Source: an optimization exercise on an open RTL-to-GDS flow (aim: small area). Production flows keep margins and buffers that such runs may drop.
Only simulation tests tie the RTL to the original design; equivalence was not proved.
Some runs may be left out. An edit can pass the tests and still lose a function that they never use.

### PDN straps and rails, run 1

Scale bar: 100 um. Pins as bars on the die edge.
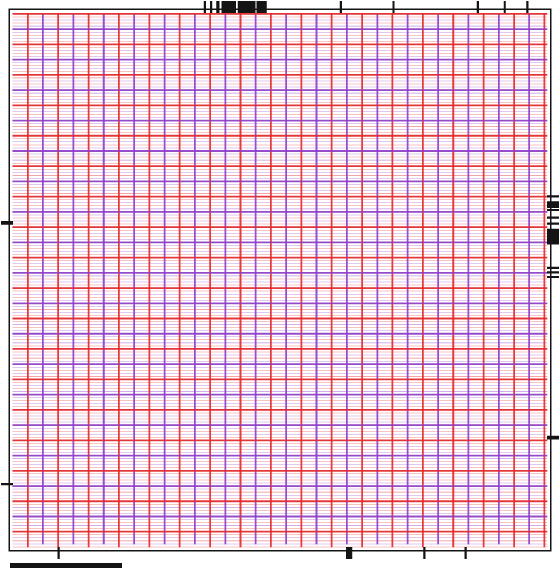
### Placement by cell class, run 1

Scale bar: 100 um. Fill, decap, tap and diode cells in grey.
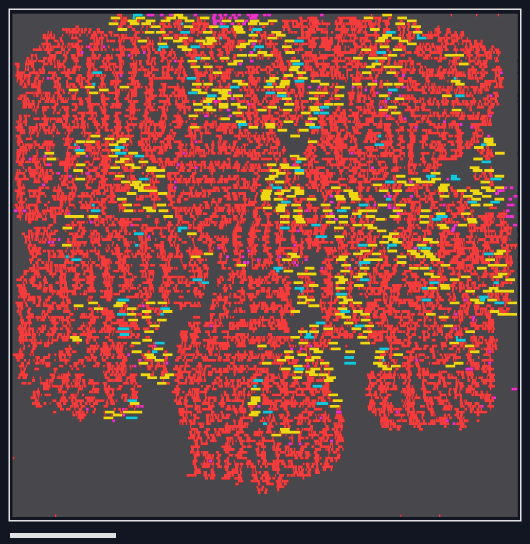
### Routed clock nets over the placement, run 1

Scale bar: 100 um.
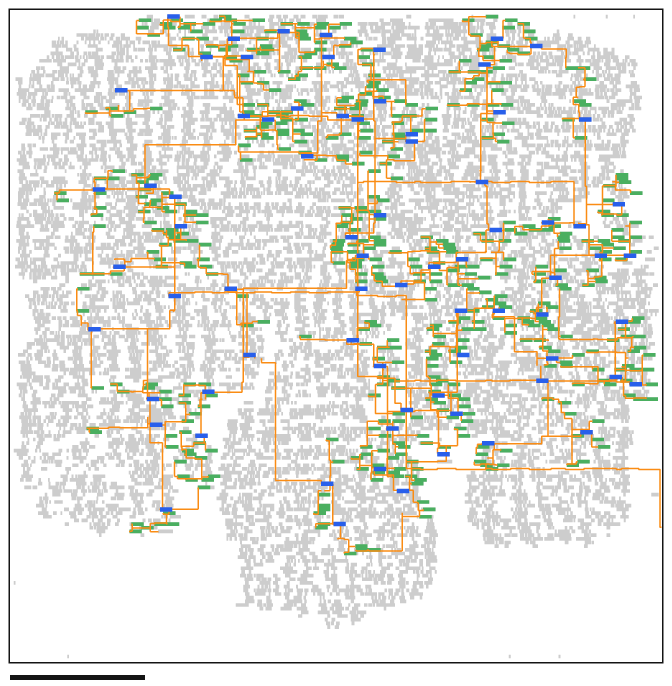
### flow/config.mk
export PLATFORM = sky130hd
export DESIGN_NAME = measure_sys
export DESIGN_NICKNAME = measure_sys
export VERILOG_FILES = /design/flow/design.v
export SDC_FILE = /design/flow/constraint.sdc
export NUM_CORES = 4
export LEC_CHECK = 0
export CAP_MARGIN = 20
export CORE_MARGIN = 2
export CORE_UTILIZATION = 40
export SLEW_MARGIN = 20
### flow/constraint.sdc
create_clock -name core_clock -period 100.0 [get_ports {sys_clk}]
set_input_delay 20.0000 -clock core_clock [delete_from_list [all_inputs] [get_ports {sys_clk}]]
set_output_delay 20.0000 -clock core_clock [all_outputs]
set_load 0.01 [all_outputs]
### flow/design.v
`timescale 1ns / 1ps
module signed_unsigned_converter #(parameter WIDTH = 16) (
    input wire [WIDTH-1:0] data_in,   
    input wire is_signed,             
    output reg [WIDTH-1:0] data_out   
);
    reg signed [WIDTH-1:0] signed_data;    
    reg [WIDTH-1:0] unsigned_data;         
    always @(*) begin
        if (is_signed) begin
            signed_data = data_in;   
            unsigned_data = signed_data + (1 << (WIDTH-1));   
            data_out = unsigned_data;
        end else begin
            unsigned_data = data_in;   
            signed_data = unsigned_data - (1 << (WIDTH-1));   
            data_out = signed_data;
        end
    end
endmodule
module clk_divider #(
	parameter FRE_DIV = 2499				 
)(
    input clk,
    input rst_n,               
    output reg sample_en       
);
    localparam W = $clog2(FRE_DIV + 1);
    localparam [W-1:0] LAST = FRE_DIV;
    reg [W-1:0] clk_div;
    always @(posedge clk or negedge rst_n) begin
        if (!rst_n) begin
            clk_div <= {W{1'b0}};
            sample_en <= 1'b0;
        end else begin
            if (clk_div == LAST) begin
                clk_div <= {W{1'b0}};
                sample_en <= 1'b1;
            end else begin
                clk_div <= clk_div + 1'b1;
                sample_en <= 1'b0;
            end
        end
    end
endmodule
module wave_cal #(
    parameter N = 8,                        
    parameter SAMPLE_POINTS = 64,           
    parameter LOG_2_SAMPLE_POINTS = 6,      
    parameter JUDGE_THRESHOLD = 700,        
    parameter FRE_DIV = 1249                
)(
    input wire clk,
    input wire rst_n,
    input wire [N-1:0] data_in_unsigned,
    output reg signed[N-1:0] signal_dc_removed,   
    output reg unsigned[N-1:0] vpp,               
    output reg unsigned[N-1:0] dc_offset,         
    output reg [N-1:0] papr,                      
    output reg is_sine_wave                       
);
    localparam L = LOG_2_SAMPLE_POINTS;
    localparam SW = 2*N - 2 + L;
    localparam [L-1:0] LAST = SAMPLE_POINTS - 1;
    localparam [2*N-3:0] THR = JUDGE_THRESHOLD;
    reg [L-1:0] sample_count_dc;
    reg unsigned[N-1:0] max_value;
    reg unsigned[N-1:0] min_value;
    wire [N:0] max_plus_min = {1'b0, max_value} + {1'b0, min_value};
    wire sample_clk;
    reg [SW-1:0] sum_squares;
    reg [L-1:0] sample_count_id;
    clk_divider #(.FRE_DIV (FRE_DIV)) clk_divider_inst(
        .clk(clk),
        .rst_n(rst_n),
        .sample_en(sample_clk)
    );
    always @(posedge clk or negedge rst_n) begin
        if (!rst_n) begin
            sample_count_dc <= {L{1'b0}};
            max_value <= {N{1'b0}};
            min_value <= {N{1'b1}};
            vpp <= {N{1'b0}};
            dc_offset <= {N{1'b0}};
        end else if (sample_clk) begin
            if (data_in_unsigned > max_value)
                max_value <= data_in_unsigned;
            if (data_in_unsigned < min_value)
                min_value <= data_in_unsigned;
            if (sample_count_dc == LAST) begin
                vpp <= max_value - min_value;
                dc_offset <= max_plus_min[N:1];    
                max_value <= {N{1'b0}};
                min_value <= {N{1'b1}};
                sample_count_dc <= {L{1'b0}};
            end else begin
                sample_count_dc <= sample_count_dc + 1'b1;
            end
        end
    end
    always @(posedge clk or negedge rst_n) begin
        if (!rst_n) begin
            signal_dc_removed <= {N{1'b0}};
        end else if (|dc_offset) begin
            signal_dc_removed <= data_in_unsigned - dc_offset;
        end
    end
    wire signed [2*N-1:0] dc_sq_full = signal_dc_removed * signal_dc_removed;
    wire [2*N-2:0] dc_sq = dc_sq_full[2*N-2:0];
    wire [2*N-1:0] vpp_squared = vpp * vpp;                      
    wire [2*N-4:0] vpp_squared_scaled = vpp_squared[2*N-1:3];    
    wire [SW-L-1:0] valid = sum_squares[SW-1:L];                  
    wire [SW-L-1:0] err_vpp_valid = (valid > vpp_squared_scaled) ?
                                    valid - vpp_squared_scaled :
                                    vpp_squared_scaled - valid;
    wire [2*N-1:0] papr_q = vpp_squared / valid;
    always @(posedge clk or negedge rst_n) begin
        if (!rst_n) begin
            sum_squares <= {SW{1'b0}};
            sample_count_id <= {L{1'b0}};
            is_sine_wave <= 1'b0;
            papr <= {N{1'b0}};
        end else if (sample_clk) begin
            sum_squares <= sum_squares + dc_sq;
            if (sample_count_id == LAST) begin
                if (|valid) papr <= papr_q[N-1:0];
                else papr <= {N{1'b0}};
                is_sine_wave <= (err_vpp_valid < THR);
                sum_squares <= {SW{1'b0}};
                sample_count_id <= {L{1'b0}};
            end else
                sample_count_id <= sample_count_id + 1'b1;
        end
    end
endmodule
module wave_rectifier #( parameter N = 8)(
    input clk,
    input rst_n,
    input signed[N-1:0] signal_dc_removed,
    output reg signal_rectified  	 
);
    always @(posedge clk or negedge rst_n) begin
        if (!rst_n) begin
            signal_rectified <= 1'b0;
        end else begin
			signal_rectified <= ~signal_dc_removed[N-1] & (|signal_dc_removed[N-2:0]);
        end
    end
endmodule
module frequency_counter  #(
	parameter MEASURE_CLK_CNT = 200,		 
	parameter MEASURE_CLK = 20000            
)(
    input clk,
    input sample_en,
    input rst_n,
    input signal_in,          	 
    output [15:0] freq_out 	     
);
    localparam CW = $clog2(MEASURE_CLK_CNT + 1);           
    localparam EW = $clog2(MEASURE_CLK_CNT / 2 + 1);       
    localparam MW = $clog2(MEASURE_CLK + 1);
    localparam PW = $clog2((MEASURE_CLK_CNT / 2) * MEASURE_CLK + 1);
    localparam QW = $clog2(MEASURE_CLK / 2 + 1);
    localparam [CW-1:0] CNT_LAST = MEASURE_CLK_CNT;
    localparam [MW-1:0] MCLK = MEASURE_CLK;
    reg signal_prev;           
    reg [CW-1:0] count_clk;    
    reg [EW-1:0] count_signal; 
    reg [CW-1:0] N1;           
    reg [EW-1:0] N2;           
    reg [QW-1:0] freq_q;
    assign freq_out = freq_q;
    always @(posedge clk or negedge rst_n) begin
        if (!rst_n) begin
            signal_prev <= 1'b0;
        end else if (sample_en) begin
            signal_prev <= signal_in;
        end
    end
    always @(posedge clk or negedge rst_n) begin
        if (!rst_n) begin
            count_clk <= {CW{1'b0}};
            count_signal <= {EW{1'b0}};
            N1 <= {CW{1'b0}};
            N2 <= {EW{1'b0}};
        end else if (sample_en) begin
            count_clk <= count_clk + 1'b1;
            if (signal_in && !signal_prev) begin
                count_signal <= count_signal + 1'b1;
            end
            if (count_clk == CNT_LAST) begin
                N1 <= count_clk;
                N2 <= count_signal;
                count_clk <= {CW{1'b0}};
                count_signal <= {EW{1'b0}};
            end
        end
    end
    wire [PW-1:0] num = N2 * MCLK;
    wire [PW-1:0] quo = num / N1;
    always @(posedge clk or negedge rst_n) begin
        if (!rst_n) begin
            freq_q <= {QW{1'b0}};
        end else if (sample_en && (|N1)) begin
            freq_q <= quo[QW-1:0];
        end
    end
endmodule
module ma_measure #(
	parameter N=8
)(
    input        clk,
    input        sample_en,
    input        rst_n,
	input        ma_measure_enable,
    input  		[N-1:0] vpp,       
    output  	[7:0] ma           
);
    reg [N+13:0] vpp_mult;    
    reg [N+13:0] sum;
    reg [N:0]    ma_temp;
    reg [6:0]    ma_r;
    assign ma = {1'b0, ma_r};
    wire [N+13:0] v = vpp;
    wire [N+17:0] sum22 = sum * 5'd22;
    always @(posedge clk or negedge rst_n) begin
        if (!rst_n) begin
            vpp_mult <= {(N+14){1'b0}};
            sum      <= {(N+14){1'b0}};
            ma_temp  <= {(N+1){1'b0}};
            ma_r     <= 7'd0;
        end else if (sample_en && ma_measure_enable)begin
            vpp_mult <= (v << 13) + (v << 10) + (v << 9) + (v << 8) + (v << 4);
            sum <= vpp_mult + 13'd7143;
            ma_temp <= sum22[N+17:17];
            if (ma_temp < 7'd30)
                ma_r <= 7'd30;
            else if (ma_temp > 7'd100)
                ma_r <= 7'd100;
            else
                ma_r <= ma_temp[6:0];
        end else if (sample_en) ma_r <= 7'd0;
    end
endmodule
module mf_measure#(
	parameter N=16,
	parameter FW=16
)(
    input        clk,
    input        sample_en,
    input        rst_n,
	input        mf_measure_enable,
	input       [FW-1:0] fm_freq,   
    input  		[N-1:0] vpp,        
    output 	    [7:0] mf            
);
    reg [N+9:0] vpp_mult;    
    reg [N+9:0] mf_temp;
    reg [5:0]   mf_r;
    assign mf = {2'b00, mf_r};
    wire [N+9:0] v = vpp;
    wire [N+9:0] quo = vpp_mult / fm_freq;
    always @(posedge clk or negedge rst_n) begin
        if (!rst_n) begin
            vpp_mult <= {(N+10){1'b0}};
            mf_temp  <= {(N+10){1'b0}};
            mf_r     <= 6'd0;
        end else if (sample_en && mf_measure_enable)begin
			vpp_mult <= (v << 10) - (v << 4) - (v << 3);
            mf_temp <= (|fm_freq) ? quo : {(N+10){1'b0}};
            if (mf_temp < 6'd10)
                mf_r <= 6'd10;
            else if (mf_temp > 6'd50)
                mf_r <= 6'd50;
            else
                mf_r <= mf_temp[5:0];
        end
    end
endmodule
module measure #(
	parameter N=8,
	parameter WAVE_DIV=249
	)(
	input clk,
	input sample_en,
	input rst_n,
	input [N-1:0] signal_in_unsigned,
	input ma_measure_enable,
	input mf_measure_enable,
    output is_sine_wave,      		 
	output [15:0] freq_out,
	output [N-1:0]papr,				 
	output unsigned[N-1:0] vpp,
	output unsigned[N-1:0] dc_offset,
	output [7:0] ma,
	output [7:0] mf
);
    wire signed[N-1:0] signal_dc_removed;   	 
 	wire signal_rectified;
	wave_cal #(
		.N(N),
		.SAMPLE_POINTS(512),
		.LOG_2_SAMPLE_POINTS(9),
		.JUDGE_THRESHOLD(700),
		.FRE_DIV(WAVE_DIV)
	)wave_cal_inst(
		.clk(clk),
	    .rst_n(rst_n),
	    .data_in_unsigned(signal_in_unsigned),
	    .signal_dc_removed(signal_dc_removed),
	    .vpp(vpp),
		.dc_offset(dc_offset),
		.papr(papr),
	    .is_sine_wave(is_sine_wave)
	);
 	wave_rectifier #(.N(N)) wave_rectifier_inst(
		.clk(clk),
		.rst_n(rst_n),
		.signal_dc_removed(signal_dc_removed),
		.signal_rectified(signal_rectified)
	);
	frequency_counter #(
		.MEASURE_CLK_CNT(400),
		.MEASURE_CLK(20000)
	)frequency_counter_inst(
		.clk(clk),
		.sample_en(sample_en),
		.rst_n(rst_n),
		.signal_in(signal_rectified),
		.freq_out(freq_out)
	);
	ma_measure #(
		.N(N)
	)ma_measure_inst(
		.clk(clk),
		.sample_en(sample_en),
		.rst_n(rst_n),
		.ma_measure_enable(is_sine_wave & ma_measure_enable),
		.vpp(vpp),
		.ma(ma)
	);
	mf_measure #(
		.N(N),
		.FW(14)
	)mf_measure_inst(
		.clk(clk),
		.sample_en(sample_en),
		.rst_n(rst_n),
		.mf_measure_enable(mf_measure_enable),
		.fm_freq(freq_out[13:0]),
		.vpp(vpp),
		.mf(mf)
	);
endmodule
module data_sele(
    input sys_clk,
    input sys_rst_n,
    input [7:0]askdemod_vpp,
    input [9:0]fskdemod_vpp,
    input [7:0]pskdemod_vpp,
    input [7:0]askdemod_dc_offset,
    input [7:0]ask_papr,
    input [9:0]fsk_papr,
    input [7:0]psk_papr,
    input ask_is_sine_wave,
	input fsk_is_sine_wave,
	input [7:0] askdemod_data,
	input [9:0] fskdemod_data,
	input [7:0] pskdemod_data,
	input [39:0] fir_data_out,
	input [15:0] ask_freq_out,
	input [15:0] fsk_freq_out,
	input [15:0] psk_freq_out,
	input [7:0] ma,
    output reg[7:0] demod_data,
    output [7:0] uart_mod_type,
    output [15:0] uart_demod_fre
);
    reg [2:0]  mod_type;
    reg [13:0] demod_fre;
    assign uart_mod_type = {5'd0, mod_type};
    assign uart_demod_fre = {2'd0, demod_fre};
    always @(posedge sys_clk or negedge sys_rst_n) begin
        if(!sys_rst_n)begin
            demod_data <= 8'd0;
            mod_type <= 3'd0;
            demod_fre <= 14'd0;
        end
        else begin
            if(askdemod_dc_offset < 8'd60) begin
                if(ask_papr > 8'd5)begin
                    if(ma >= 8'd30 && ma <= 8'd35)
                        demod_data <= {askdemod_data[6:0], 1'b0};
                    else demod_data <= askdemod_data;
                    demod_fre <= ask_freq_out[13:0];
                    mod_type <= 3'd1;                    
                end
                else begin
                    demod_data <= askdemod_data;
                    demod_fre <= ask_freq_out[13:0];
                    mod_type <= 3'd2;                    
                end
            end
            else if(fsk_papr >= 10'd20)begin
                demod_data <= pskdemod_data;
                mod_type <= 3'd5;                        
                demod_fre <= psk_freq_out[13:0];
            end
            else if(fsk_papr >= 10'd5)begin
                demod_fre <= fsk_freq_out[13:0];
                mod_type <= 3'd3;                        
                if(fsk_freq_out <= 16'd1500)begin
                    demod_data <= {~fskdemod_data[7], fskdemod_data[4:0], 2'b00};
                end
                else if(fsk_freq_out <= 16'd2500)begin
                    demod_data <= {~fskdemod_data[7], fskdemod_data[5:0], 1'b0};
                end
                else demod_data <= {~fskdemod_data[7], fskdemod_data[6:0]};
            end
            else if(|fsk_papr)begin
                demod_data <= fskdemod_data[9:2];
                demod_fre <= fsk_freq_out[13:0];
                mod_type <= 3'd4;                        
            end
            else begin
                mod_type <= 3'd6;                        
            end
        end
    end
endmodule
module measure_sys(
	input            sys_clk,
	input            sys_rst_n,
	input      [7:0] askdemod_data,    
	input      [9:0] fsk_demod,        
	input      [7:0] pskdemod_data,    
	output     [7:0] demod_data,
	output     [7:0] uart_mod_type,
	output    [15:0] uart_demod_fre,
	output     [7:0] uart_mod_depth,
	output reg [7:0] uart_delta_freq
);
	localparam SAMPLE_DIV = 249;   
	localparam WAVE_DIV   = 24;    
	wire [8:0] fskdemod_data_9;
	wire [9:0] fskdemod_data_10;
	wire [7:0] ma;
	wire [7:0] mf;
	wire ask_is_sine_wave;
	wire fsk_is_sine_wave;
	wire [7:0] askdemod_vpp;
	wire [9:0] fskdemod_vpp;
	wire [7:0] pskdemod_vpp;
	wire [7:0] askdemod_dc_offset;
	wire [7:0] ask_papr;
	wire [9:0] fsk_papr;
	wire [7:0] psk_papr;
	wire [15:0] ask_freq_out;
	wire [15:0] fsk_freq_out;
	wire [15:0] psk_freq_out;
	signed_unsigned_converter #(9) signed_unsigned_converter_fsk2(
		.data_in(fsk_demod[8:0]),
		.is_signed(1'b1),
		.data_out(fskdemod_data_9)
	);
	signed_unsigned_converter #(10) signed_unsigned_converter_fsk3(
		.data_in(fsk_demod),
		.is_signed(1'b1),
		.data_out(fskdemod_data_10)
	);
	wire sample_en;
	clk_divider #(.FRE_DIV(SAMPLE_DIV)) clk_divider_inst(
		.clk(sys_clk),
		.rst_n(sys_rst_n),
		.sample_en(sample_en)
	);
	measure #(.N(8), .WAVE_DIV(WAVE_DIV)) measure_ask(
		.clk(sys_clk),
		.sample_en(sample_en),
		.rst_n(sys_rst_n),
		.signal_in_unsigned(askdemod_data),
		.ma_measure_enable(1'b1),
		.mf_measure_enable(1'b0),
		.is_sine_wave(ask_is_sine_wave),
		.freq_out(ask_freq_out),
		.papr(ask_papr),
		.vpp(askdemod_vpp),
		.dc_offset(askdemod_dc_offset),
		.ma(ma),
		.mf()
	);
	measure #(.N(9), .WAVE_DIV(WAVE_DIV)) measure_fsk(
		.clk(sys_clk),
		.sample_en(sample_en),
		.rst_n(sys_rst_n),
		.signal_in_unsigned(fskdemod_data_9),
		.ma_measure_enable(1'b0),
		.mf_measure_enable(1'b1),
		.is_sine_wave(fsk_is_sine_wave),
		.freq_out(fsk_freq_out),
		.papr(fsk_papr[8:0]),
		.vpp(fskdemod_vpp[8:0]),
		.dc_offset(),
		.ma(),
		.mf(mf)
	);
	assign fsk_papr[9] = 1'b0;
	assign fskdemod_vpp[9] = 1'b0;
	measure #(.N(8), .WAVE_DIV(WAVE_DIV)) measure_psk(
		.clk(sys_clk),
		.sample_en(sample_en),
		.rst_n(sys_rst_n),
		.signal_in_unsigned(pskdemod_data),
		.ma_measure_enable(1'b0),
		.mf_measure_enable(1'b0),
		.is_sine_wave(),
		.freq_out(psk_freq_out),
		.papr(psk_papr),
		.vpp(pskdemod_vpp),
		.dc_offset(),
		.ma(),
		.mf()
	);
	data_sele data_sele_inst(
		.sys_clk(sys_clk),
		.sys_rst_n(sys_rst_n),
		.askdemod_vpp(askdemod_vpp),
		.fskdemod_vpp(fskdemod_vpp),
		.pskdemod_vpp(pskdemod_vpp),
		.ask_papr(ask_papr),
		.fsk_papr(fsk_papr),
		.psk_papr(psk_papr),
		.askdemod_dc_offset(askdemod_dc_offset),
		.ask_is_sine_wave(ask_is_sine_wave),
		.fsk_is_sine_wave(fsk_is_sine_wave),
		.askdemod_data(askdemod_data),
		.fskdemod_data(fskdemod_data_10),
		.pskdemod_data(pskdemod_data),
		.fir_data_out(40'd0),
		.ma(ma),
		.ask_freq_out(ask_freq_out),
		.fsk_freq_out(fsk_freq_out),
		.psk_freq_out(psk_freq_out),
		.demod_data(demod_data),
		.uart_mod_type(uart_mod_type),
		.uart_demod_fre(uart_demod_fre)
	);
	reg [6:0] mod_depth;
	assign uart_mod_depth = {1'b0, mod_depth};
	wire [2:0] mod_type = uart_mod_type[2:0];
	always @(posedge sys_clk or negedge sys_rst_n) begin
		if (!sys_rst_n) begin
			mod_depth <= 7'd0;
			uart_delta_freq <= 8'd0;
		end
		else if (mod_type == 3'd1)
			mod_depth <= ma[6:0];
		else if (mod_type == 3'd3 || mod_type == 3'd4) begin
			mod_depth <= mf[6:0];
			if (mod_type == 3'd3)
				uart_delta_freq <= fskdemod_vpp[7:0];
		end
		else begin
			mod_depth <= 7'd0;
			uart_delta_freq <= 8'd0;
		end
	end
endmodule
### flow/run.sh
#!/bin/bash
# synth_recipe.tcl (not shown) runs the flow's synth.tcl, then flattens the netlist and writes it again
# the make line also repeats each setting of config.mk as NAME=value (left out here)
make -C /OpenROAD-flow-scripts/flow DESIGN_CONFIG=/design/flow/config.mk WORK_HOME=/design/flow/orfs CLKGATE_MAP_FILE= SYNTH_SCRIPT=/design/flow/synth_recipe.tcl finish
==> run notes, run 1 <==
clock sinks=around 540; setup slack, reg-to-reg=39070 ps; DRT iter0 DRCs=approximately 4.5k; metal2 WL=about 120 mm; most frequent cells in the layout=ha_1 (1470), nand2_1 (1091), nor2_1 (824); most frequent cell on the critical path=o21a_1; critical path data required time=between 100000 and 150000 ps; root buffer cell=clkbuf_16; Storage cell area=0.0135 mm^2; vias in the first global route=a little over 80k; buffering overhead=1.62%; met3 Use GR=under 10%; Setup crit end=measure_fsk.frequency_counter_inst.freq_q[0]; Ports=76; Synth Area in Adders=between 20% and 30%; worst slew pin tran=1090 ps; ClkCell Share=2.70%; HP Class=register to register; critical path's top delay family=compound AO/OA/AOI/OAI gates; comb_multi_in=9910; Post-synth top cells=ha_1 (1470), nand2_1 (1092), nor2_1 (826), inv_1 (787), o21ai_0 (748); DRC viols=0; compound-cell area share of the yosys netlist=roughly 26%; slew margin rel.=26.7%; Final Instance Count excl. Fillers=14.6k; placed cell area=about 0.096 mm^2; largest net degree at the start of global routing=136; flops & latches, synth=538; Most used DFF post-synth=dfrtp_1; Clock Latency Late Sink=700 ps; RePlAce Congestion=~0.89; CP Class=register to register; DR vias/cell=just under 6; mux cell area share after synthesis=between 3 and 4%; Largest stage delay, worst path=770 ps; CP arrival=61490 ps; Synth area leader=ha_1; GR Util All Layers=21.3%; Hold WS=roughly 470 ps; TritonCTS clock tree=done; WL final=253 mm; Post-Syn Instances=11.6k; final slew viol count=0; Largest Register=measure_fsk.wave_cal_inst.sum_squares; DR WL met3=7.97 mm; Non-clk invs=797; Synth Area in Simple Gates=20.4%; max FFs per register=25; seq_cells=538; bufs w/o clock=approximately 190; count leader, synth=ha_1; TNS Setup=0 ps; CTS Buf Count=74; port bufs=between 60 and 70; endpoints failing setup=0; min setup slack post-route=slightly below 40000 ps; placed insts=14.4k; status=no timing/DRC/antenna violations; dpl hpwl=201 mm; largest registers=measure_fsk.wave_cal_inst.sum_squares: 25 flops, measure_ask.wave_cal_inst.sum_squares: 23 flops; largest cells by area after synthesis=ha_1 (20%), dfrtp_1 (14%), fa_1 (5.3%); XOR/XNOR Fraction of Synth Area=5.54%; Post-CTS Resized=0; RSZ-0062 raised after global routing=false; footprint of the multi-input gates=0.0737 mm^2; crit path buf inv count=7; hold path start=measure_ask.frequency_counter_inst.freq_q[4]; tapcell count=3009; WHS Path Cells=2; antenna violations before repair=2; first-pass GRT wire length=419 mm; largest class=multi-input combinational cells; DRT antenna net count=0; Synth top area share=20.1%; Tmin final=60930 ps; worst r2r dst=measure_fsk.frequency_counter_inst.freq_q[0]; Yosys cell types=136; asr flop ratio synth=100%; post-synthesis sequential area ratio=14.8%; core area=0.227 mm^2; post-DR wirelength/cell=17.4 um; hold endpoint=measure_ask.frequency_counter_inst.freq_q[4]; reg-to-reg startpoint=measure_fsk.frequency_counter_inst.N2[3]; grt ovf=0; combinational family with the most area after synthesis=compound AO/OA/AOI/OAI gates; Cell Area, Synth=between 0.09 and 0.1 mm^2; Final period util=between 60% and 70%; ANT cells=1; CLK BUF=99; Reg clk slew, reported paths=about 60 ps; Fin. Hold Viols=0; CP Capture Type=register; layout cells sized above 1=5.95%; 1st-pass router iterations=5; Initial Utilization=a little over 40%; Avg Cell Area, Syn=roughly 7.9 um^2; Filler Cell Count=approximately 23k; Util after Layout=between 40% and 50%; Layout Area Growth over Synthesis=7.35%; slowest CP cell=a21oi_1; max-cap violation count=0; Met1 Wirelength=approximately 120 mm; multi-input logic portion of the cell area=between 70 and 80%; clock tree buffer depth=3; CP Max Fanout=23; GR peak layer=met2; worst clock skew=41.6 ps; total die area=0.233 mm^2; commonest non-fill, non-tap cell in the layout=ha_1; worst reg2reg path depth=239; routed via count=84.2k
-- 'PDN straps and rails' (at the start) --
Key: red = VSS; purple = VDD
176 met1 rails follow the rows. 76 signal pins sit on the boundary. The core has 175 rows. 35 straps on met4.
Die Width: 482 um
die height: 482 um

-- 'Placement by cell class' (at the start) --
Key: yellow = flip-flops [cells 538, share of their area 14%]; cyan = clock drivers and dummy loads [cells 134, share of their area 2.8%]; red = all other logic [cells 10707, share of their area 81%]; magenta = other buffers and delay cells [cells 187, share of their area 1.7%]
register share of the cell area: 13.7%
site row count: 175
Final Cell Area: 0.0982 mm^2

-- 'Routed clock nets over the placement' (at the start) --
Key: orange = clock wires [length 10400 um]; green = flip-flops [count 538]; blue = cells driving clock nets [count 74]
Position of the flops: widely spread.

### The routed nets, run 1

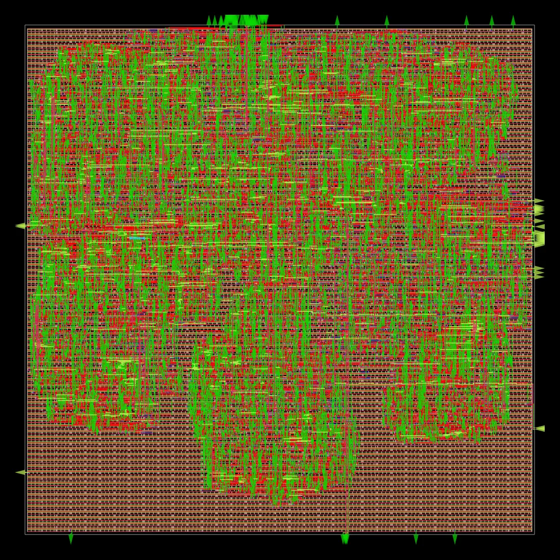

==> run 2: too many edits to list; what changed since run 1 <==
flow/design.v: 569 -> 1353 lines; modules unchanged: 0
  papr_ask: new, 82 lines
  papr_fsk: new, 34 lines
  clk_divider: edited, 25 -> 87 lines
  wave_cal8: new, 95 lines
  wave_cal9: new, 103 lines
  wave_rectifier8: new, 33 lines
  wave_rectifier9: new, 35 lines
  wave_rectifier_bit: new, 33 lines
  frequency_counter: edited, 60 -> 43 lines
  ma_measure: edited, 36 -> 101 lines
  mf_measure: edited, 35 -> 89 lines
  sqsum8: new, 137 lines
  sqsum9: new, 159 lines
  sdiv14: new, 44 lines
  sdiv16: new, 48 lines
  data_sele: edited, 76 -> 74 lines
  measure_sys: edited, 138 -> 156 lines
  removed: signed_unsigned_converter, wave_cal, wave_rectifier, measure
==> module papr_fsk as of run 2 <==
module papr_fsk (
    input  wire        clk,
    input  wire        rst_n,
    input  wire [4:0]  p,
    input  wire        latch,
    input  wire        q,
    input  wire [15:0] valid,
    output wire        nz,
    output wire        ge5,
    output wire        ge20
);
    reg x, y, z, t;    
    always @(posedge clk) begin
        case (p)
        5'd9: begin x <= q; y <= q; z <= q; end
        5'd10, 5'd11, 5'd12: begin x <= x | q; y <= y | q; z <= z | q; end
        5'd13: begin x <= x | q; y <= y | q; t <= q; end
        5'd14: begin x <= x | q; y <= y | q; z <= z | (t & q); end
        5'd15: begin x <= x | q; z <= z | (t & q); t <= q; end
        5'd16, 5'd17: begin x <= x | q; y <= y | (t & q); end
        default: ;
        endcase
    end
    reg [1:0] c;
    always @(posedge clk or negedge rst_n) begin
        if (!rst_n)
            c <= 2'd0;
        else if (latch)
            c <= (|valid) ? {y, z | (x & ~y)} : 2'd0;
    end
    assign nz = |c;
    assign ge5 = c[1];
    assign ge20 = &c;
endmodule
==> module mf_measure as of run 2 <==
module mf_measure (
    input  wire       clk,
    input  wire       rst_n,
    input  wire       sen,
    input  wire [8:0] vpp,
    input  wire [7:0] n2,
    output reg  [5:0] mf
);
    reg  [13:0] mr;
    reg  [5:0]  mc;
    wire v20_0 = vpp[0] ^ vpp[2];
    wire v20_1 = vpp[0] & vpp[2];
    wire v20_2 = vpp[1] ^ vpp[3] ^ v20_1;
    wire v20_3 = (vpp[1] & vpp[3]) | (vpp[1] & v20_1) | (vpp[3] & v20_1);
    wire v20_4 = vpp[2] ^ vpp[4] ^ v20_3;
    wire v20_5 = (vpp[2] & vpp[4]) | (vpp[2] & v20_3) | (vpp[4] & v20_3);
    wire v20_6 = vpp[3] ^ vpp[5] ^ v20_5;
    wire v20_7 = (vpp[3] & vpp[5]) | (vpp[3] & v20_5) | (vpp[5] & v20_5);
    wire v20_8 = vpp[4] ^ vpp[6] ^ v20_7;
    wire v20_9 = (vpp[4] & vpp[6]) | (vpp[4] & v20_7) | (vpp[6] & v20_7);
    wire v20_10 = vpp[5] ^ vpp[7] ^ v20_9;
    wire v20_11 = (vpp[5] & vpp[7]) | (vpp[5] & v20_9) | (vpp[7] & v20_9);
    wire v20_12 = vpp[6] ^ vpp[8] ^ v20_11;
    wire v20_13 = (vpp[6] & vpp[8]) | (vpp[6] & v20_11) | (vpp[8] & v20_11);
    wire v20_14 = vpp[7] ^ v20_13;
    wire v20_15 = vpp[7] & v20_13;
    wire v20_16 = vpp[8] ^ v20_15;
    wire v20_17 = vpp[8] & v20_15;
    wire md_0 = ~(mr[0] ^ ~n2[0]);
    wire md_1 = mr[0] | ~n2[0];
    wire md_2 = mr[1] ^ ~n2[1] ^ md_1;
    wire md_3 = (mr[1] & ~n2[1]) | (mr[1] & md_1) | (~n2[1] & md_1);
    wire md_4 = mr[2] ^ ~n2[2] ^ md_3;
    wire md_5 = (mr[2] & ~n2[2]) | (mr[2] & md_3) | (~n2[2] & md_3);
    wire md_6 = mr[3] ^ ~n2[3] ^ md_5;
    wire md_7 = (mr[3] & ~n2[3]) | (mr[3] & md_5) | (~n2[3] & md_5);
    wire md_8 = mr[4] ^ ~n2[4] ^ md_7;
    wire md_9 = (mr[4] & ~n2[4]) | (mr[4] & md_7) | (~n2[4] & md_7);
    wire md_10 = mr[5] ^ ~n2[5] ^ md_9;
    wire md_11 = (mr[5] & ~n2[5]) | (mr[5] & md_9) | (~n2[5] & md_9);
    wire md_12 = mr[6] ^ ~n2[6] ^ md_11;
    wire md_13 = (mr[6] & ~n2[6]) | (mr[6] & md_11) | (~n2[6] & md_11);
    wire md_14 = mr[7] ^ ~n2[7] ^ md_13;
    wire md_15 = (mr[7] & ~n2[7]) | (mr[7] & md_13) | (~n2[7] & md_13);
    wire md_16 = ~(mr[8] ^ md_15);
    wire md_17 = mr[8] | md_15;
    wire md_18 = ~(mr[9] ^ md_17);
    wire md_19 = mr[9] | md_17;
    wire md_20 = ~(mr[10] ^ md_19);
    wire md_21 = mr[10] | md_19;
    wire md_22 = ~(mr[11] ^ md_21);
    wire md_23 = mr[11] | md_21;
    wire md_24 = ~(mr[12] ^ md_23);
    wire md_25 = mr[12] | md_23;
    wire md_26 = ~(mr[13] ^ md_25);
    wire md_27 = mr[13] | md_25;
    wire md_28 = ~md_27;
    wire mi_0 = ~mc[0];
    wire mi_1 = mc[1] ^ mc[0];
    wire mi_2 = mc[1] & mc[0];
    wire mi_3 = mc[2] ^ mi_2;
    wire mi_4 = mc[2] & mi_2;
    wire mi_5 = mc[3] ^ mi_4;
    wire mi_6 = mc[3] & mi_4;
    wire mi_7 = mc[4] ^ mi_6;
    wire mi_8 = mc[4] & mi_6;
    wire mi_9 = mc[5] ^ mi_8;
    wire mi_10 = mc[5] & mi_8;
    wire ge = ~md_28;    
    always @(posedge clk) begin
        if (sen) begin
            mr <= {v20_17, v20_16, v20_14, v20_12, v20_10, v20_8, v20_6, v20_4, v20_2, v20_0, vpp[1], vpp[0], 1'b0, 1'b0};
            mc <= 6'd0;
        end else if (ge && mc != 6'd50) begin
            mr <= {md_26, md_24, md_22, md_20, md_18, md_16, md_14, md_12, md_10, md_8, md_6, md_4, md_2, md_0};
            mc <= {mi_9, mi_7, mi_5, mi_3, mi_1, mi_0};
        end
    end
    reg [5:0] mt;
    always @(posedge clk or negedge rst_n) begin
        if (!rst_n) begin
            mt <= 6'd10;
            mf <= 6'd0;
        end else if (sen) begin
            mt <= (n2 == 8'd0 || mc < 6'd10) ? 6'd10 : mc;
            mf <= mt;
        end
    end
endmodule
==> module frequency_counter as of run 2 <==
module frequency_counter (
    input  wire       clk,
    input  wire       rst_n,
    input  wire       sen,
    input  wire       cc0,
    input  wire       cc400,
    input  wire       rect,
    output reg  [7:0] fr
);
    reg       prev;
    reg [7:0] cs;
    wire      rise = rect & ~prev;
    wire ci_0 = cs[0] ^ rise;
    wire ci_1 = cs[0] & rise;
    wire ci_2 = cs[1] ^ ci_1;
    wire ci_3 = cs[1] & ci_1;
    wire ci_4 = cs[2] ^ ci_3;
    wire ci_5 = cs[2] & ci_3;
    wire ci_6 = cs[3] ^ ci_5;
    wire ci_7 = cs[3] & ci_5;
    wire ci_8 = cs[4] ^ ci_7;
    wire ci_9 = cs[4] & ci_7;
    wire ci_10 = cs[5] ^ ci_9;
    wire ci_11 = cs[5] & ci_9;
    wire ci_12 = cs[6] ^ ci_11;
    wire ci_13 = cs[6] & ci_11;
    wire ci_14 = cs[7] ^ ci_13;
    wire ci_15 = cs[7] & ci_13;
    always @(posedge clk or negedge rst_n) begin
        if (!rst_n) begin
            prev <= 1'b0;
            cs   <= 8'd0;
            fr   <= 8'd0;
        end else if (sen) begin
            prev <= rect;
            if (cc0) begin
                fr <= cs;
                cs <= {7'd0, rise};
            end else if (!cc400)
                cs <= {ci_14, ci_12, ci_10, ci_8, ci_6, ci_4, ci_2, ci_0};
        end
    end
endmodule
==> module wave_cal9 as of run 2 <==
module wave_cal9 (
    input  wire         clk,
    input  wire         rst_n,
    input  wire         sclk,
    input  wire         first,
    input  wire         last,
    input  wire [8:0] din,
    output reg  [8:0] vpp,
    output reg  [8:0] dc
);
    reg [8:0] mx, mn;
    wire gt_0 = ~(mx[0] ^ ~din[0]);
    wire gt_1 = mx[0] | ~din[0];
    wire gt_2 = mx[1] ^ ~din[1] ^ gt_1;
    wire gt_3 = (mx[1] & ~din[1]) | (mx[1] & gt_1) | (~din[1] & gt_1);
    wire gt_4 = mx[2] ^ ~din[2] ^ gt_3;
    wire gt_5 = (mx[2] & ~din[2]) | (mx[2] & gt_3) | (~din[2] & gt_3);
    wire gt_6 = mx[3] ^ ~din[3] ^ gt_5;
    wire gt_7 = (mx[3] & ~din[3]) | (mx[3] & gt_5) | (~din[3] & gt_5);
    wire gt_8 = mx[4] ^ ~din[4] ^ gt_7;
    wire gt_9 = (mx[4] & ~din[4]) | (mx[4] & gt_7) | (~din[4] & gt_7);
    wire gt_10 = mx[5] ^ ~din[5] ^ gt_9;
    wire gt_11 = (mx[5] & ~din[5]) | (mx[5] & gt_9) | (~din[5] & gt_9);
    wire gt_12 = mx[6] ^ ~din[6] ^ gt_11;
    wire gt_13 = (mx[6] & ~din[6]) | (mx[6] & gt_11) | (~din[6] & gt_11);
    wire gt_14 = mx[7] ^ ~din[7] ^ gt_13;
    wire gt_15 = (mx[7] & ~din[7]) | (mx[7] & gt_13) | (~din[7] & gt_13);
    wire gt_16 = mx[8] ^ ~din[8] ^ gt_15;
    wire gt_17 = (mx[8] & ~din[8]) | (mx[8] & gt_15) | (~din[8] & gt_15);
    wire gt_18 = ~gt_17;
    wire lt_0 = ~(din[0] ^ ~mn[0]);
    wire lt_1 = din[0] | ~mn[0];
    wire lt_2 = din[1] ^ ~mn[1] ^ lt_1;
    wire lt_3 = (din[1] & ~mn[1]) | (din[1] & lt_1) | (~mn[1] & lt_1);
    wire lt_4 = din[2] ^ ~mn[2] ^ lt_3;
    wire lt_5 = (din[2] & ~mn[2]) | (din[2] & lt_3) | (~mn[2] & lt_3);
    wire lt_6 = din[3] ^ ~mn[3] ^ lt_5;
    wire lt_7 = (din[3] & ~mn[3]) | (din[3] & lt_5) | (~mn[3] & lt_5);
    wire lt_8 = din[4] ^ ~mn[4] ^ lt_7;
    wire lt_9 = (din[4] & ~mn[4]) | (din[4] & lt_7) | (~mn[4] & lt_7);
    wire lt_10 = din[5] ^ ~mn[5] ^ lt_9;
    wire lt_11 = (din[5] & ~mn[5]) | (din[5] & lt_9) | (~mn[5] & lt_9);
    wire lt_12 = din[6] ^ ~mn[6] ^ lt_11;
    wire lt_13 = (din[6] & ~mn[6]) | (din[6] & lt_11) | (~mn[6] & lt_11);
    wire lt_14 = din[7] ^ ~mn[7] ^ lt_13;
    wire lt_15 = (din[7] & ~mn[7]) | (din[7] & lt_13) | (~mn[7] & lt_13);
    wire lt_16 = din[8] ^ ~mn[8] ^ lt_15;
    wire lt_17 = (din[8] & ~mn[8]) | (din[8] & lt_15) | (~mn[8] & lt_15);
    wire lt_18 = ~lt_17;
    wire vp_0 = ~(mx[0] ^ ~mn[0]);
    wire vp_1 = mx[0] | ~mn[0];
    wire vp_2 = mx[1] ^ ~mn[1] ^ vp_1;
    wire vp_3 = (mx[1] & ~mn[1]) | (mx[1] & vp_1) | (~mn[1] & vp_1);
    wire vp_4 = mx[2] ^ ~mn[2] ^ vp_3;
    wire vp_5 = (mx[2] & ~mn[2]) | (mx[2] & vp_3) | (~mn[2] & vp_3);
    wire vp_6 = mx[3] ^ ~mn[3] ^ vp_5;
    wire vp_7 = (mx[3] & ~mn[3]) | (mx[3] & vp_5) | (~mn[3] & vp_5);
    wire vp_8 = mx[4] ^ ~mn[4] ^ vp_7;
    wire vp_9 = (mx[4] & ~mn[4]) | (mx[4] & vp_7) | (~mn[4] & vp_7);
    wire vp_10 = mx[5] ^ ~mn[5] ^ vp_9;
    wire vp_11 = (mx[5] & ~mn[5]) | (mx[5] & vp_9) | (~mn[5] & vp_9);
    wire vp_12 = mx[6] ^ ~mn[6] ^ vp_11;
    wire vp_13 = (mx[6] & ~mn[6]) | (mx[6] & vp_11) | (~mn[6] & vp_11);
    wire vp_14 = mx[7] ^ ~mn[7] ^ vp_13;
    wire vp_15 = (mx[7] & ~mn[7]) | (mx[7] & vp_13) | (~mn[7] & vp_13);
    wire vp_16 = mx[8] ^ ~mn[8] ^ vp_15;
    wire vp_17 = (mx[8] & ~mn[8]) | (mx[8] & vp_15) | (~mn[8] & vp_15);
    wire dc_0 = mx[0] ^ mn[0];
    wire dc_1 = mx[0] & mn[0];
    wire dc_2 = mx[1] ^ mn[1] ^ dc_1;
    wire dc_3 = (mx[1] & mn[1]) | (mx[1] & dc_1) | (mn[1] & dc_1);
    wire dc_4 = mx[2] ^ mn[2] ^ dc_3;
    wire dc_5 = (mx[2] & mn[2]) | (mx[2] & dc_3) | (mn[2] & dc_3);
    wire dc_6 = mx[3] ^ mn[3] ^ dc_5;
    wire dc_7 = (mx[3] & mn[3]) | (mx[3] & dc_5) | (mn[3] & dc_5);
    wire dc_8 = mx[4] ^ mn[4] ^ dc_7;
    wire dc_9 = (mx[4] & mn[4]) | (mx[4] & dc_7) | (mn[4] & dc_7);
    wire dc_10 = mx[5] ^ mn[5] ^ dc_9;
    wire dc_11 = (mx[5] & mn[5]) | (mx[5] & dc_9) | (mn[5] & dc_9);
    wire dc_12 = mx[6] ^ mn[6] ^ dc_11;
    wire dc_13 = (mx[6] & mn[6]) | (mx[6] & dc_11) | (mn[6] & dc_11);
    wire dc_14 = mx[7] ^ mn[7] ^ dc_13;
    wire dc_15 = (mx[7] & mn[7]) | (mx[7] & dc_13) | (mn[7] & dc_13);
    wire dc_16 = mx[8] ^ mn[8] ^ dc_15;
    wire dc_17 = (mx[8] & mn[8]) | (mx[8] & dc_15) | (mn[8] & dc_15);
    wire gt = gt_18;    
    wire lt = lt_18;    
    always @(posedge clk) begin
        if (sclk) begin
            if (first || gt) mx <= din;
            if (first || lt) mn <= din;
        end
    end
    always @(posedge clk or negedge rst_n) begin
        if (!rst_n) begin
            vpp <= 9'd0;
            dc  <= 9'd0;
        end else if (sclk && last) begin
            vpp <= {vp_16, vp_14, vp_12, vp_10, vp_8, vp_6, vp_4, vp_2, vp_0};
            dc  <= {dc_17, dc_16, dc_14, dc_12, dc_10, dc_8, dc_6, dc_4, dc_2};
        end
    end
endmodule
==> module papr_ask as of run 2 <==
module papr_ask (
    input  wire        clk,
    input  wire        rst_n,
    input  wire [4:0]  p,
    input  wire        latch,
    input  wire        q,
    input  wire [13:0] valid,
    input  wire [15:0] sq,        
    output reg         papr,
    output reg         sine
);
    reg hi, t;
    always @(posedge clk) begin
        if (p == 5'd8) hi <= q;
        else if (p >= 5'd9 && p <= 5'd12) hi <= hi | q;
        else if (p == 5'd14) hi <= hi | (t & q);
        if (p == 5'd13) t <= q;
    end
    wire e_0 = valid[0] ^ ~sq[3];
    wire e_1 = valid[0] & ~sq[3];
    wire e_2 = valid[1] ^ ~sq[4] ^ e_1;
    wire e_3 = (valid[1] & ~sq[4]) | (valid[1] & e_1) | (~sq[4] & e_1);
    wire e_4 = valid[2] ^ ~sq[5] ^ e_3;
    wire e_5 = (valid[2] & ~sq[5]) | (valid[2] & e_3) | (~sq[5] & e_3);
    wire e_6 = ~e_4;
    wire e_7 = valid[3] ^ ~sq[6] ^ e_5;
    wire e_8 = (valid[3] & ~sq[6]) | (valid[3] & e_5) | (~sq[6] & e_5);
    wire e_9 = ~(e_4 ^ e_7);
    wire e_10 = e_4 | e_7;
    wire e_11 = valid[4] ^ ~sq[7] ^ e_8;
    wire e_12 = (valid[4] & ~sq[7]) | (valid[4] & e_8) | (~sq[7] & e_8);
    wire e_13 = ~(e_10 ^ e_11);
    wire e_14 = e_10 | e_11;
    wire e_15 = valid[5] ^ ~sq[8] ^ e_12;
    wire e_16 = (valid[5] & ~sq[8]) | (valid[5] & e_12) | (~sq[8] & e_12);
    wire e_17 = ~(e_14 ^ e_15);
    wire e_18 = e_14 | e_15;
    wire e_19 = valid[6] ^ ~sq[9] ^ e_16;
    wire e_20 = (valid[6] & ~sq[9]) | (valid[6] & e_16) | (~sq[9] & e_16);
    wire e_21 = e_18 ^ e_19;
    wire e_22 = e_18 & e_19;
    wire e_23 = valid[7] ^ ~sq[10] ^ e_20;
    wire e_24 = (valid[7] & ~sq[10]) | (valid[7] & e_20) | (~sq[10] & e_20);
    wire e_25 = ~(e_22 ^ e_23);
    wire e_26 = e_22 | e_23;
    wire e_27 = valid[8] ^ ~sq[11] ^ e_24;
    wire e_28 = (valid[8] & ~sq[11]) | (valid[8] & e_24) | (~sq[11] & e_24);
    wire e_29 = e_26 ^ e_27;
    wire e_30 = e_26 & e_27;
    wire e_31 = valid[9] ^ ~sq[12] ^ e_28;
    wire e_32 = (valid[9] & ~sq[12]) | (valid[9] & e_28) | (~sq[12] & e_28);
    wire e_33 = ~(e_30 ^ e_31);
    wire e_34 = e_30 | e_31;
    wire e_35 = valid[10] ^ ~sq[13] ^ e_32;
    wire e_36 = (valid[10] & ~sq[13]) | (valid[10] & e_32) | (~sq[13] & e_32);
    wire e_37 = e_34 ^ e_35;
    wire e_38 = e_34 & e_35;
    wire e_39 = valid[11] ^ ~sq[14] ^ e_36;
    wire e_40 = (valid[11] & ~sq[14]) | (valid[11] & e_36) | (~sq[14] & e_36);
    wire e_41 = e_38 ^ e_39;
    wire e_42 = e_38 & e_39;
    wire e_43 = valid[12] ^ ~sq[15] ^ e_40;
    wire e_44 = (valid[12] & ~sq[15]) | (valid[12] & e_40) | (~sq[15] & e_40);
    wire e_45 = e_42 ^ e_43;
    wire e_46 = e_42 & e_43;
    wire e_47 = valid[13] ^ e_44 ^ e_46;
    wire e_48 = (valid[13] & e_44) | (valid[13] & e_46) | (e_44 & e_46);
    wire e_49 = ~e_47;
    wire e_50 = ~(e_48 ^ e_47);
    wire e_51 = e_48 | e_47;
    wire e_52 = ~e_51;
    wire [15:0] e = {e_52, e_50, e_49, e_45, e_41, e_37, e_33, e_29, e_25, e_21, e_17, e_13, e_9, e_6, e_2, e_0};
    always @(posedge clk or negedge rst_n) begin
        if (!rst_n) begin
            papr <= 1'b0;
            sine <= 1'b0;
        end else if (latch) begin
            papr <= (|valid) & hi;
            sine <= ~e[15] & (e[14:0] < 15'd1399);
        end
    end
endmodule
--- a/flow/config.mk
+++ b/flow/config.mk
@@ -8,4 +8,5 @@
 export CAP_MARGIN = 20
 export CORE_MARGIN = 2
-export CORE_UTILIZATION = 40
+export CORE_UTILIZATION = 60
+export CTS_BUF_LIST = sky130_fd_sc_hd__clkbuf_4
 export SLEW_MARGIN = 20
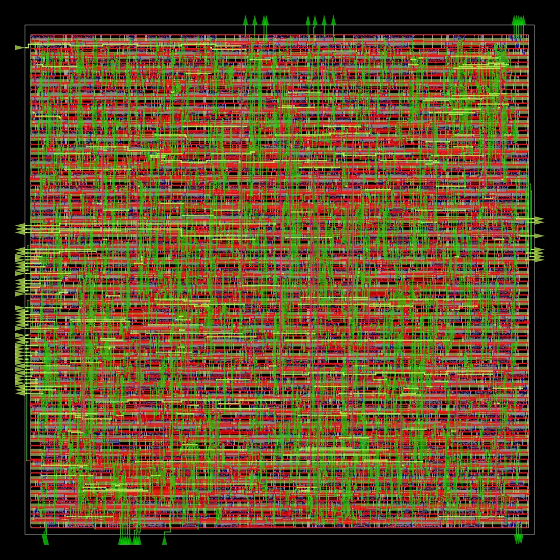
*The routed nets, run 2*
post-DR wirelength/cell: 17.7 um
DR WL met3: 2.84 mm
GR Util All Layers: 27.2%

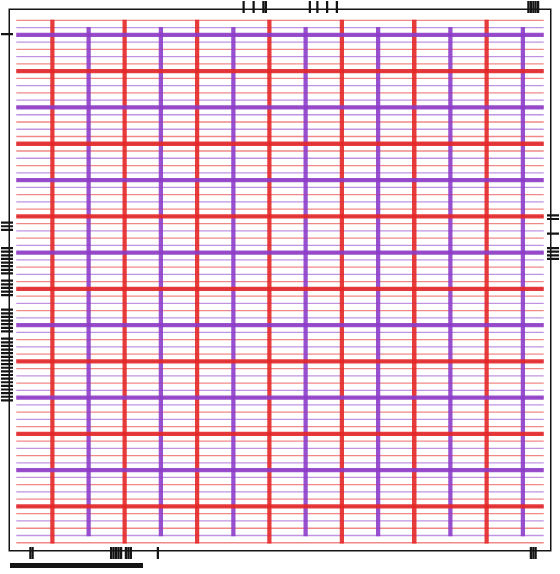
*PDN straps and rails, run 2*
Scale bar: 50 um. Pins as bars on the die edge.
Key: red = VSS; purple = VDD
The core has 72 rows. 14 straps on met4. 14 straps on met5.
Die Width: 202 um
die height: 202 um
core area: 0.0387 mm^2

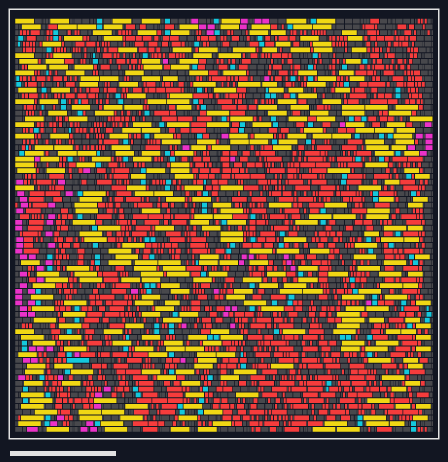
*Placement by cell class, run 2*
Scale bar: 50 um. Fill, decap, tap and diode cells in grey.
Key: cyan = clock drivers and dummy loads [cells 190, share of their area 5.5%]; magenta = other buffers and delay cells [cells 87, share of their area 3.2%]; red = all other logic [cells 1824, share of their area 53%]; yellow = flip-flops [cells 377, share of their area 39%]

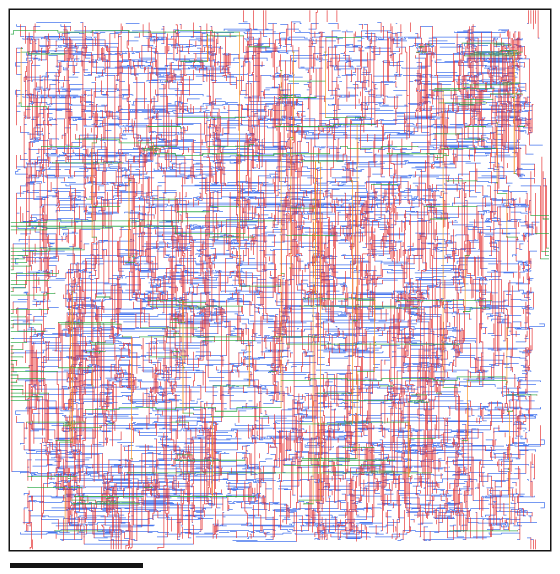
*Routed metal, one colour a layer, run 2*
Scale bar: 50 um.
Key: orange = met4 [wire length 1520 um]; blue = met1 [wire length 23.9 mm]; red = met2 [wire length 24.9 mm]; green = met3 [wire length 2840 um]
WL final: 53.1 mm
routed via count: 16.5k

==> run notes, run 2 <==
total die area=approximately 0.04 mm^2; Met1 Wirelength=23.9 mm; Filler Cell Count=approximately 3.1k; placed cell area=about 0.025 mm^2; worst r2r dst=pf.y; Hold WS=around 450 ps; Place WS=between 70000 and 80000 ps; CP Capture Type=output port; slowest CP cell=clkdlybuf4s50_1; final slew viol count=0; layout cells sized above 1=10.9%; crit path launch=sel.fre[0]; GR peak layer=met2; largest cells by area after synthesis=dfrtp_1 (21%), fa_1 (16%), edfxtp_1 (16%); WP depth=12; clock tree buffer depth=3; Layout Area Growth over Synthesis=10.3%; nature of the critical path startpoint=register; Synth Area in Simple Gates=13.6%; Post-CTS Resized=0; vias in the first global route=17.1k; Ports=76; Cell Area, Synth=roughly 0.024 mm^2; Synth Area in Adders=23.7%; CP Class=register to output port; largest registers=ss_f.sum: 25 flops, ss_a.sum: 23 flops, dv_f.r: 16 flops; RSZ-0062 raised after global routing=false; buffering overhead=3.16%; min setup slack post-route=75580 ps; seq_cells=between 300 and 400; endpoints failing setup=0; postcts setup bufs=0; Post-synth top cells=nand2_1 (393), inv_1 (226), dfrtp_1 (200), fa_1 (187), nor2_1 (155); max FFs per register=25; DRT antenna net count=0; placed insts=about 2.8k; met3 Use GR=6.02%; CTS HTree Levels=3; site row count=72; M2 GR Usage=around 43%; compound-cell area share of the yosys netlist=9.86%; Initial Utilization=between 60% and 70%; most frequent cells in the layout=nand2_1 (392), inv_1 (226), dfrtp_1 (200); Post-Syn Instances=~2.3k; nets@finish=2750; tapcell count=518; first-pass GRT wire length=88.5 mm; cells along the critical path=fa_1 -> ha_1 -> inv_1 -> fa_1 -> fa_1 -> inv_1 -> fa_1 -> ha_1 -> ha_1 -> ha_1 -> fa_1 -> clkdlybuf4s50_1; EDFF count, synth=122; worst reg2reg path depth=74; Final Cell Area=0.0261 mm^2; ANT cells=2; critical path's top delay family=adder cells; Fin. Hold Viols=0; root buffer cell=clkbuf_4; crit path buf inv count=3; hold endpoint=fc_p.prev; CTS Buf Count=100; ClkCell Share=under 10%; XOR/XNOR Fraction of Synth Area=1.78%; Most used DFF post-synth=dfrtp_1; Non-clk invs=227; Largest Register=ss_f.sum; Util after Layout=a little under 70%; reg-to-reg startpoint=tm.w[0]; setup slack, reg-to-reg=~80000 ps; CP arrival=4420 ps; flops & latches, synth=377; count leader, synth=nand2_1; Tmin final=approximately 24000 ps; met1 usage=between 30% and 40%; asr flop ratio synth=54.9%; clock sinks=between 300 and 400; TNS Setup=0 ps; HP Class=register to register; footprint of the multi-input gates=between 0.01 and 0.015 mm^2; WHS Path Cells=2; status=no timing/DRC/antenna violations; Synth top area share=21.2%; CLK BUF=169; TritonCTS clock tree=done; number of synthesis warnings=17; combinational family with the most area after synthesis=adder cells; Yosys cell types=80; Largest stage delay, worst path=530 ps; 1st-pass router iterations=5; DRC viols=0; Clock Latency Late Sink=820 ps; Storage cell area=0.00981 mm^2; worst clock skew=42.6 ps; mux cell area share after synthesis=3.71%; dpl hpwl=38.7 mm; Final Instance Count excl. Fillers=2998; largest class=multi-input combinational cells; slew margin rel.=29.2%; metal2 WL=24.9 mm; bufs w/o clock=87; hold path start=rc_p.rect; register share of the cell area=37.6%; comb_multi_in=1597; post-synthesis sequential area ratio=41.5%; critical path data required time=about 80000 ps; most frequent cell on the critical path=fa_1; DRT iter0 DRCs=around 1k; hold buffers post-CTS=0; antenna violations before repair=1; commonest non-fill, non-tap cell in the layout=nand2_1; Final period util=about 24%; multi-input logic portion of the cell area=48.1%; Avg Cell Area, Syn=10.3 um^2; Synth area leader=dfrtp_1; port bufs=66; DR vias/cell=5.52; worst slew pin tran=roughly 1000 ps; maximum clock frequency=41.0 MHz; RePlAce Congestion=0.890; largest net degree at the start of global routing=93; top sig layer=met4; max-cap violation count=0; Reg clk slew, reported paths=70 ps; CP Max Fanout=4; grt ovf=0; Setup crit end=uart_demod_fre[12]
### Routed clock nets over the placement, run 2

Scale bar: 50 um.
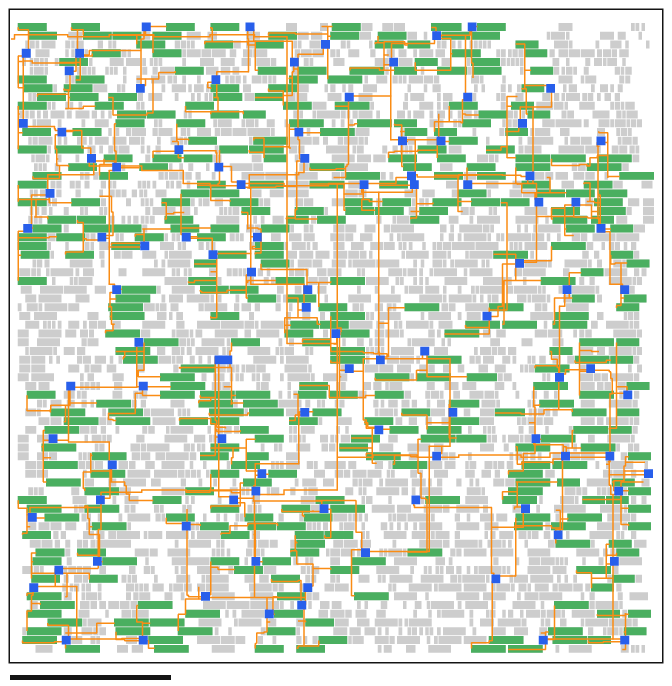

==> run 3: changes to the inputs <==
--- a/flow/config.mk
+++ b/flow/config.mk
@@ -9,4 +9,3 @@
 export CORE_MARGIN = 2
-export CORE_UTILIZATION = 60
-export CTS_BUF_LIST = sky130_fd_sc_hd__clkbuf_4
+export CORE_UTILIZATION = 40
 export SLEW_MARGIN = 20
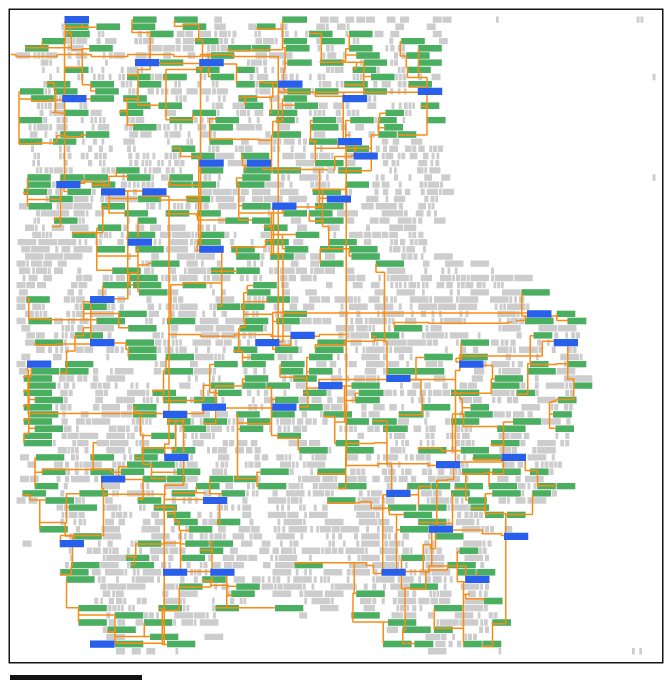
*Routed clock nets over the placement, run 3*
Scale bar: 50 um.
Key: orange = clock wires [length 5470 um]; green = flip-flops [count 377]; blue = cells driving clock nets [count 45]
Position of the flops: widely spread.

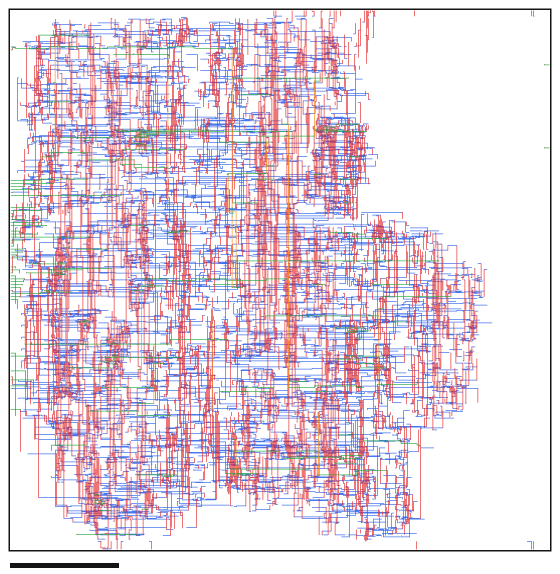
*Routed metal, one colour a layer, run 3*
Scale bar: 50 um.
Key: red = met2 [wire length 25.8 mm]; orange = met4 [wire length 1040 um]; blue = met1 [wire length 24.1 mm]; green = met3 [wire length 2290 um]

==> run notes, run 3 <==
largest class=multi-input combinational cells; post-synthesis sequential area ratio=41.5%; crit path buf inv count=3; seq_cells=about 380; footprint of the multi-input gates=approximately 0.013 mm^2; Ports=76; commonest non-fill, non-tap cell in the layout=nand2_1; ClkCell Share=5.94%; Fin. Hold Viols=0; Hold WS=431 ps; Place WS=~76000 ps; Tmin final=roughly 24000 ps; largest registers=ss_f.sum: 25 flops, ss_a.sum: 23 flops, dv_f.r: 16 flops; DRT antenna net count=0; Reg clk slew, reported paths=60 ps; compound-cell area share of the yosys netlist=under 10%; min setup slack post-route=75810 ps; asr flop ratio synth=between 50% and 60%; bufs w/o clock=89; antenna violations before repair=0; Setup crit end=uart_demod_fre[12]; XOR/XNOR Fraction of Synth Area=1.78%; buffering overhead=roughly 3.2%; most frequent cells in the layout=nand2_1 (392), inv_1 (226), dfrtp_1 (200); maximum clock frequency=~41 MHz; TritonCTS clock tree=done; clock tree buffer depth=3; grt ovf=0; DR vias/cell=~5.1; RSZ-0062 raised after global routing=false; Synth area leader=dfrtp_1; max-cap violation count=0; Largest Register=ss_f.sum; Storage cell area=0.00981 mm^2; DR WL met3=2.29 mm; Avg Cell Area, Syn=10.3 um^2; vias in the first global route=approximately 17k; placed cell area=0.0250 mm^2; Post-synth top cells=nand2_1 (393), inv_1 (226), dfrtp_1 (200), fa_1 (187), nor2_1 (155); register share of the cell area=36.9%; 1st-pass router iterations=6; reg-to-reg startpoint=tm.w[0]; routed via count=16.1k; top sig layer=met4; dpl hpwl=between 30 and 40 mm; clock sinks=377; CP arrival=roughly 4200 ps; Non-clk invs=227; max FFs per register=25; worst r2r dst=pf.y; tapcell count=around 770; worst slew pin tran=995 ps; first-pass GRT wire length=87.6 mm; Clock Latency Late Sink=roughly 600 ps; GR peak layer=met2; largest cells by area after synthesis=dfrtp_1 (21%), fa_1 (16%), edfxtp_1 (16%); Most used DFF post-synth=dfrtp_1; crit path launch=sel.fre[0]; count leader, synth=nand2_1; root buffer cell=clkbuf_16; most frequent cell on the critical path=fa_1; combinational family with the most area after synthesis=adder cells; WHS Path Cells=2; GR Util All Layers=18.0%; nature of the critical path startpoint=register; Initial Utilization=40.3%; HP Class=register to register; endpoints failing setup=0; critical path's top delay family=adder cells; Filler Cell Count=5431; post-DR wirelength/cell=16.9 um; metal2 WL=about 26 mm; CTS Buf Count=45; Synth Area in Adders=approximately a quarter; number of synthesis warnings=17; CP Capture Type=output port; hold buffers post-CTS=0; Largest stage delay, worst path=between 500 and 600 ps; worst reg2reg path depth=74; DRC viols=0; Yosys cell types=80; met3 Use GR=roughly 2.7%; Met1 Wirelength=24.1 mm; CLK BUF=71; status=no timing/DRC/antenna violations; nets@finish=between 2k and 3k; WP depth=12; placed insts=3063; Layout Area Growth over Synthesis=12.5%; M2 GR Usage=between 30 and 40%; met1 usage=24.1%; CTS HTree Levels=2; flops & latches, synth=377; RePlAce Congestion=approximately 0.88; EDFF count, synth=~120; Post-CTS Resized=0; DRT iter0 DRCs=between 1k and 1.5k; Post-Syn Instances=approximately 2.3k; CP Max Fanout=4; slew margin rel.=31.8%; layout cells sized above 1=6.99%; TNS Setup=0 ps; comb_multi_in=1597; slowest CP cell=clkdlybuf4s50_1; mux cell area share after synthesis=~3.7%; final slew viol count=0; ANT cells=0
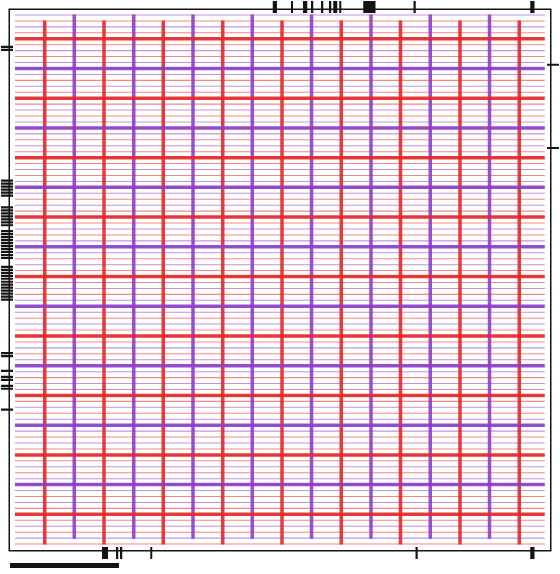
*PDN straps and rails, run 3*
Scale bar: 50 um. Pins as bars on the die edge.
Key: red = VSS; purple = VDD
76 signal pins sit on the boundary. The core has 89 rows. 17 straps on met5. 17 straps on met4. 90 met1 rails follow the rows.
core area: 0.0587 mm^2
Die Width: 247 um
die height: 247 um

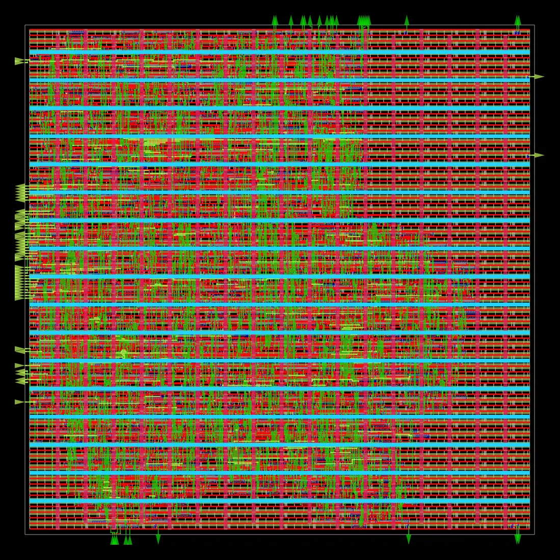
*The whole layout, all layers, run 3*
WL final: 53.2 mm
Final Cell Area: 0.0266 mm^2
site row count: 89
Util after Layout: 45.3%
total die area: 0.0610 mm^2

### Placement by cell class, run 3

Scale bar: 50 um. Fill, decap, tap and diode cells in grey.
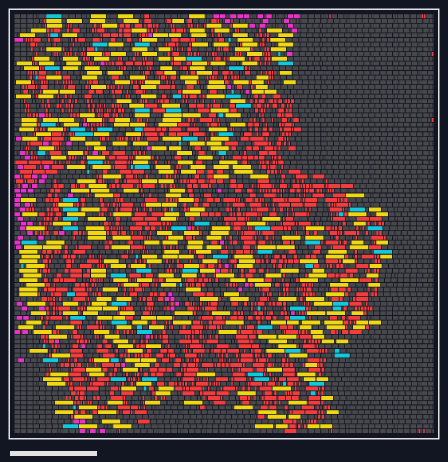

==> run 4: changes to the inputs <==
--- a/flow/design.v
+++ b/flow/design.v
@@ -130,8 +130,10 @@
     reg [8:0] cc;
+    wire wz = ~|w[7:0];
+    wire cz = ~|cc[7:0];
     assign sclk  = (p == 5'd24);
     assign sen   = sclk & (m == 4'd9);
-    assign first = (w == 9'd0);
-    assign last  = &w;
-    assign cc0   = (cc == 9'd0);
-    assign cc400 = (cc == 9'd400);
+    assign first = wz & ~w[8];
+    assign last  = wz & w[8];
+    assign cc0   = cz & ~cc[8];
+    assign cc400 = (cc == 9'd248);
     wire pi_0 = ~p[0];
@@ -152,36 +154,2 @@
     wire mi_6 = m[3] & mi_4;
-    wire wi_0 = ~w[0];
-    wire wi_1 = w[1] ^ w[0];
-    wire wi_2 = w[1] & w[0];
-    wire wi_3 = w[2] ^ wi_2;
-    wire wi_4 = w[2] & wi_2;
-    wire wi_5 = w[3] ^ wi_4;
-    wire wi_6 = w[3] & wi_4;
-    wire wi_7 = w[4] ^ wi_6;
-    wire wi_8 = w[4] & wi_6;
-    wire wi_9 = w[5] ^ wi_8;
-    wire wi_10 = w[5] & wi_8;
-    wire wi_11 = w[6] ^ wi_10;
-    wire wi_12 = w[6] & wi_10;
-    wire wi_13 = w[7] ^ wi_12;
-    wire wi_14 = w[7] & wi_12;
-    wire wi_15 = w[8] ^ wi_14;
-    wire wi_16 = w[8] & wi_14;
-    wire ci_0 = ~cc[0];
-    wire ci_1 = cc[1] ^ cc[0];
-    wire ci_2 = cc[1] & cc[0];
-    wire ci_3 = cc[2] ^ ci_2;
-    wire ci_4 = cc[2] & ci_2;
-    wire ci_5 = cc[3] ^ ci_4;
-    wire ci_6 = cc[3] & ci_4;
-    wire ci_7 = cc[4] ^ ci_6;
-    wire ci_8 = cc[4] & ci_6;
-    wire ci_9 = cc[5] ^ ci_8;
-    wire ci_10 = cc[5] & ci_8;
-    wire ci_11 = cc[6] ^ ci_10;
-    wire ci_12 = cc[6] & ci_10;
-    wire ci_13 = cc[7] ^ ci_12;
-    wire ci_14 = cc[7] & ci_12;
-    wire ci_15 = cc[8] ^ ci_14;
-    wire ci_16 = cc[8] & ci_14;
     always @(posedge clk or negedge rst_n) begin
@@ -196,6 +164,6 @@
                 m <= (m == 4'd9) ? 4'd0 : {mi_5, mi_3, mi_1, mi_0};
-                w <= {wi_15, wi_13, wi_11, wi_9, wi_7, wi_5, wi_3, wi_1, wi_0};
+                w <= {w[7:0], w[8] ^ w[4] ^ wz};
             end
             if (sen)
-                cc <= cc400 ? 9'd0 : {ci_15, ci_13, ci_11, ci_9, ci_7, ci_5, ci_3, ci_1, ci_0};
+                cc <= cc400 ? 9'd0 : {cc[7:0], cc[8] ^ cc[4] ^ cz};
         end
@@ -554,2 +522,25 @@
 );
+    wire [5:0] u = (|vpp[7:6]) ? 6'd63 : vpp[5:0];
+    reg  [5:0] ra, rb;
+    reg  [1:0] n;
+    reg        nz;
+    always @(posedge clk or negedge rst_n) begin
+        if (!rst_n) begin
+            ra <= 6'd0;
+            rb <= 6'd0;
+            n <= 2'd3;
+            nz <= 1'b0;
+        end else if (sen) begin
+            if (en) begin
+                if (u != rb) begin
+                    ra <= rb;
+                    rb <= u;
+                    n <= 2'd0;
+                end else if (n != 2'd3)
+                    n <= n + 2'd1;
+            end
+            nz <= en;
+        end
+    end
+    wire [5:0] mu = (n == 2'd3) ? rb : ra;    
     reg [6:0] ma_tab;
@@ -623,22 +614,2 @@
     end
-    wire [5:0] u = (|vpp[7:6]) ? 6'd63 : vpp[5:0];
-    reg  [5:0] s1, s2, s3, mu;
-    reg        nz;
-    always @(posedge clk or negedge rst_n) begin
-        if (!rst_n) begin
-            s1 <= 6'd0;
-            s2 <= 6'd0;
-            s3 <= 6'd0;
-            nz <= 1'b0;
-        end else if (sen) begin
-            if (en) begin
-                s1 <= u;
-                s2 <= s1;
-                s3 <= s2;
-            end
-            nz <= en;
-        end
-    end
-    always @(posedge clk)
-        if (sen && en) mu <= s3;
     assign ma = nz ? ma_tab : 7'd0;
--- a/flow/config.mk
+++ b/flow/config.mk
@@ -9,3 +9,6 @@
 export CORE_MARGIN = 2
-export CORE_UTILIZATION = 40
+export CORE_UTILIZATION = 60
+export CTS_BUF_LIST = sky130_fd_sc_hd__clkbuf_8
+export CTS_CLUSTER_DIAMETER = 60
+export CTS_CLUSTER_SIZE = 14
 export SLEW_MARGIN = 20
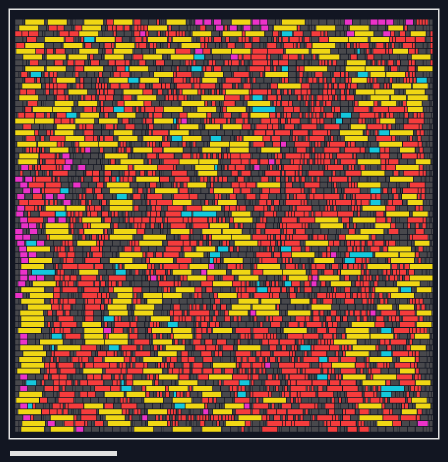
*Placement by cell class, run 4*
Scale bar: 50 um. Fill, decap, tap and diode cells in grey.
Key: red = all other logic [cells 1704, share of their area 54%]; yellow = flip-flops [cells 360, share of their area 39%]; magenta = other buffers and delay cells [cells 84, share of their area 3.3%]; cyan = clock drivers and dummy loads [cells 65, share of their area 3.5%]

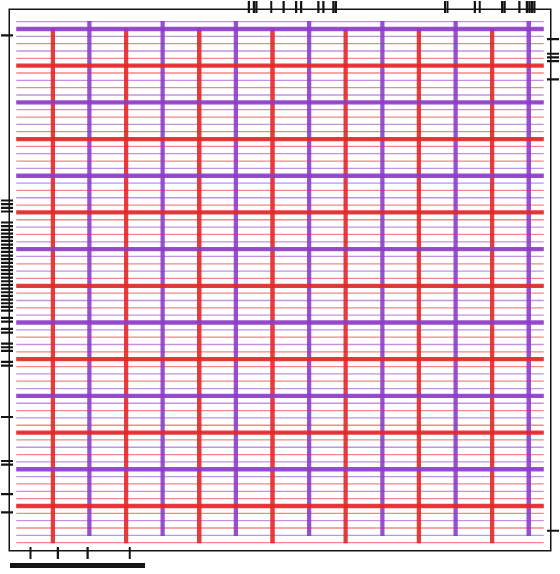
*PDN straps and rails, run 4*
Scale bar: 50 um. Pins as bars on the die edge.
Key: red = VSS; purple = VDD
The core has 71 rows. 14 straps on met4.

==> run notes, run 4 <==
seq_cells=360; worst r2r dst=dv_f.r[2]; CLK BUF=42; DR WL met3=2.84 mm; Reg clk slew, reported paths=90 ps; Filler Cell Count=between 3k and 4k; Avg Cell Area, Syn=10.7 um^2; met3 Use GR=~4.7%; GR Util All Layers=26.8%; DRT iter0 DRCs=around 1.1k; Cell Area, Synth=0.0231 mm^2; worst slew pin tran=1040 ps; CTS HTree Levels=2; Synth area leader=dfrtp_1; Post-synth top cells=nand2_1 (262), inv_1 (223), dfrtp_1 (194), fa_1 (187), nor2_1 (142); Layout Area Growth over Synthesis=7.77%; hold buffers post-CTS=0; multi-input logic portion of the cell area=about 50%; hold path start=rc_p.pos; tapcell count=511; DRC viols=0; postcts setup bufs=0; Non-clk invs=223; hold endpoint=rc_p.rect; GR peak layer=met2; footprint of the multi-input gates=around 0.012 mm^2; largest registers=ss_f.sum: 25 flops, ss_a.sum: 23 flops, dv_f.r: 16 flops; Fin. Hold Viols=0; Util after Layout=between 60% and 70%; Largest Register=ss_f.sum; register share of the cell area=37.8%; nature of the critical path startpoint=register; largest net degree at the start of global routing=80; antenna violations before repair=1; commonest non-fill, non-tap cell in the layout=nand2_1; Synth top area share=21.0%; DR vias/cell=roughly 5.7; buffering overhead=3.21%; final slew viol count=0; Yosys cell types=80; XOR/XNOR Fraction of Synth Area=between 1.5 and 2%; nets@finish=2530; Most used DFF post-synth=dfrtp_1; ANT cells=0; cells along the critical path=fa_1 -> ha_1 -> inv_1 -> fa_1 -> fa_1 -> inv_1 -> fa_1 -> ha_1 -> ha_1 -> ha_1 -> fa_1 -> clkdlybuf4s50_1; TritonCTS clock tree=done; status=no timing/DRC/antenna violations; 1st-pass router iterations=6; WHS Path Cells=0; Ports=76; combinational family with the most area after synthesis=adder cells; port bufs=66; clock tree buffer depth=3; top sig layer=met4; layout cells sized above 1=under 10%; Storage cell area=approximately 0.0094 mm^2; Hold WS=396 ps; RePlAce Congestion=0.866; Final period util=about a quarter; Post-CTS Resized=0; mux cell area share after synthesis=~5.4%; most frequent cell on the critical path=fa_1; critical path data required time=~80000 ps; ClkCell Share=3.37%; grt ovf=0; Place WS=75720 ps; EDFF count, synth=116; crit path launch=sel.fre[0]; comb_multi_in=1481; post-synthesis sequential area ratio=between 40 and 50%; core area=between 0.03 and 0.04 mm^2; compound-cell area share of the yosys netlist=10.4%; HP Class=register to register; Met1 Wirelength=23.4 mm; met1 usage=between 30% and 40%; routed via count=15.6k; TNS Setup=0 ps; largest cells by area after synthesis=dfrtp_1 (21%), fa_1 (16%), edfxtp_1 (15%); first-pass GRT wire length=roughly 86 mm; endpoints failing setup=0; crit path buf inv count=3; max FFs per register=25; CP arrival=4300 ps; asr flop ratio synth=56.4%; setup slack, reg-to-reg=79370 ps; critical path's top delay family=adder cells; min setup slack post-route=roughly 76000 ps; Largest stage delay, worst path=530 ps; DRT antenna net count=0; Final Cell Area=0.0249 mm^2; WL final=52.0 mm; root buffer cell=clkbuf_8; slowest CP cell=clkdlybuf4s50_1; WP depth=12; max-cap violation count=0; Synth Area in Adders=23.8%; CTS Buf Count=37; most frequent cells in the layout=nand2_1 (262), inv_1 (231), dfrtp_1 (194); M2 GR Usage=43.1%; maximum clock frequency=41.2 MHz; count leader, synth=nand2_1; number of synthesis warnings=17; CP Max Fanout=4; Synth Area in Simple Gates=11.9%; slew margin rel.=a little under a third; total die area=0.0401 mm^2; post-DR wirelength/cell=around 19 um; Setup crit end=uart_demod_fre[12]; vias in the first global route=15.9k; placed insts=2659; CP Class=register to output port; Post-Syn Instances=between 2k and 2.5k
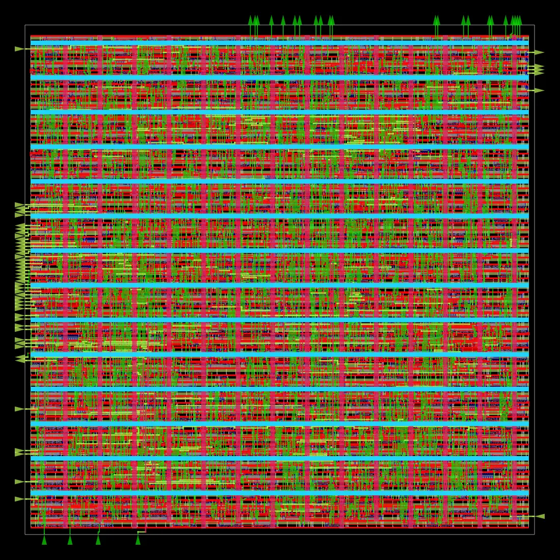
*The whole layout, all layers, run 4*
site row count: 71
Die Width: 200 um

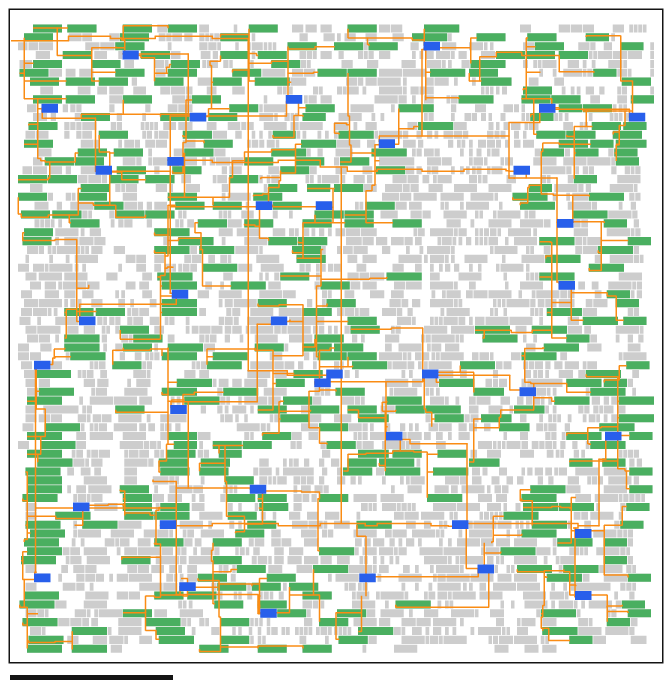
*Routed clock nets over the placement, run 4*
Scale bar: 50 um.
Key: orange = clock wires [length 4870 um]; green = flip-flops [count 360]; blue = cells driving clock nets [count 37]
There are 38 routed clock nets. Position of the flops: widely spread.
worst clock skew: 42.0 ps
Clock Latency Late Sink: 630 ps

### The routed nets, run 4

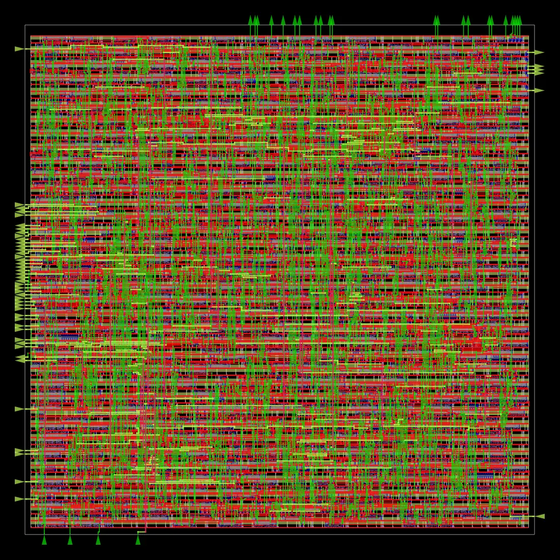

==> run 5: changes to the inputs <==
--- a/flow/config.mk
+++ b/flow/config.mk
@@ -10,5 +10,5 @@
 export CORE_UTILIZATION = 60
-export CTS_BUF_LIST = sky130_fd_sc_hd__clkbuf_8
-export CTS_CLUSTER_DIAMETER = 60
-export CTS_CLUSTER_SIZE = 14
+export CTS_BUF_LIST = sky130_fd_sc_hd__clkbuf_16
+export CTS_CLUSTER_DIAMETER = 80
+export CTS_CLUSTER_SIZE = 24
 export SLEW_MARGIN = 20
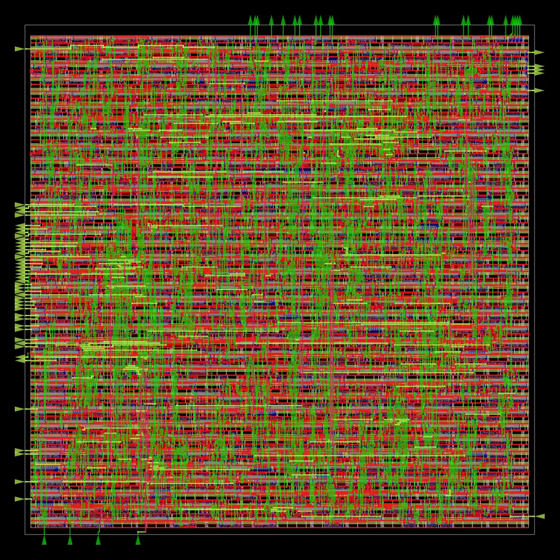
*The routed nets, run 5*
DR WL met3: 2.75 mm
post-DR wirelength/cell: 19.0 um
GR Util All Layers: 26.4%
metal2 WL: 24.5 mm
WL final: 51.5 mm

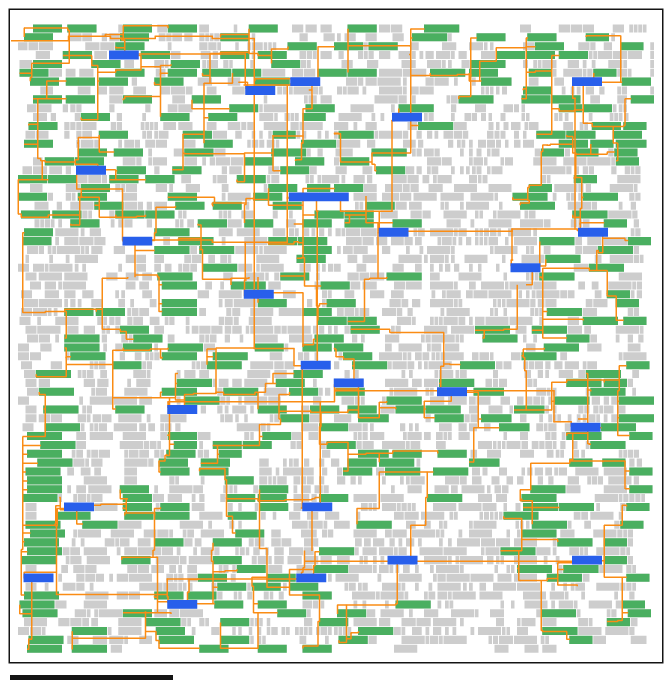
*Routed clock nets over the placement, run 5*
Scale bar: 50 um.
Key: blue = cells driving clock nets [count 25]; green = flip-flops [count 360]; orange = clock wires [length 4500 um]
There are 26 routed clock nets. Position of the flops: widely spread.

==> run notes, run 5 <==
status=no timing/DRC/antenna violations; met1 usage=38.1%; placed insts=approximately 2.7k; Storage cell area=0.00940 mm^2; combinational family with the most area after synthesis=adder cells; worst r2r dst=dv_f.r[11]; Clock Latency Late Sink=580 ps; Place WS=75720 ps; Synth Area in Simple Gates=11.9%; buffering overhead=3.21%; DRT iter0 DRCs=1021; Avg Cell Area, Syn=roughly 11 um^2; Largest Register=ss_f.sum; Filler Cell Count=approximately 3.0k; largest registers=ss_f.sum: 25 flops, ss_a.sum: 23 flops, dv_f.r: 16 flops; setup slack, reg-to-reg=approximately 80000 ps; commonest non-fill, non-tap cell in the layout=nand2_1; CP Class=register to output port; grt ovf=0; mux cell area share after synthesis=5.38%; DRT antenna net count=0; hold buffers post-CTS=0; Layout Area Growth over Synthesis=7.81%; Post-synth top cells=nand2_1 (262), inv_1 (223), dfrtp_1 (194), fa_1 (187), nor2_1 (142); CTS HTree Levels=1; Non-clk invs=223; CP Max Fanout=4; WP depth=12; CTS Buf Count=25; Post-CTS Resized=0; maximum clock frequency=41.2 MHz; Met1 Wirelength=23.2 mm; tapcell count=511; Tmin final=~24000 ps; core area=0.0378 mm^2; max-cap violation count=0; largest class=multi-input combinational cells; Setup crit end=uart_demod_fre[12]; DR vias/cell=5.72; CLK BUF=25; endpoints failing setup=0; WHS Path Cells=0; routed via count=15.5k; worst reg2reg path depth=74; most frequent cells in the layout=nand2_1 (262), inv_1 (227), dfrtp_1 (194); dpl hpwl=38.2 mm; die height=200 um; TNS Setup=0 ps; critical path's top delay family=adder cells; final slew viol count=0; first-pass GRT wire length=roughly 85 mm; nets@finish=2518; Yosys cell types=80; bufs w/o clock=84; ANT cells=0; hold path start=rc_p.pos; hold endpoint=rc_p.rect; Cell Area, Synth=0.0231 mm^2; HP Class=register to register; count leader, synth=nand2_1; placed cell area=0.0240 mm^2; RSZ-0062 raised after global routing=false; Synth area leader=dfrtp_1; asr flop ratio synth=56.4%; clock sinks=360; CP Capture Type=output port; EDFF count, synth=116; CP arrival=4260 ps; DRC viols=0; number of synthesis warnings=17; postcts setup bufs=0; register share of the cell area=roughly 38%; largest net degree at the start of global routing=80; min setup slack post-route=around 76000 ps; footprint of the multi-input gates=approximately 0.012 mm^2; Synth top area share=between 20% and 30%; met3 Use GR=3.32%; critical path data required time=around 80000 ps; compound-cell area share of the yosys netlist=10.4%; Largest stage delay, worst path=roughly 530 ps; max FFs per register=25; Initial Utilization=61.1%; multi-input logic portion of the cell area=49.7%; nature of the critical path startpoint=register; 1st-pass router iterations=6; Fin. Hold Viols=0; M2 GR Usage=42.9%; post-synthesis sequential area ratio=40.7%; largest cells by area after synthesis=dfrtp_1 (21%), fa_1 (16%), edfxtp_1 (15%); most frequent cell on the critical path=fa_1; antenna violations before repair=1; cells along the critical path=fa_1 -> ha_1 -> inv_1 -> fa_1 -> fa_1 -> inv_1 -> fa_1 -> ha_1 -> ha_1 -> ha_1 -> fa_1 -> clkdlybuf4s50_1; reg-to-reg startpoint=tm.w[1]; seq_cells=360; worst slew pin tran=1010 ps; top sig layer=met4; port bufs=66; ClkCell Share=3.40%; RePlAce Congestion=0.866; slowest CP cell=clkdlybuf4s50_1; Synth Area in Adders=23.8%; crit path launch=sel.fre[0]; TritonCTS clock tree=done; Hold WS=about 400 ps; Die Width=200 um; site row count=71; Final period util=24.3%; GR peak layer=met2; Post-Syn Instances=2167; layout cells sized above 1=7.43%; root buffer cell=clkbuf_16; comb_multi_in=1481; Reg clk slew, reported paths=100 ps; Most used DFF post-synth=dfrtp_1; vias in the first global route=15.8k; flops & latches, synth=360; crit path buf inv count=3; clock tree buffer depth=3; XOR/XNOR Fraction of Synth Area=around 1.9%; slew margin rel.=32.3%; worst clock skew=26.1 ps
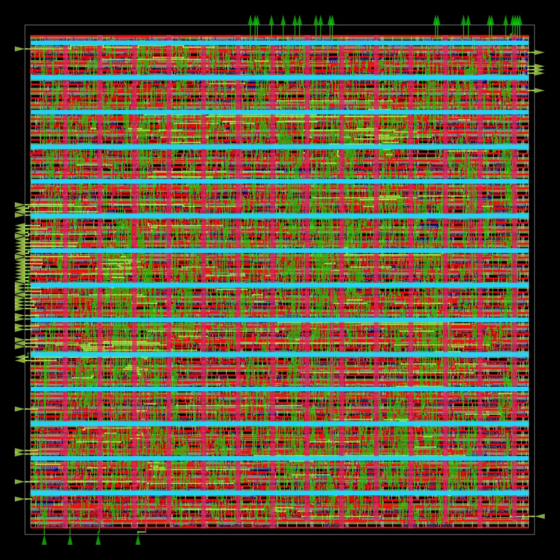
*The whole layout, all layers, run 5*
Ports: 76
total die area: 0.0401 mm^2
Util after Layout: 65.9%
Final Cell Area: 0.0249 mm^2
Final Instance Count excl. Fillers: 2705

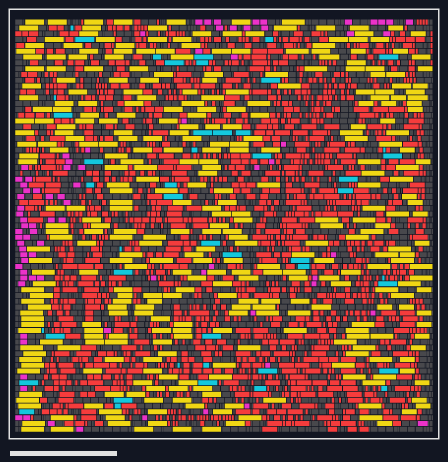
*Placement by cell class, run 5*
Scale bar: 50 um. Fill, decap, tap and diode cells in grey.
Key: cyan = clock drivers and dummy loads [cells 46, share of their area 3.5%]; yellow = flip-flops [cells 360, share of their area 39%]; red = all other logic [cells 1704, share of their area 54%]; magenta = other buffers and delay cells [cells 84, share of their area 3.3%]

### Routed metal, one colour a layer, run 5

Scale bar: 50 um.
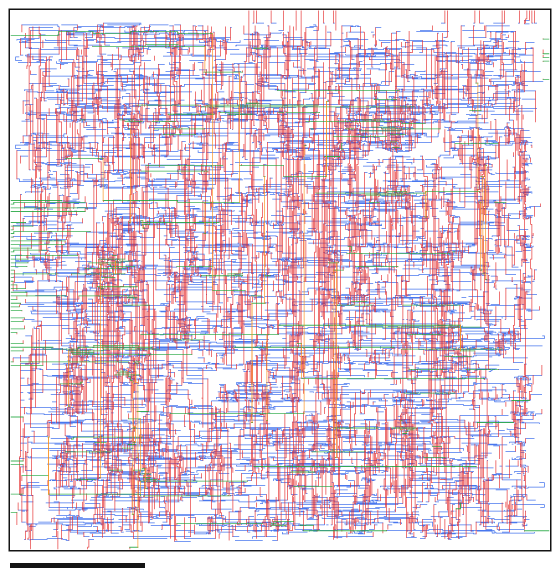

==> run 6: changes to the inputs <==
==> flow/flow/run.sh (new file) <==
#!/bin/bash
# Layout flow: the standard flow (standard.sh, unchanged synthesis,
# floorplan, power grid and routing) with two changes:
#  - ports are buffered with sky130_fd_sc_hd__buf_1 instead of the cell
#    buffer_ports picks by default (every port still gets its buffer);
#  - clock tree: clkbuf_8 buffers, sink clusters of at most 14 flops within
#    60 um, and no dummy loads.
# The full make output goes to flow.log in this folder; ORFS's per-step
# logs stay under orfs/logs/.
set -euo pipefail
bash standard.sh \
  "BUFFER_PORTS_ARGS=-buffer_cell sky130_fd_sc_hd__buf_1" \
  "CTS_ARGS=-sink_clustering_enable -repair_clock_nets -buf_list sky130_fd_sc_hd__clkbuf_8 -sink_clustering_size 14 -sink_clustering_max_diameter 60 -dont_use_dummy_load" \
  finish > flow.log 2>&1
==> flow/standard.sh (new file) <==
#!/bin/bash
# synth_recipe.tcl (not shown) runs the flow's synth.tcl, then flattens the netlist and writes it again
# the make line also repeats each setting of config.mk as NAME=value (left out here)
make -C /OpenROAD-flow-scripts/flow DESIGN_CONFIG=/design/flow/config.mk WORK_HOME=/design/flow/orfs CLKGATE_MAP_FILE= SYNTH_SCRIPT=/design/flow/synth_recipe.tcl "${@:-finish}"
--- a/flow/config.mk
+++ b/flow/config.mk
@@ -10,5 +10,2 @@
 export CORE_UTILIZATION = 60
-export CTS_BUF_LIST = sky130_fd_sc_hd__clkbuf_16
-export CTS_CLUSTER_DIAMETER = 80
-export CTS_CLUSTER_SIZE = 24
 export SLEW_MARGIN = 20
removed: flow/run.sh
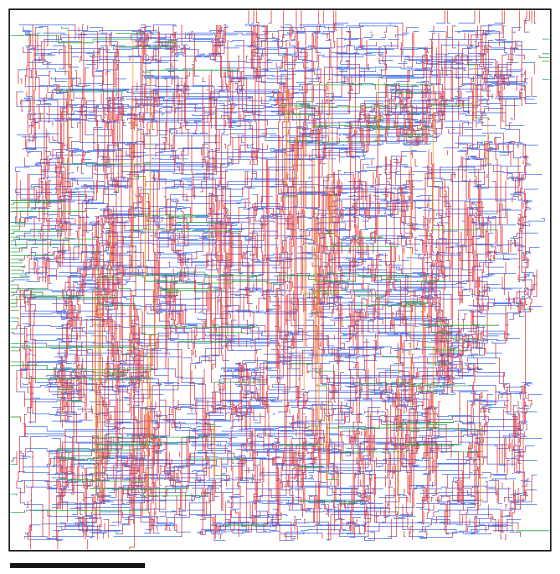
*Routed metal, one colour a layer, run 6*
Scale bar: 50 um.
Key: red = met2 [wire length 24.1 mm]; blue = met1 [wire length 23.4 mm]; green = met3 [wire length 2390 um]; orange = met4 [wire length 1500 um]
GR Util All Layers: 26.5%
post-DR wirelength/cell: 19.0 um
WL final: 51.3 mm

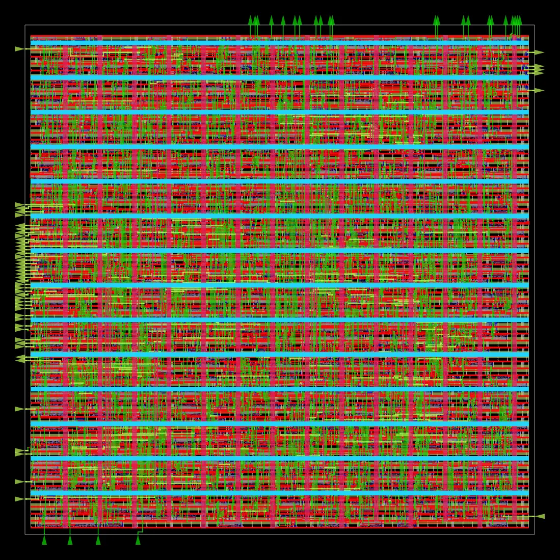
*The whole layout, all layers, run 6*
Util after Layout: 64.0%
die height: 200 um
Final Cell Area: 0.0241 mm^2
Final Instance Count excl. Fillers: 2696

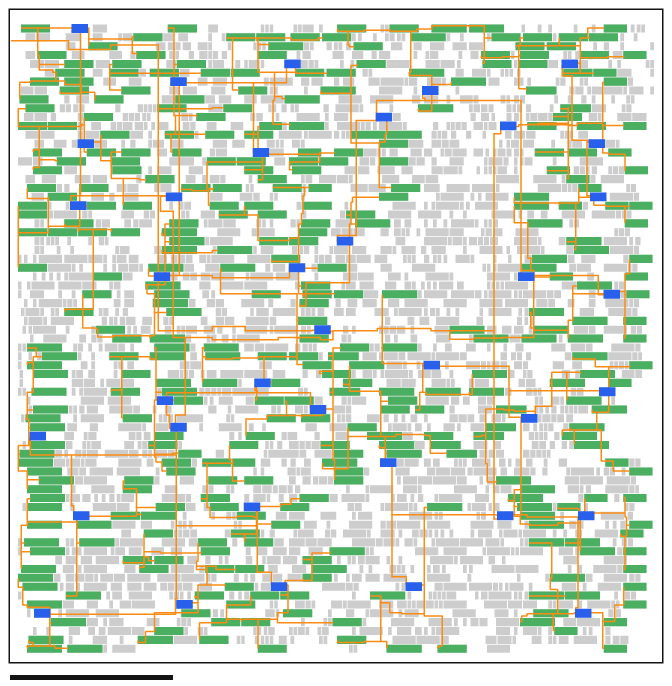
*Routed clock nets over the placement, run 6*
Scale bar: 50 um.
Key: orange = clock wires [length 4730 um]; green = flip-flops [count 360]; blue = cells driving clock nets [count 37]
There are 38 routed clock nets.
Clock Latency Late Sink: 620 ps
worst clock skew: 54.6 ps

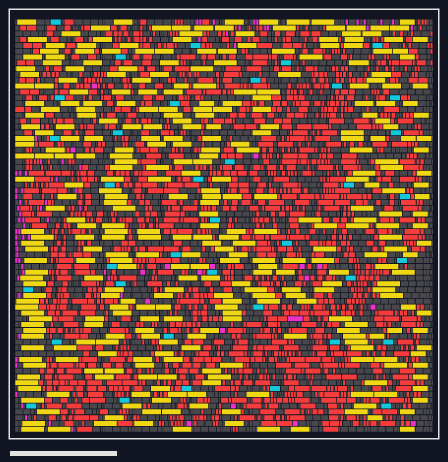
*Placement by cell class, run 6*
Scale bar: 50 um. Fill, decap, tap and diode cells in grey.
Key: magenta = other buffers and delay cells [cells 83, share of their area 1.7%]; cyan = cells driving clock nets [cells 37, share of their area 2.2%]; yellow = flip-flops [cells 360, share of their area 40%]; red = all other logic [cells 1704, share of their area 56%]
core area: 0.0378 mm^2
register share of the cell area: 38.9%

==> run notes, run 6 <==
setup slack, reg-to-reg=about 79000 ps; CTS HTree Levels=2; number of synthesis warnings=17; root buffer cell=clkbuf_8; site row count=slightly above 70; Cell Area, Synth=between 0.02 and 0.025 mm^2; CP Capture Type=output port; worst reg2reg path depth=75; Reg clk slew, reported paths=90 ps; max-cap violation count=0; DRC viols=0; flops & latches, synth=360; count leader, synth=nand2_1; critical path's top delay family=adder cells; slowest CP cell=fa_1; Filler Cell Count=3082; nets@finish=2529; DR WL met3=2.39 mm; Largest stage delay, worst path=500 ps; largest class=multi-input combinational cells; Largest Register=ss_f.sum; most frequent cells in the layout=nand2_1 (262), inv_1 (222), dfrtp_1 (194); reg-to-reg startpoint=tm.w[4]; HP Class=register to register; Place WS=76100 ps; largest registers=ss_f.sum: 25 flops, ss_a.sum: 23 flops, dv_f.r: 16 flops; min setup slack post-route=between 70000 and 80000 ps; comb_multi_in=around 1.5k; DRT iter0 DRCs=885; worst slew pin tran=around 1000 ps; combinational family with the most area after synthesis=adder cells; largest cells by area after synthesis=dfrtp_1 (21%), fa_1 (16%), edfxtp_1 (15%); Fin. Hold Viols=0; asr flop ratio synth=56.4%; worst r2r dst=dv_f.r[4]; CP arrival=3840 ps; maximum clock frequency=41.9 MHz; critical path data required time=80000 ps; compound-cell area share of the yosys netlist=10.4%; first-pass GRT wire length=84.6 mm; mux cell area share after synthesis=5.38%; CP Class=register to output port; bufs w/o clock=83; placed insts=2657; TNS Setup=0 ps; status=no timing/DRC/antenna violations; met1 usage=37.1%; Ports=76; hold buffers post-CTS=0; grt ovf=0; routed via count=15.4k; crit path launch=sel.fre[0]; ANT cells=1; DR vias/cell=5.72; multi-input logic portion of the cell area=51.2%; Avg Cell Area, Syn=10.7 um^2; Layout Area Growth over Synthesis=4.61%; commonest non-fill, non-tap cell in the layout=nand2_1; WHS Path Cells=0; Synth area leader=dfrtp_1; CTS Buf Count=37; total die area=0.0401 mm^2; Most used DFF post-synth=dfrtp_1; Setup crit end=uart_demod_fre[12]

[afterwards: timing with drivers on the ports]
The results above use ideal ports. As a check the final layouts listed here were re-extracted and re-timed, cells and wires unchanged. Step 1 (the two cells are an assumption about what drives the block):
set clk [get_ports {sys_clk}]
set_driving_cell -lib_cell sky130_fd_sc_hd__clkbuf_16 $clk
set_driving_cell -lib_cell sky130_fd_sc_hd__buf_2 [delete_from_list [all_inputs] $clk]
Step 2 adds t to the input delays and takes it off the output delays; t is the mean of the earliest and latest rising clock arrival at the registers after step 1. Input paths then give back, and output paths get back, about the clock's delay inside the block. Slacks: no drivers / after step 1 / after step 2; pairs: no drivers / after step 1.
| run | t, ns | slack for setup (ns) | worst setup path after step 2 |
|---|---|---|---|
| run 1 | 0.770 | 39.070 / 39.070 / 39.070 | register to register |
| run 2 | 0.851 | 75.584 / 75.529 / 75.725 | input to register |
| run 3 | 0.638 | 75.809 / 75.749 / 75.745 | input to register |
| run 4 | 0.668 | 75.705 / 75.648 / 75.710 | input to register |
| run 5 | 0.622 | 75.741 / 75.683 / 75.675 | input to register |
| run 6 | 0.643 | 76.159 / 76.107 / 76.033 | input to register |
After both steps every run listed still meets setup and hold. For run 6, which loses most, drivers alone change the setup slack by -0.052 ns; drivers and shift together by -0.126 ns.
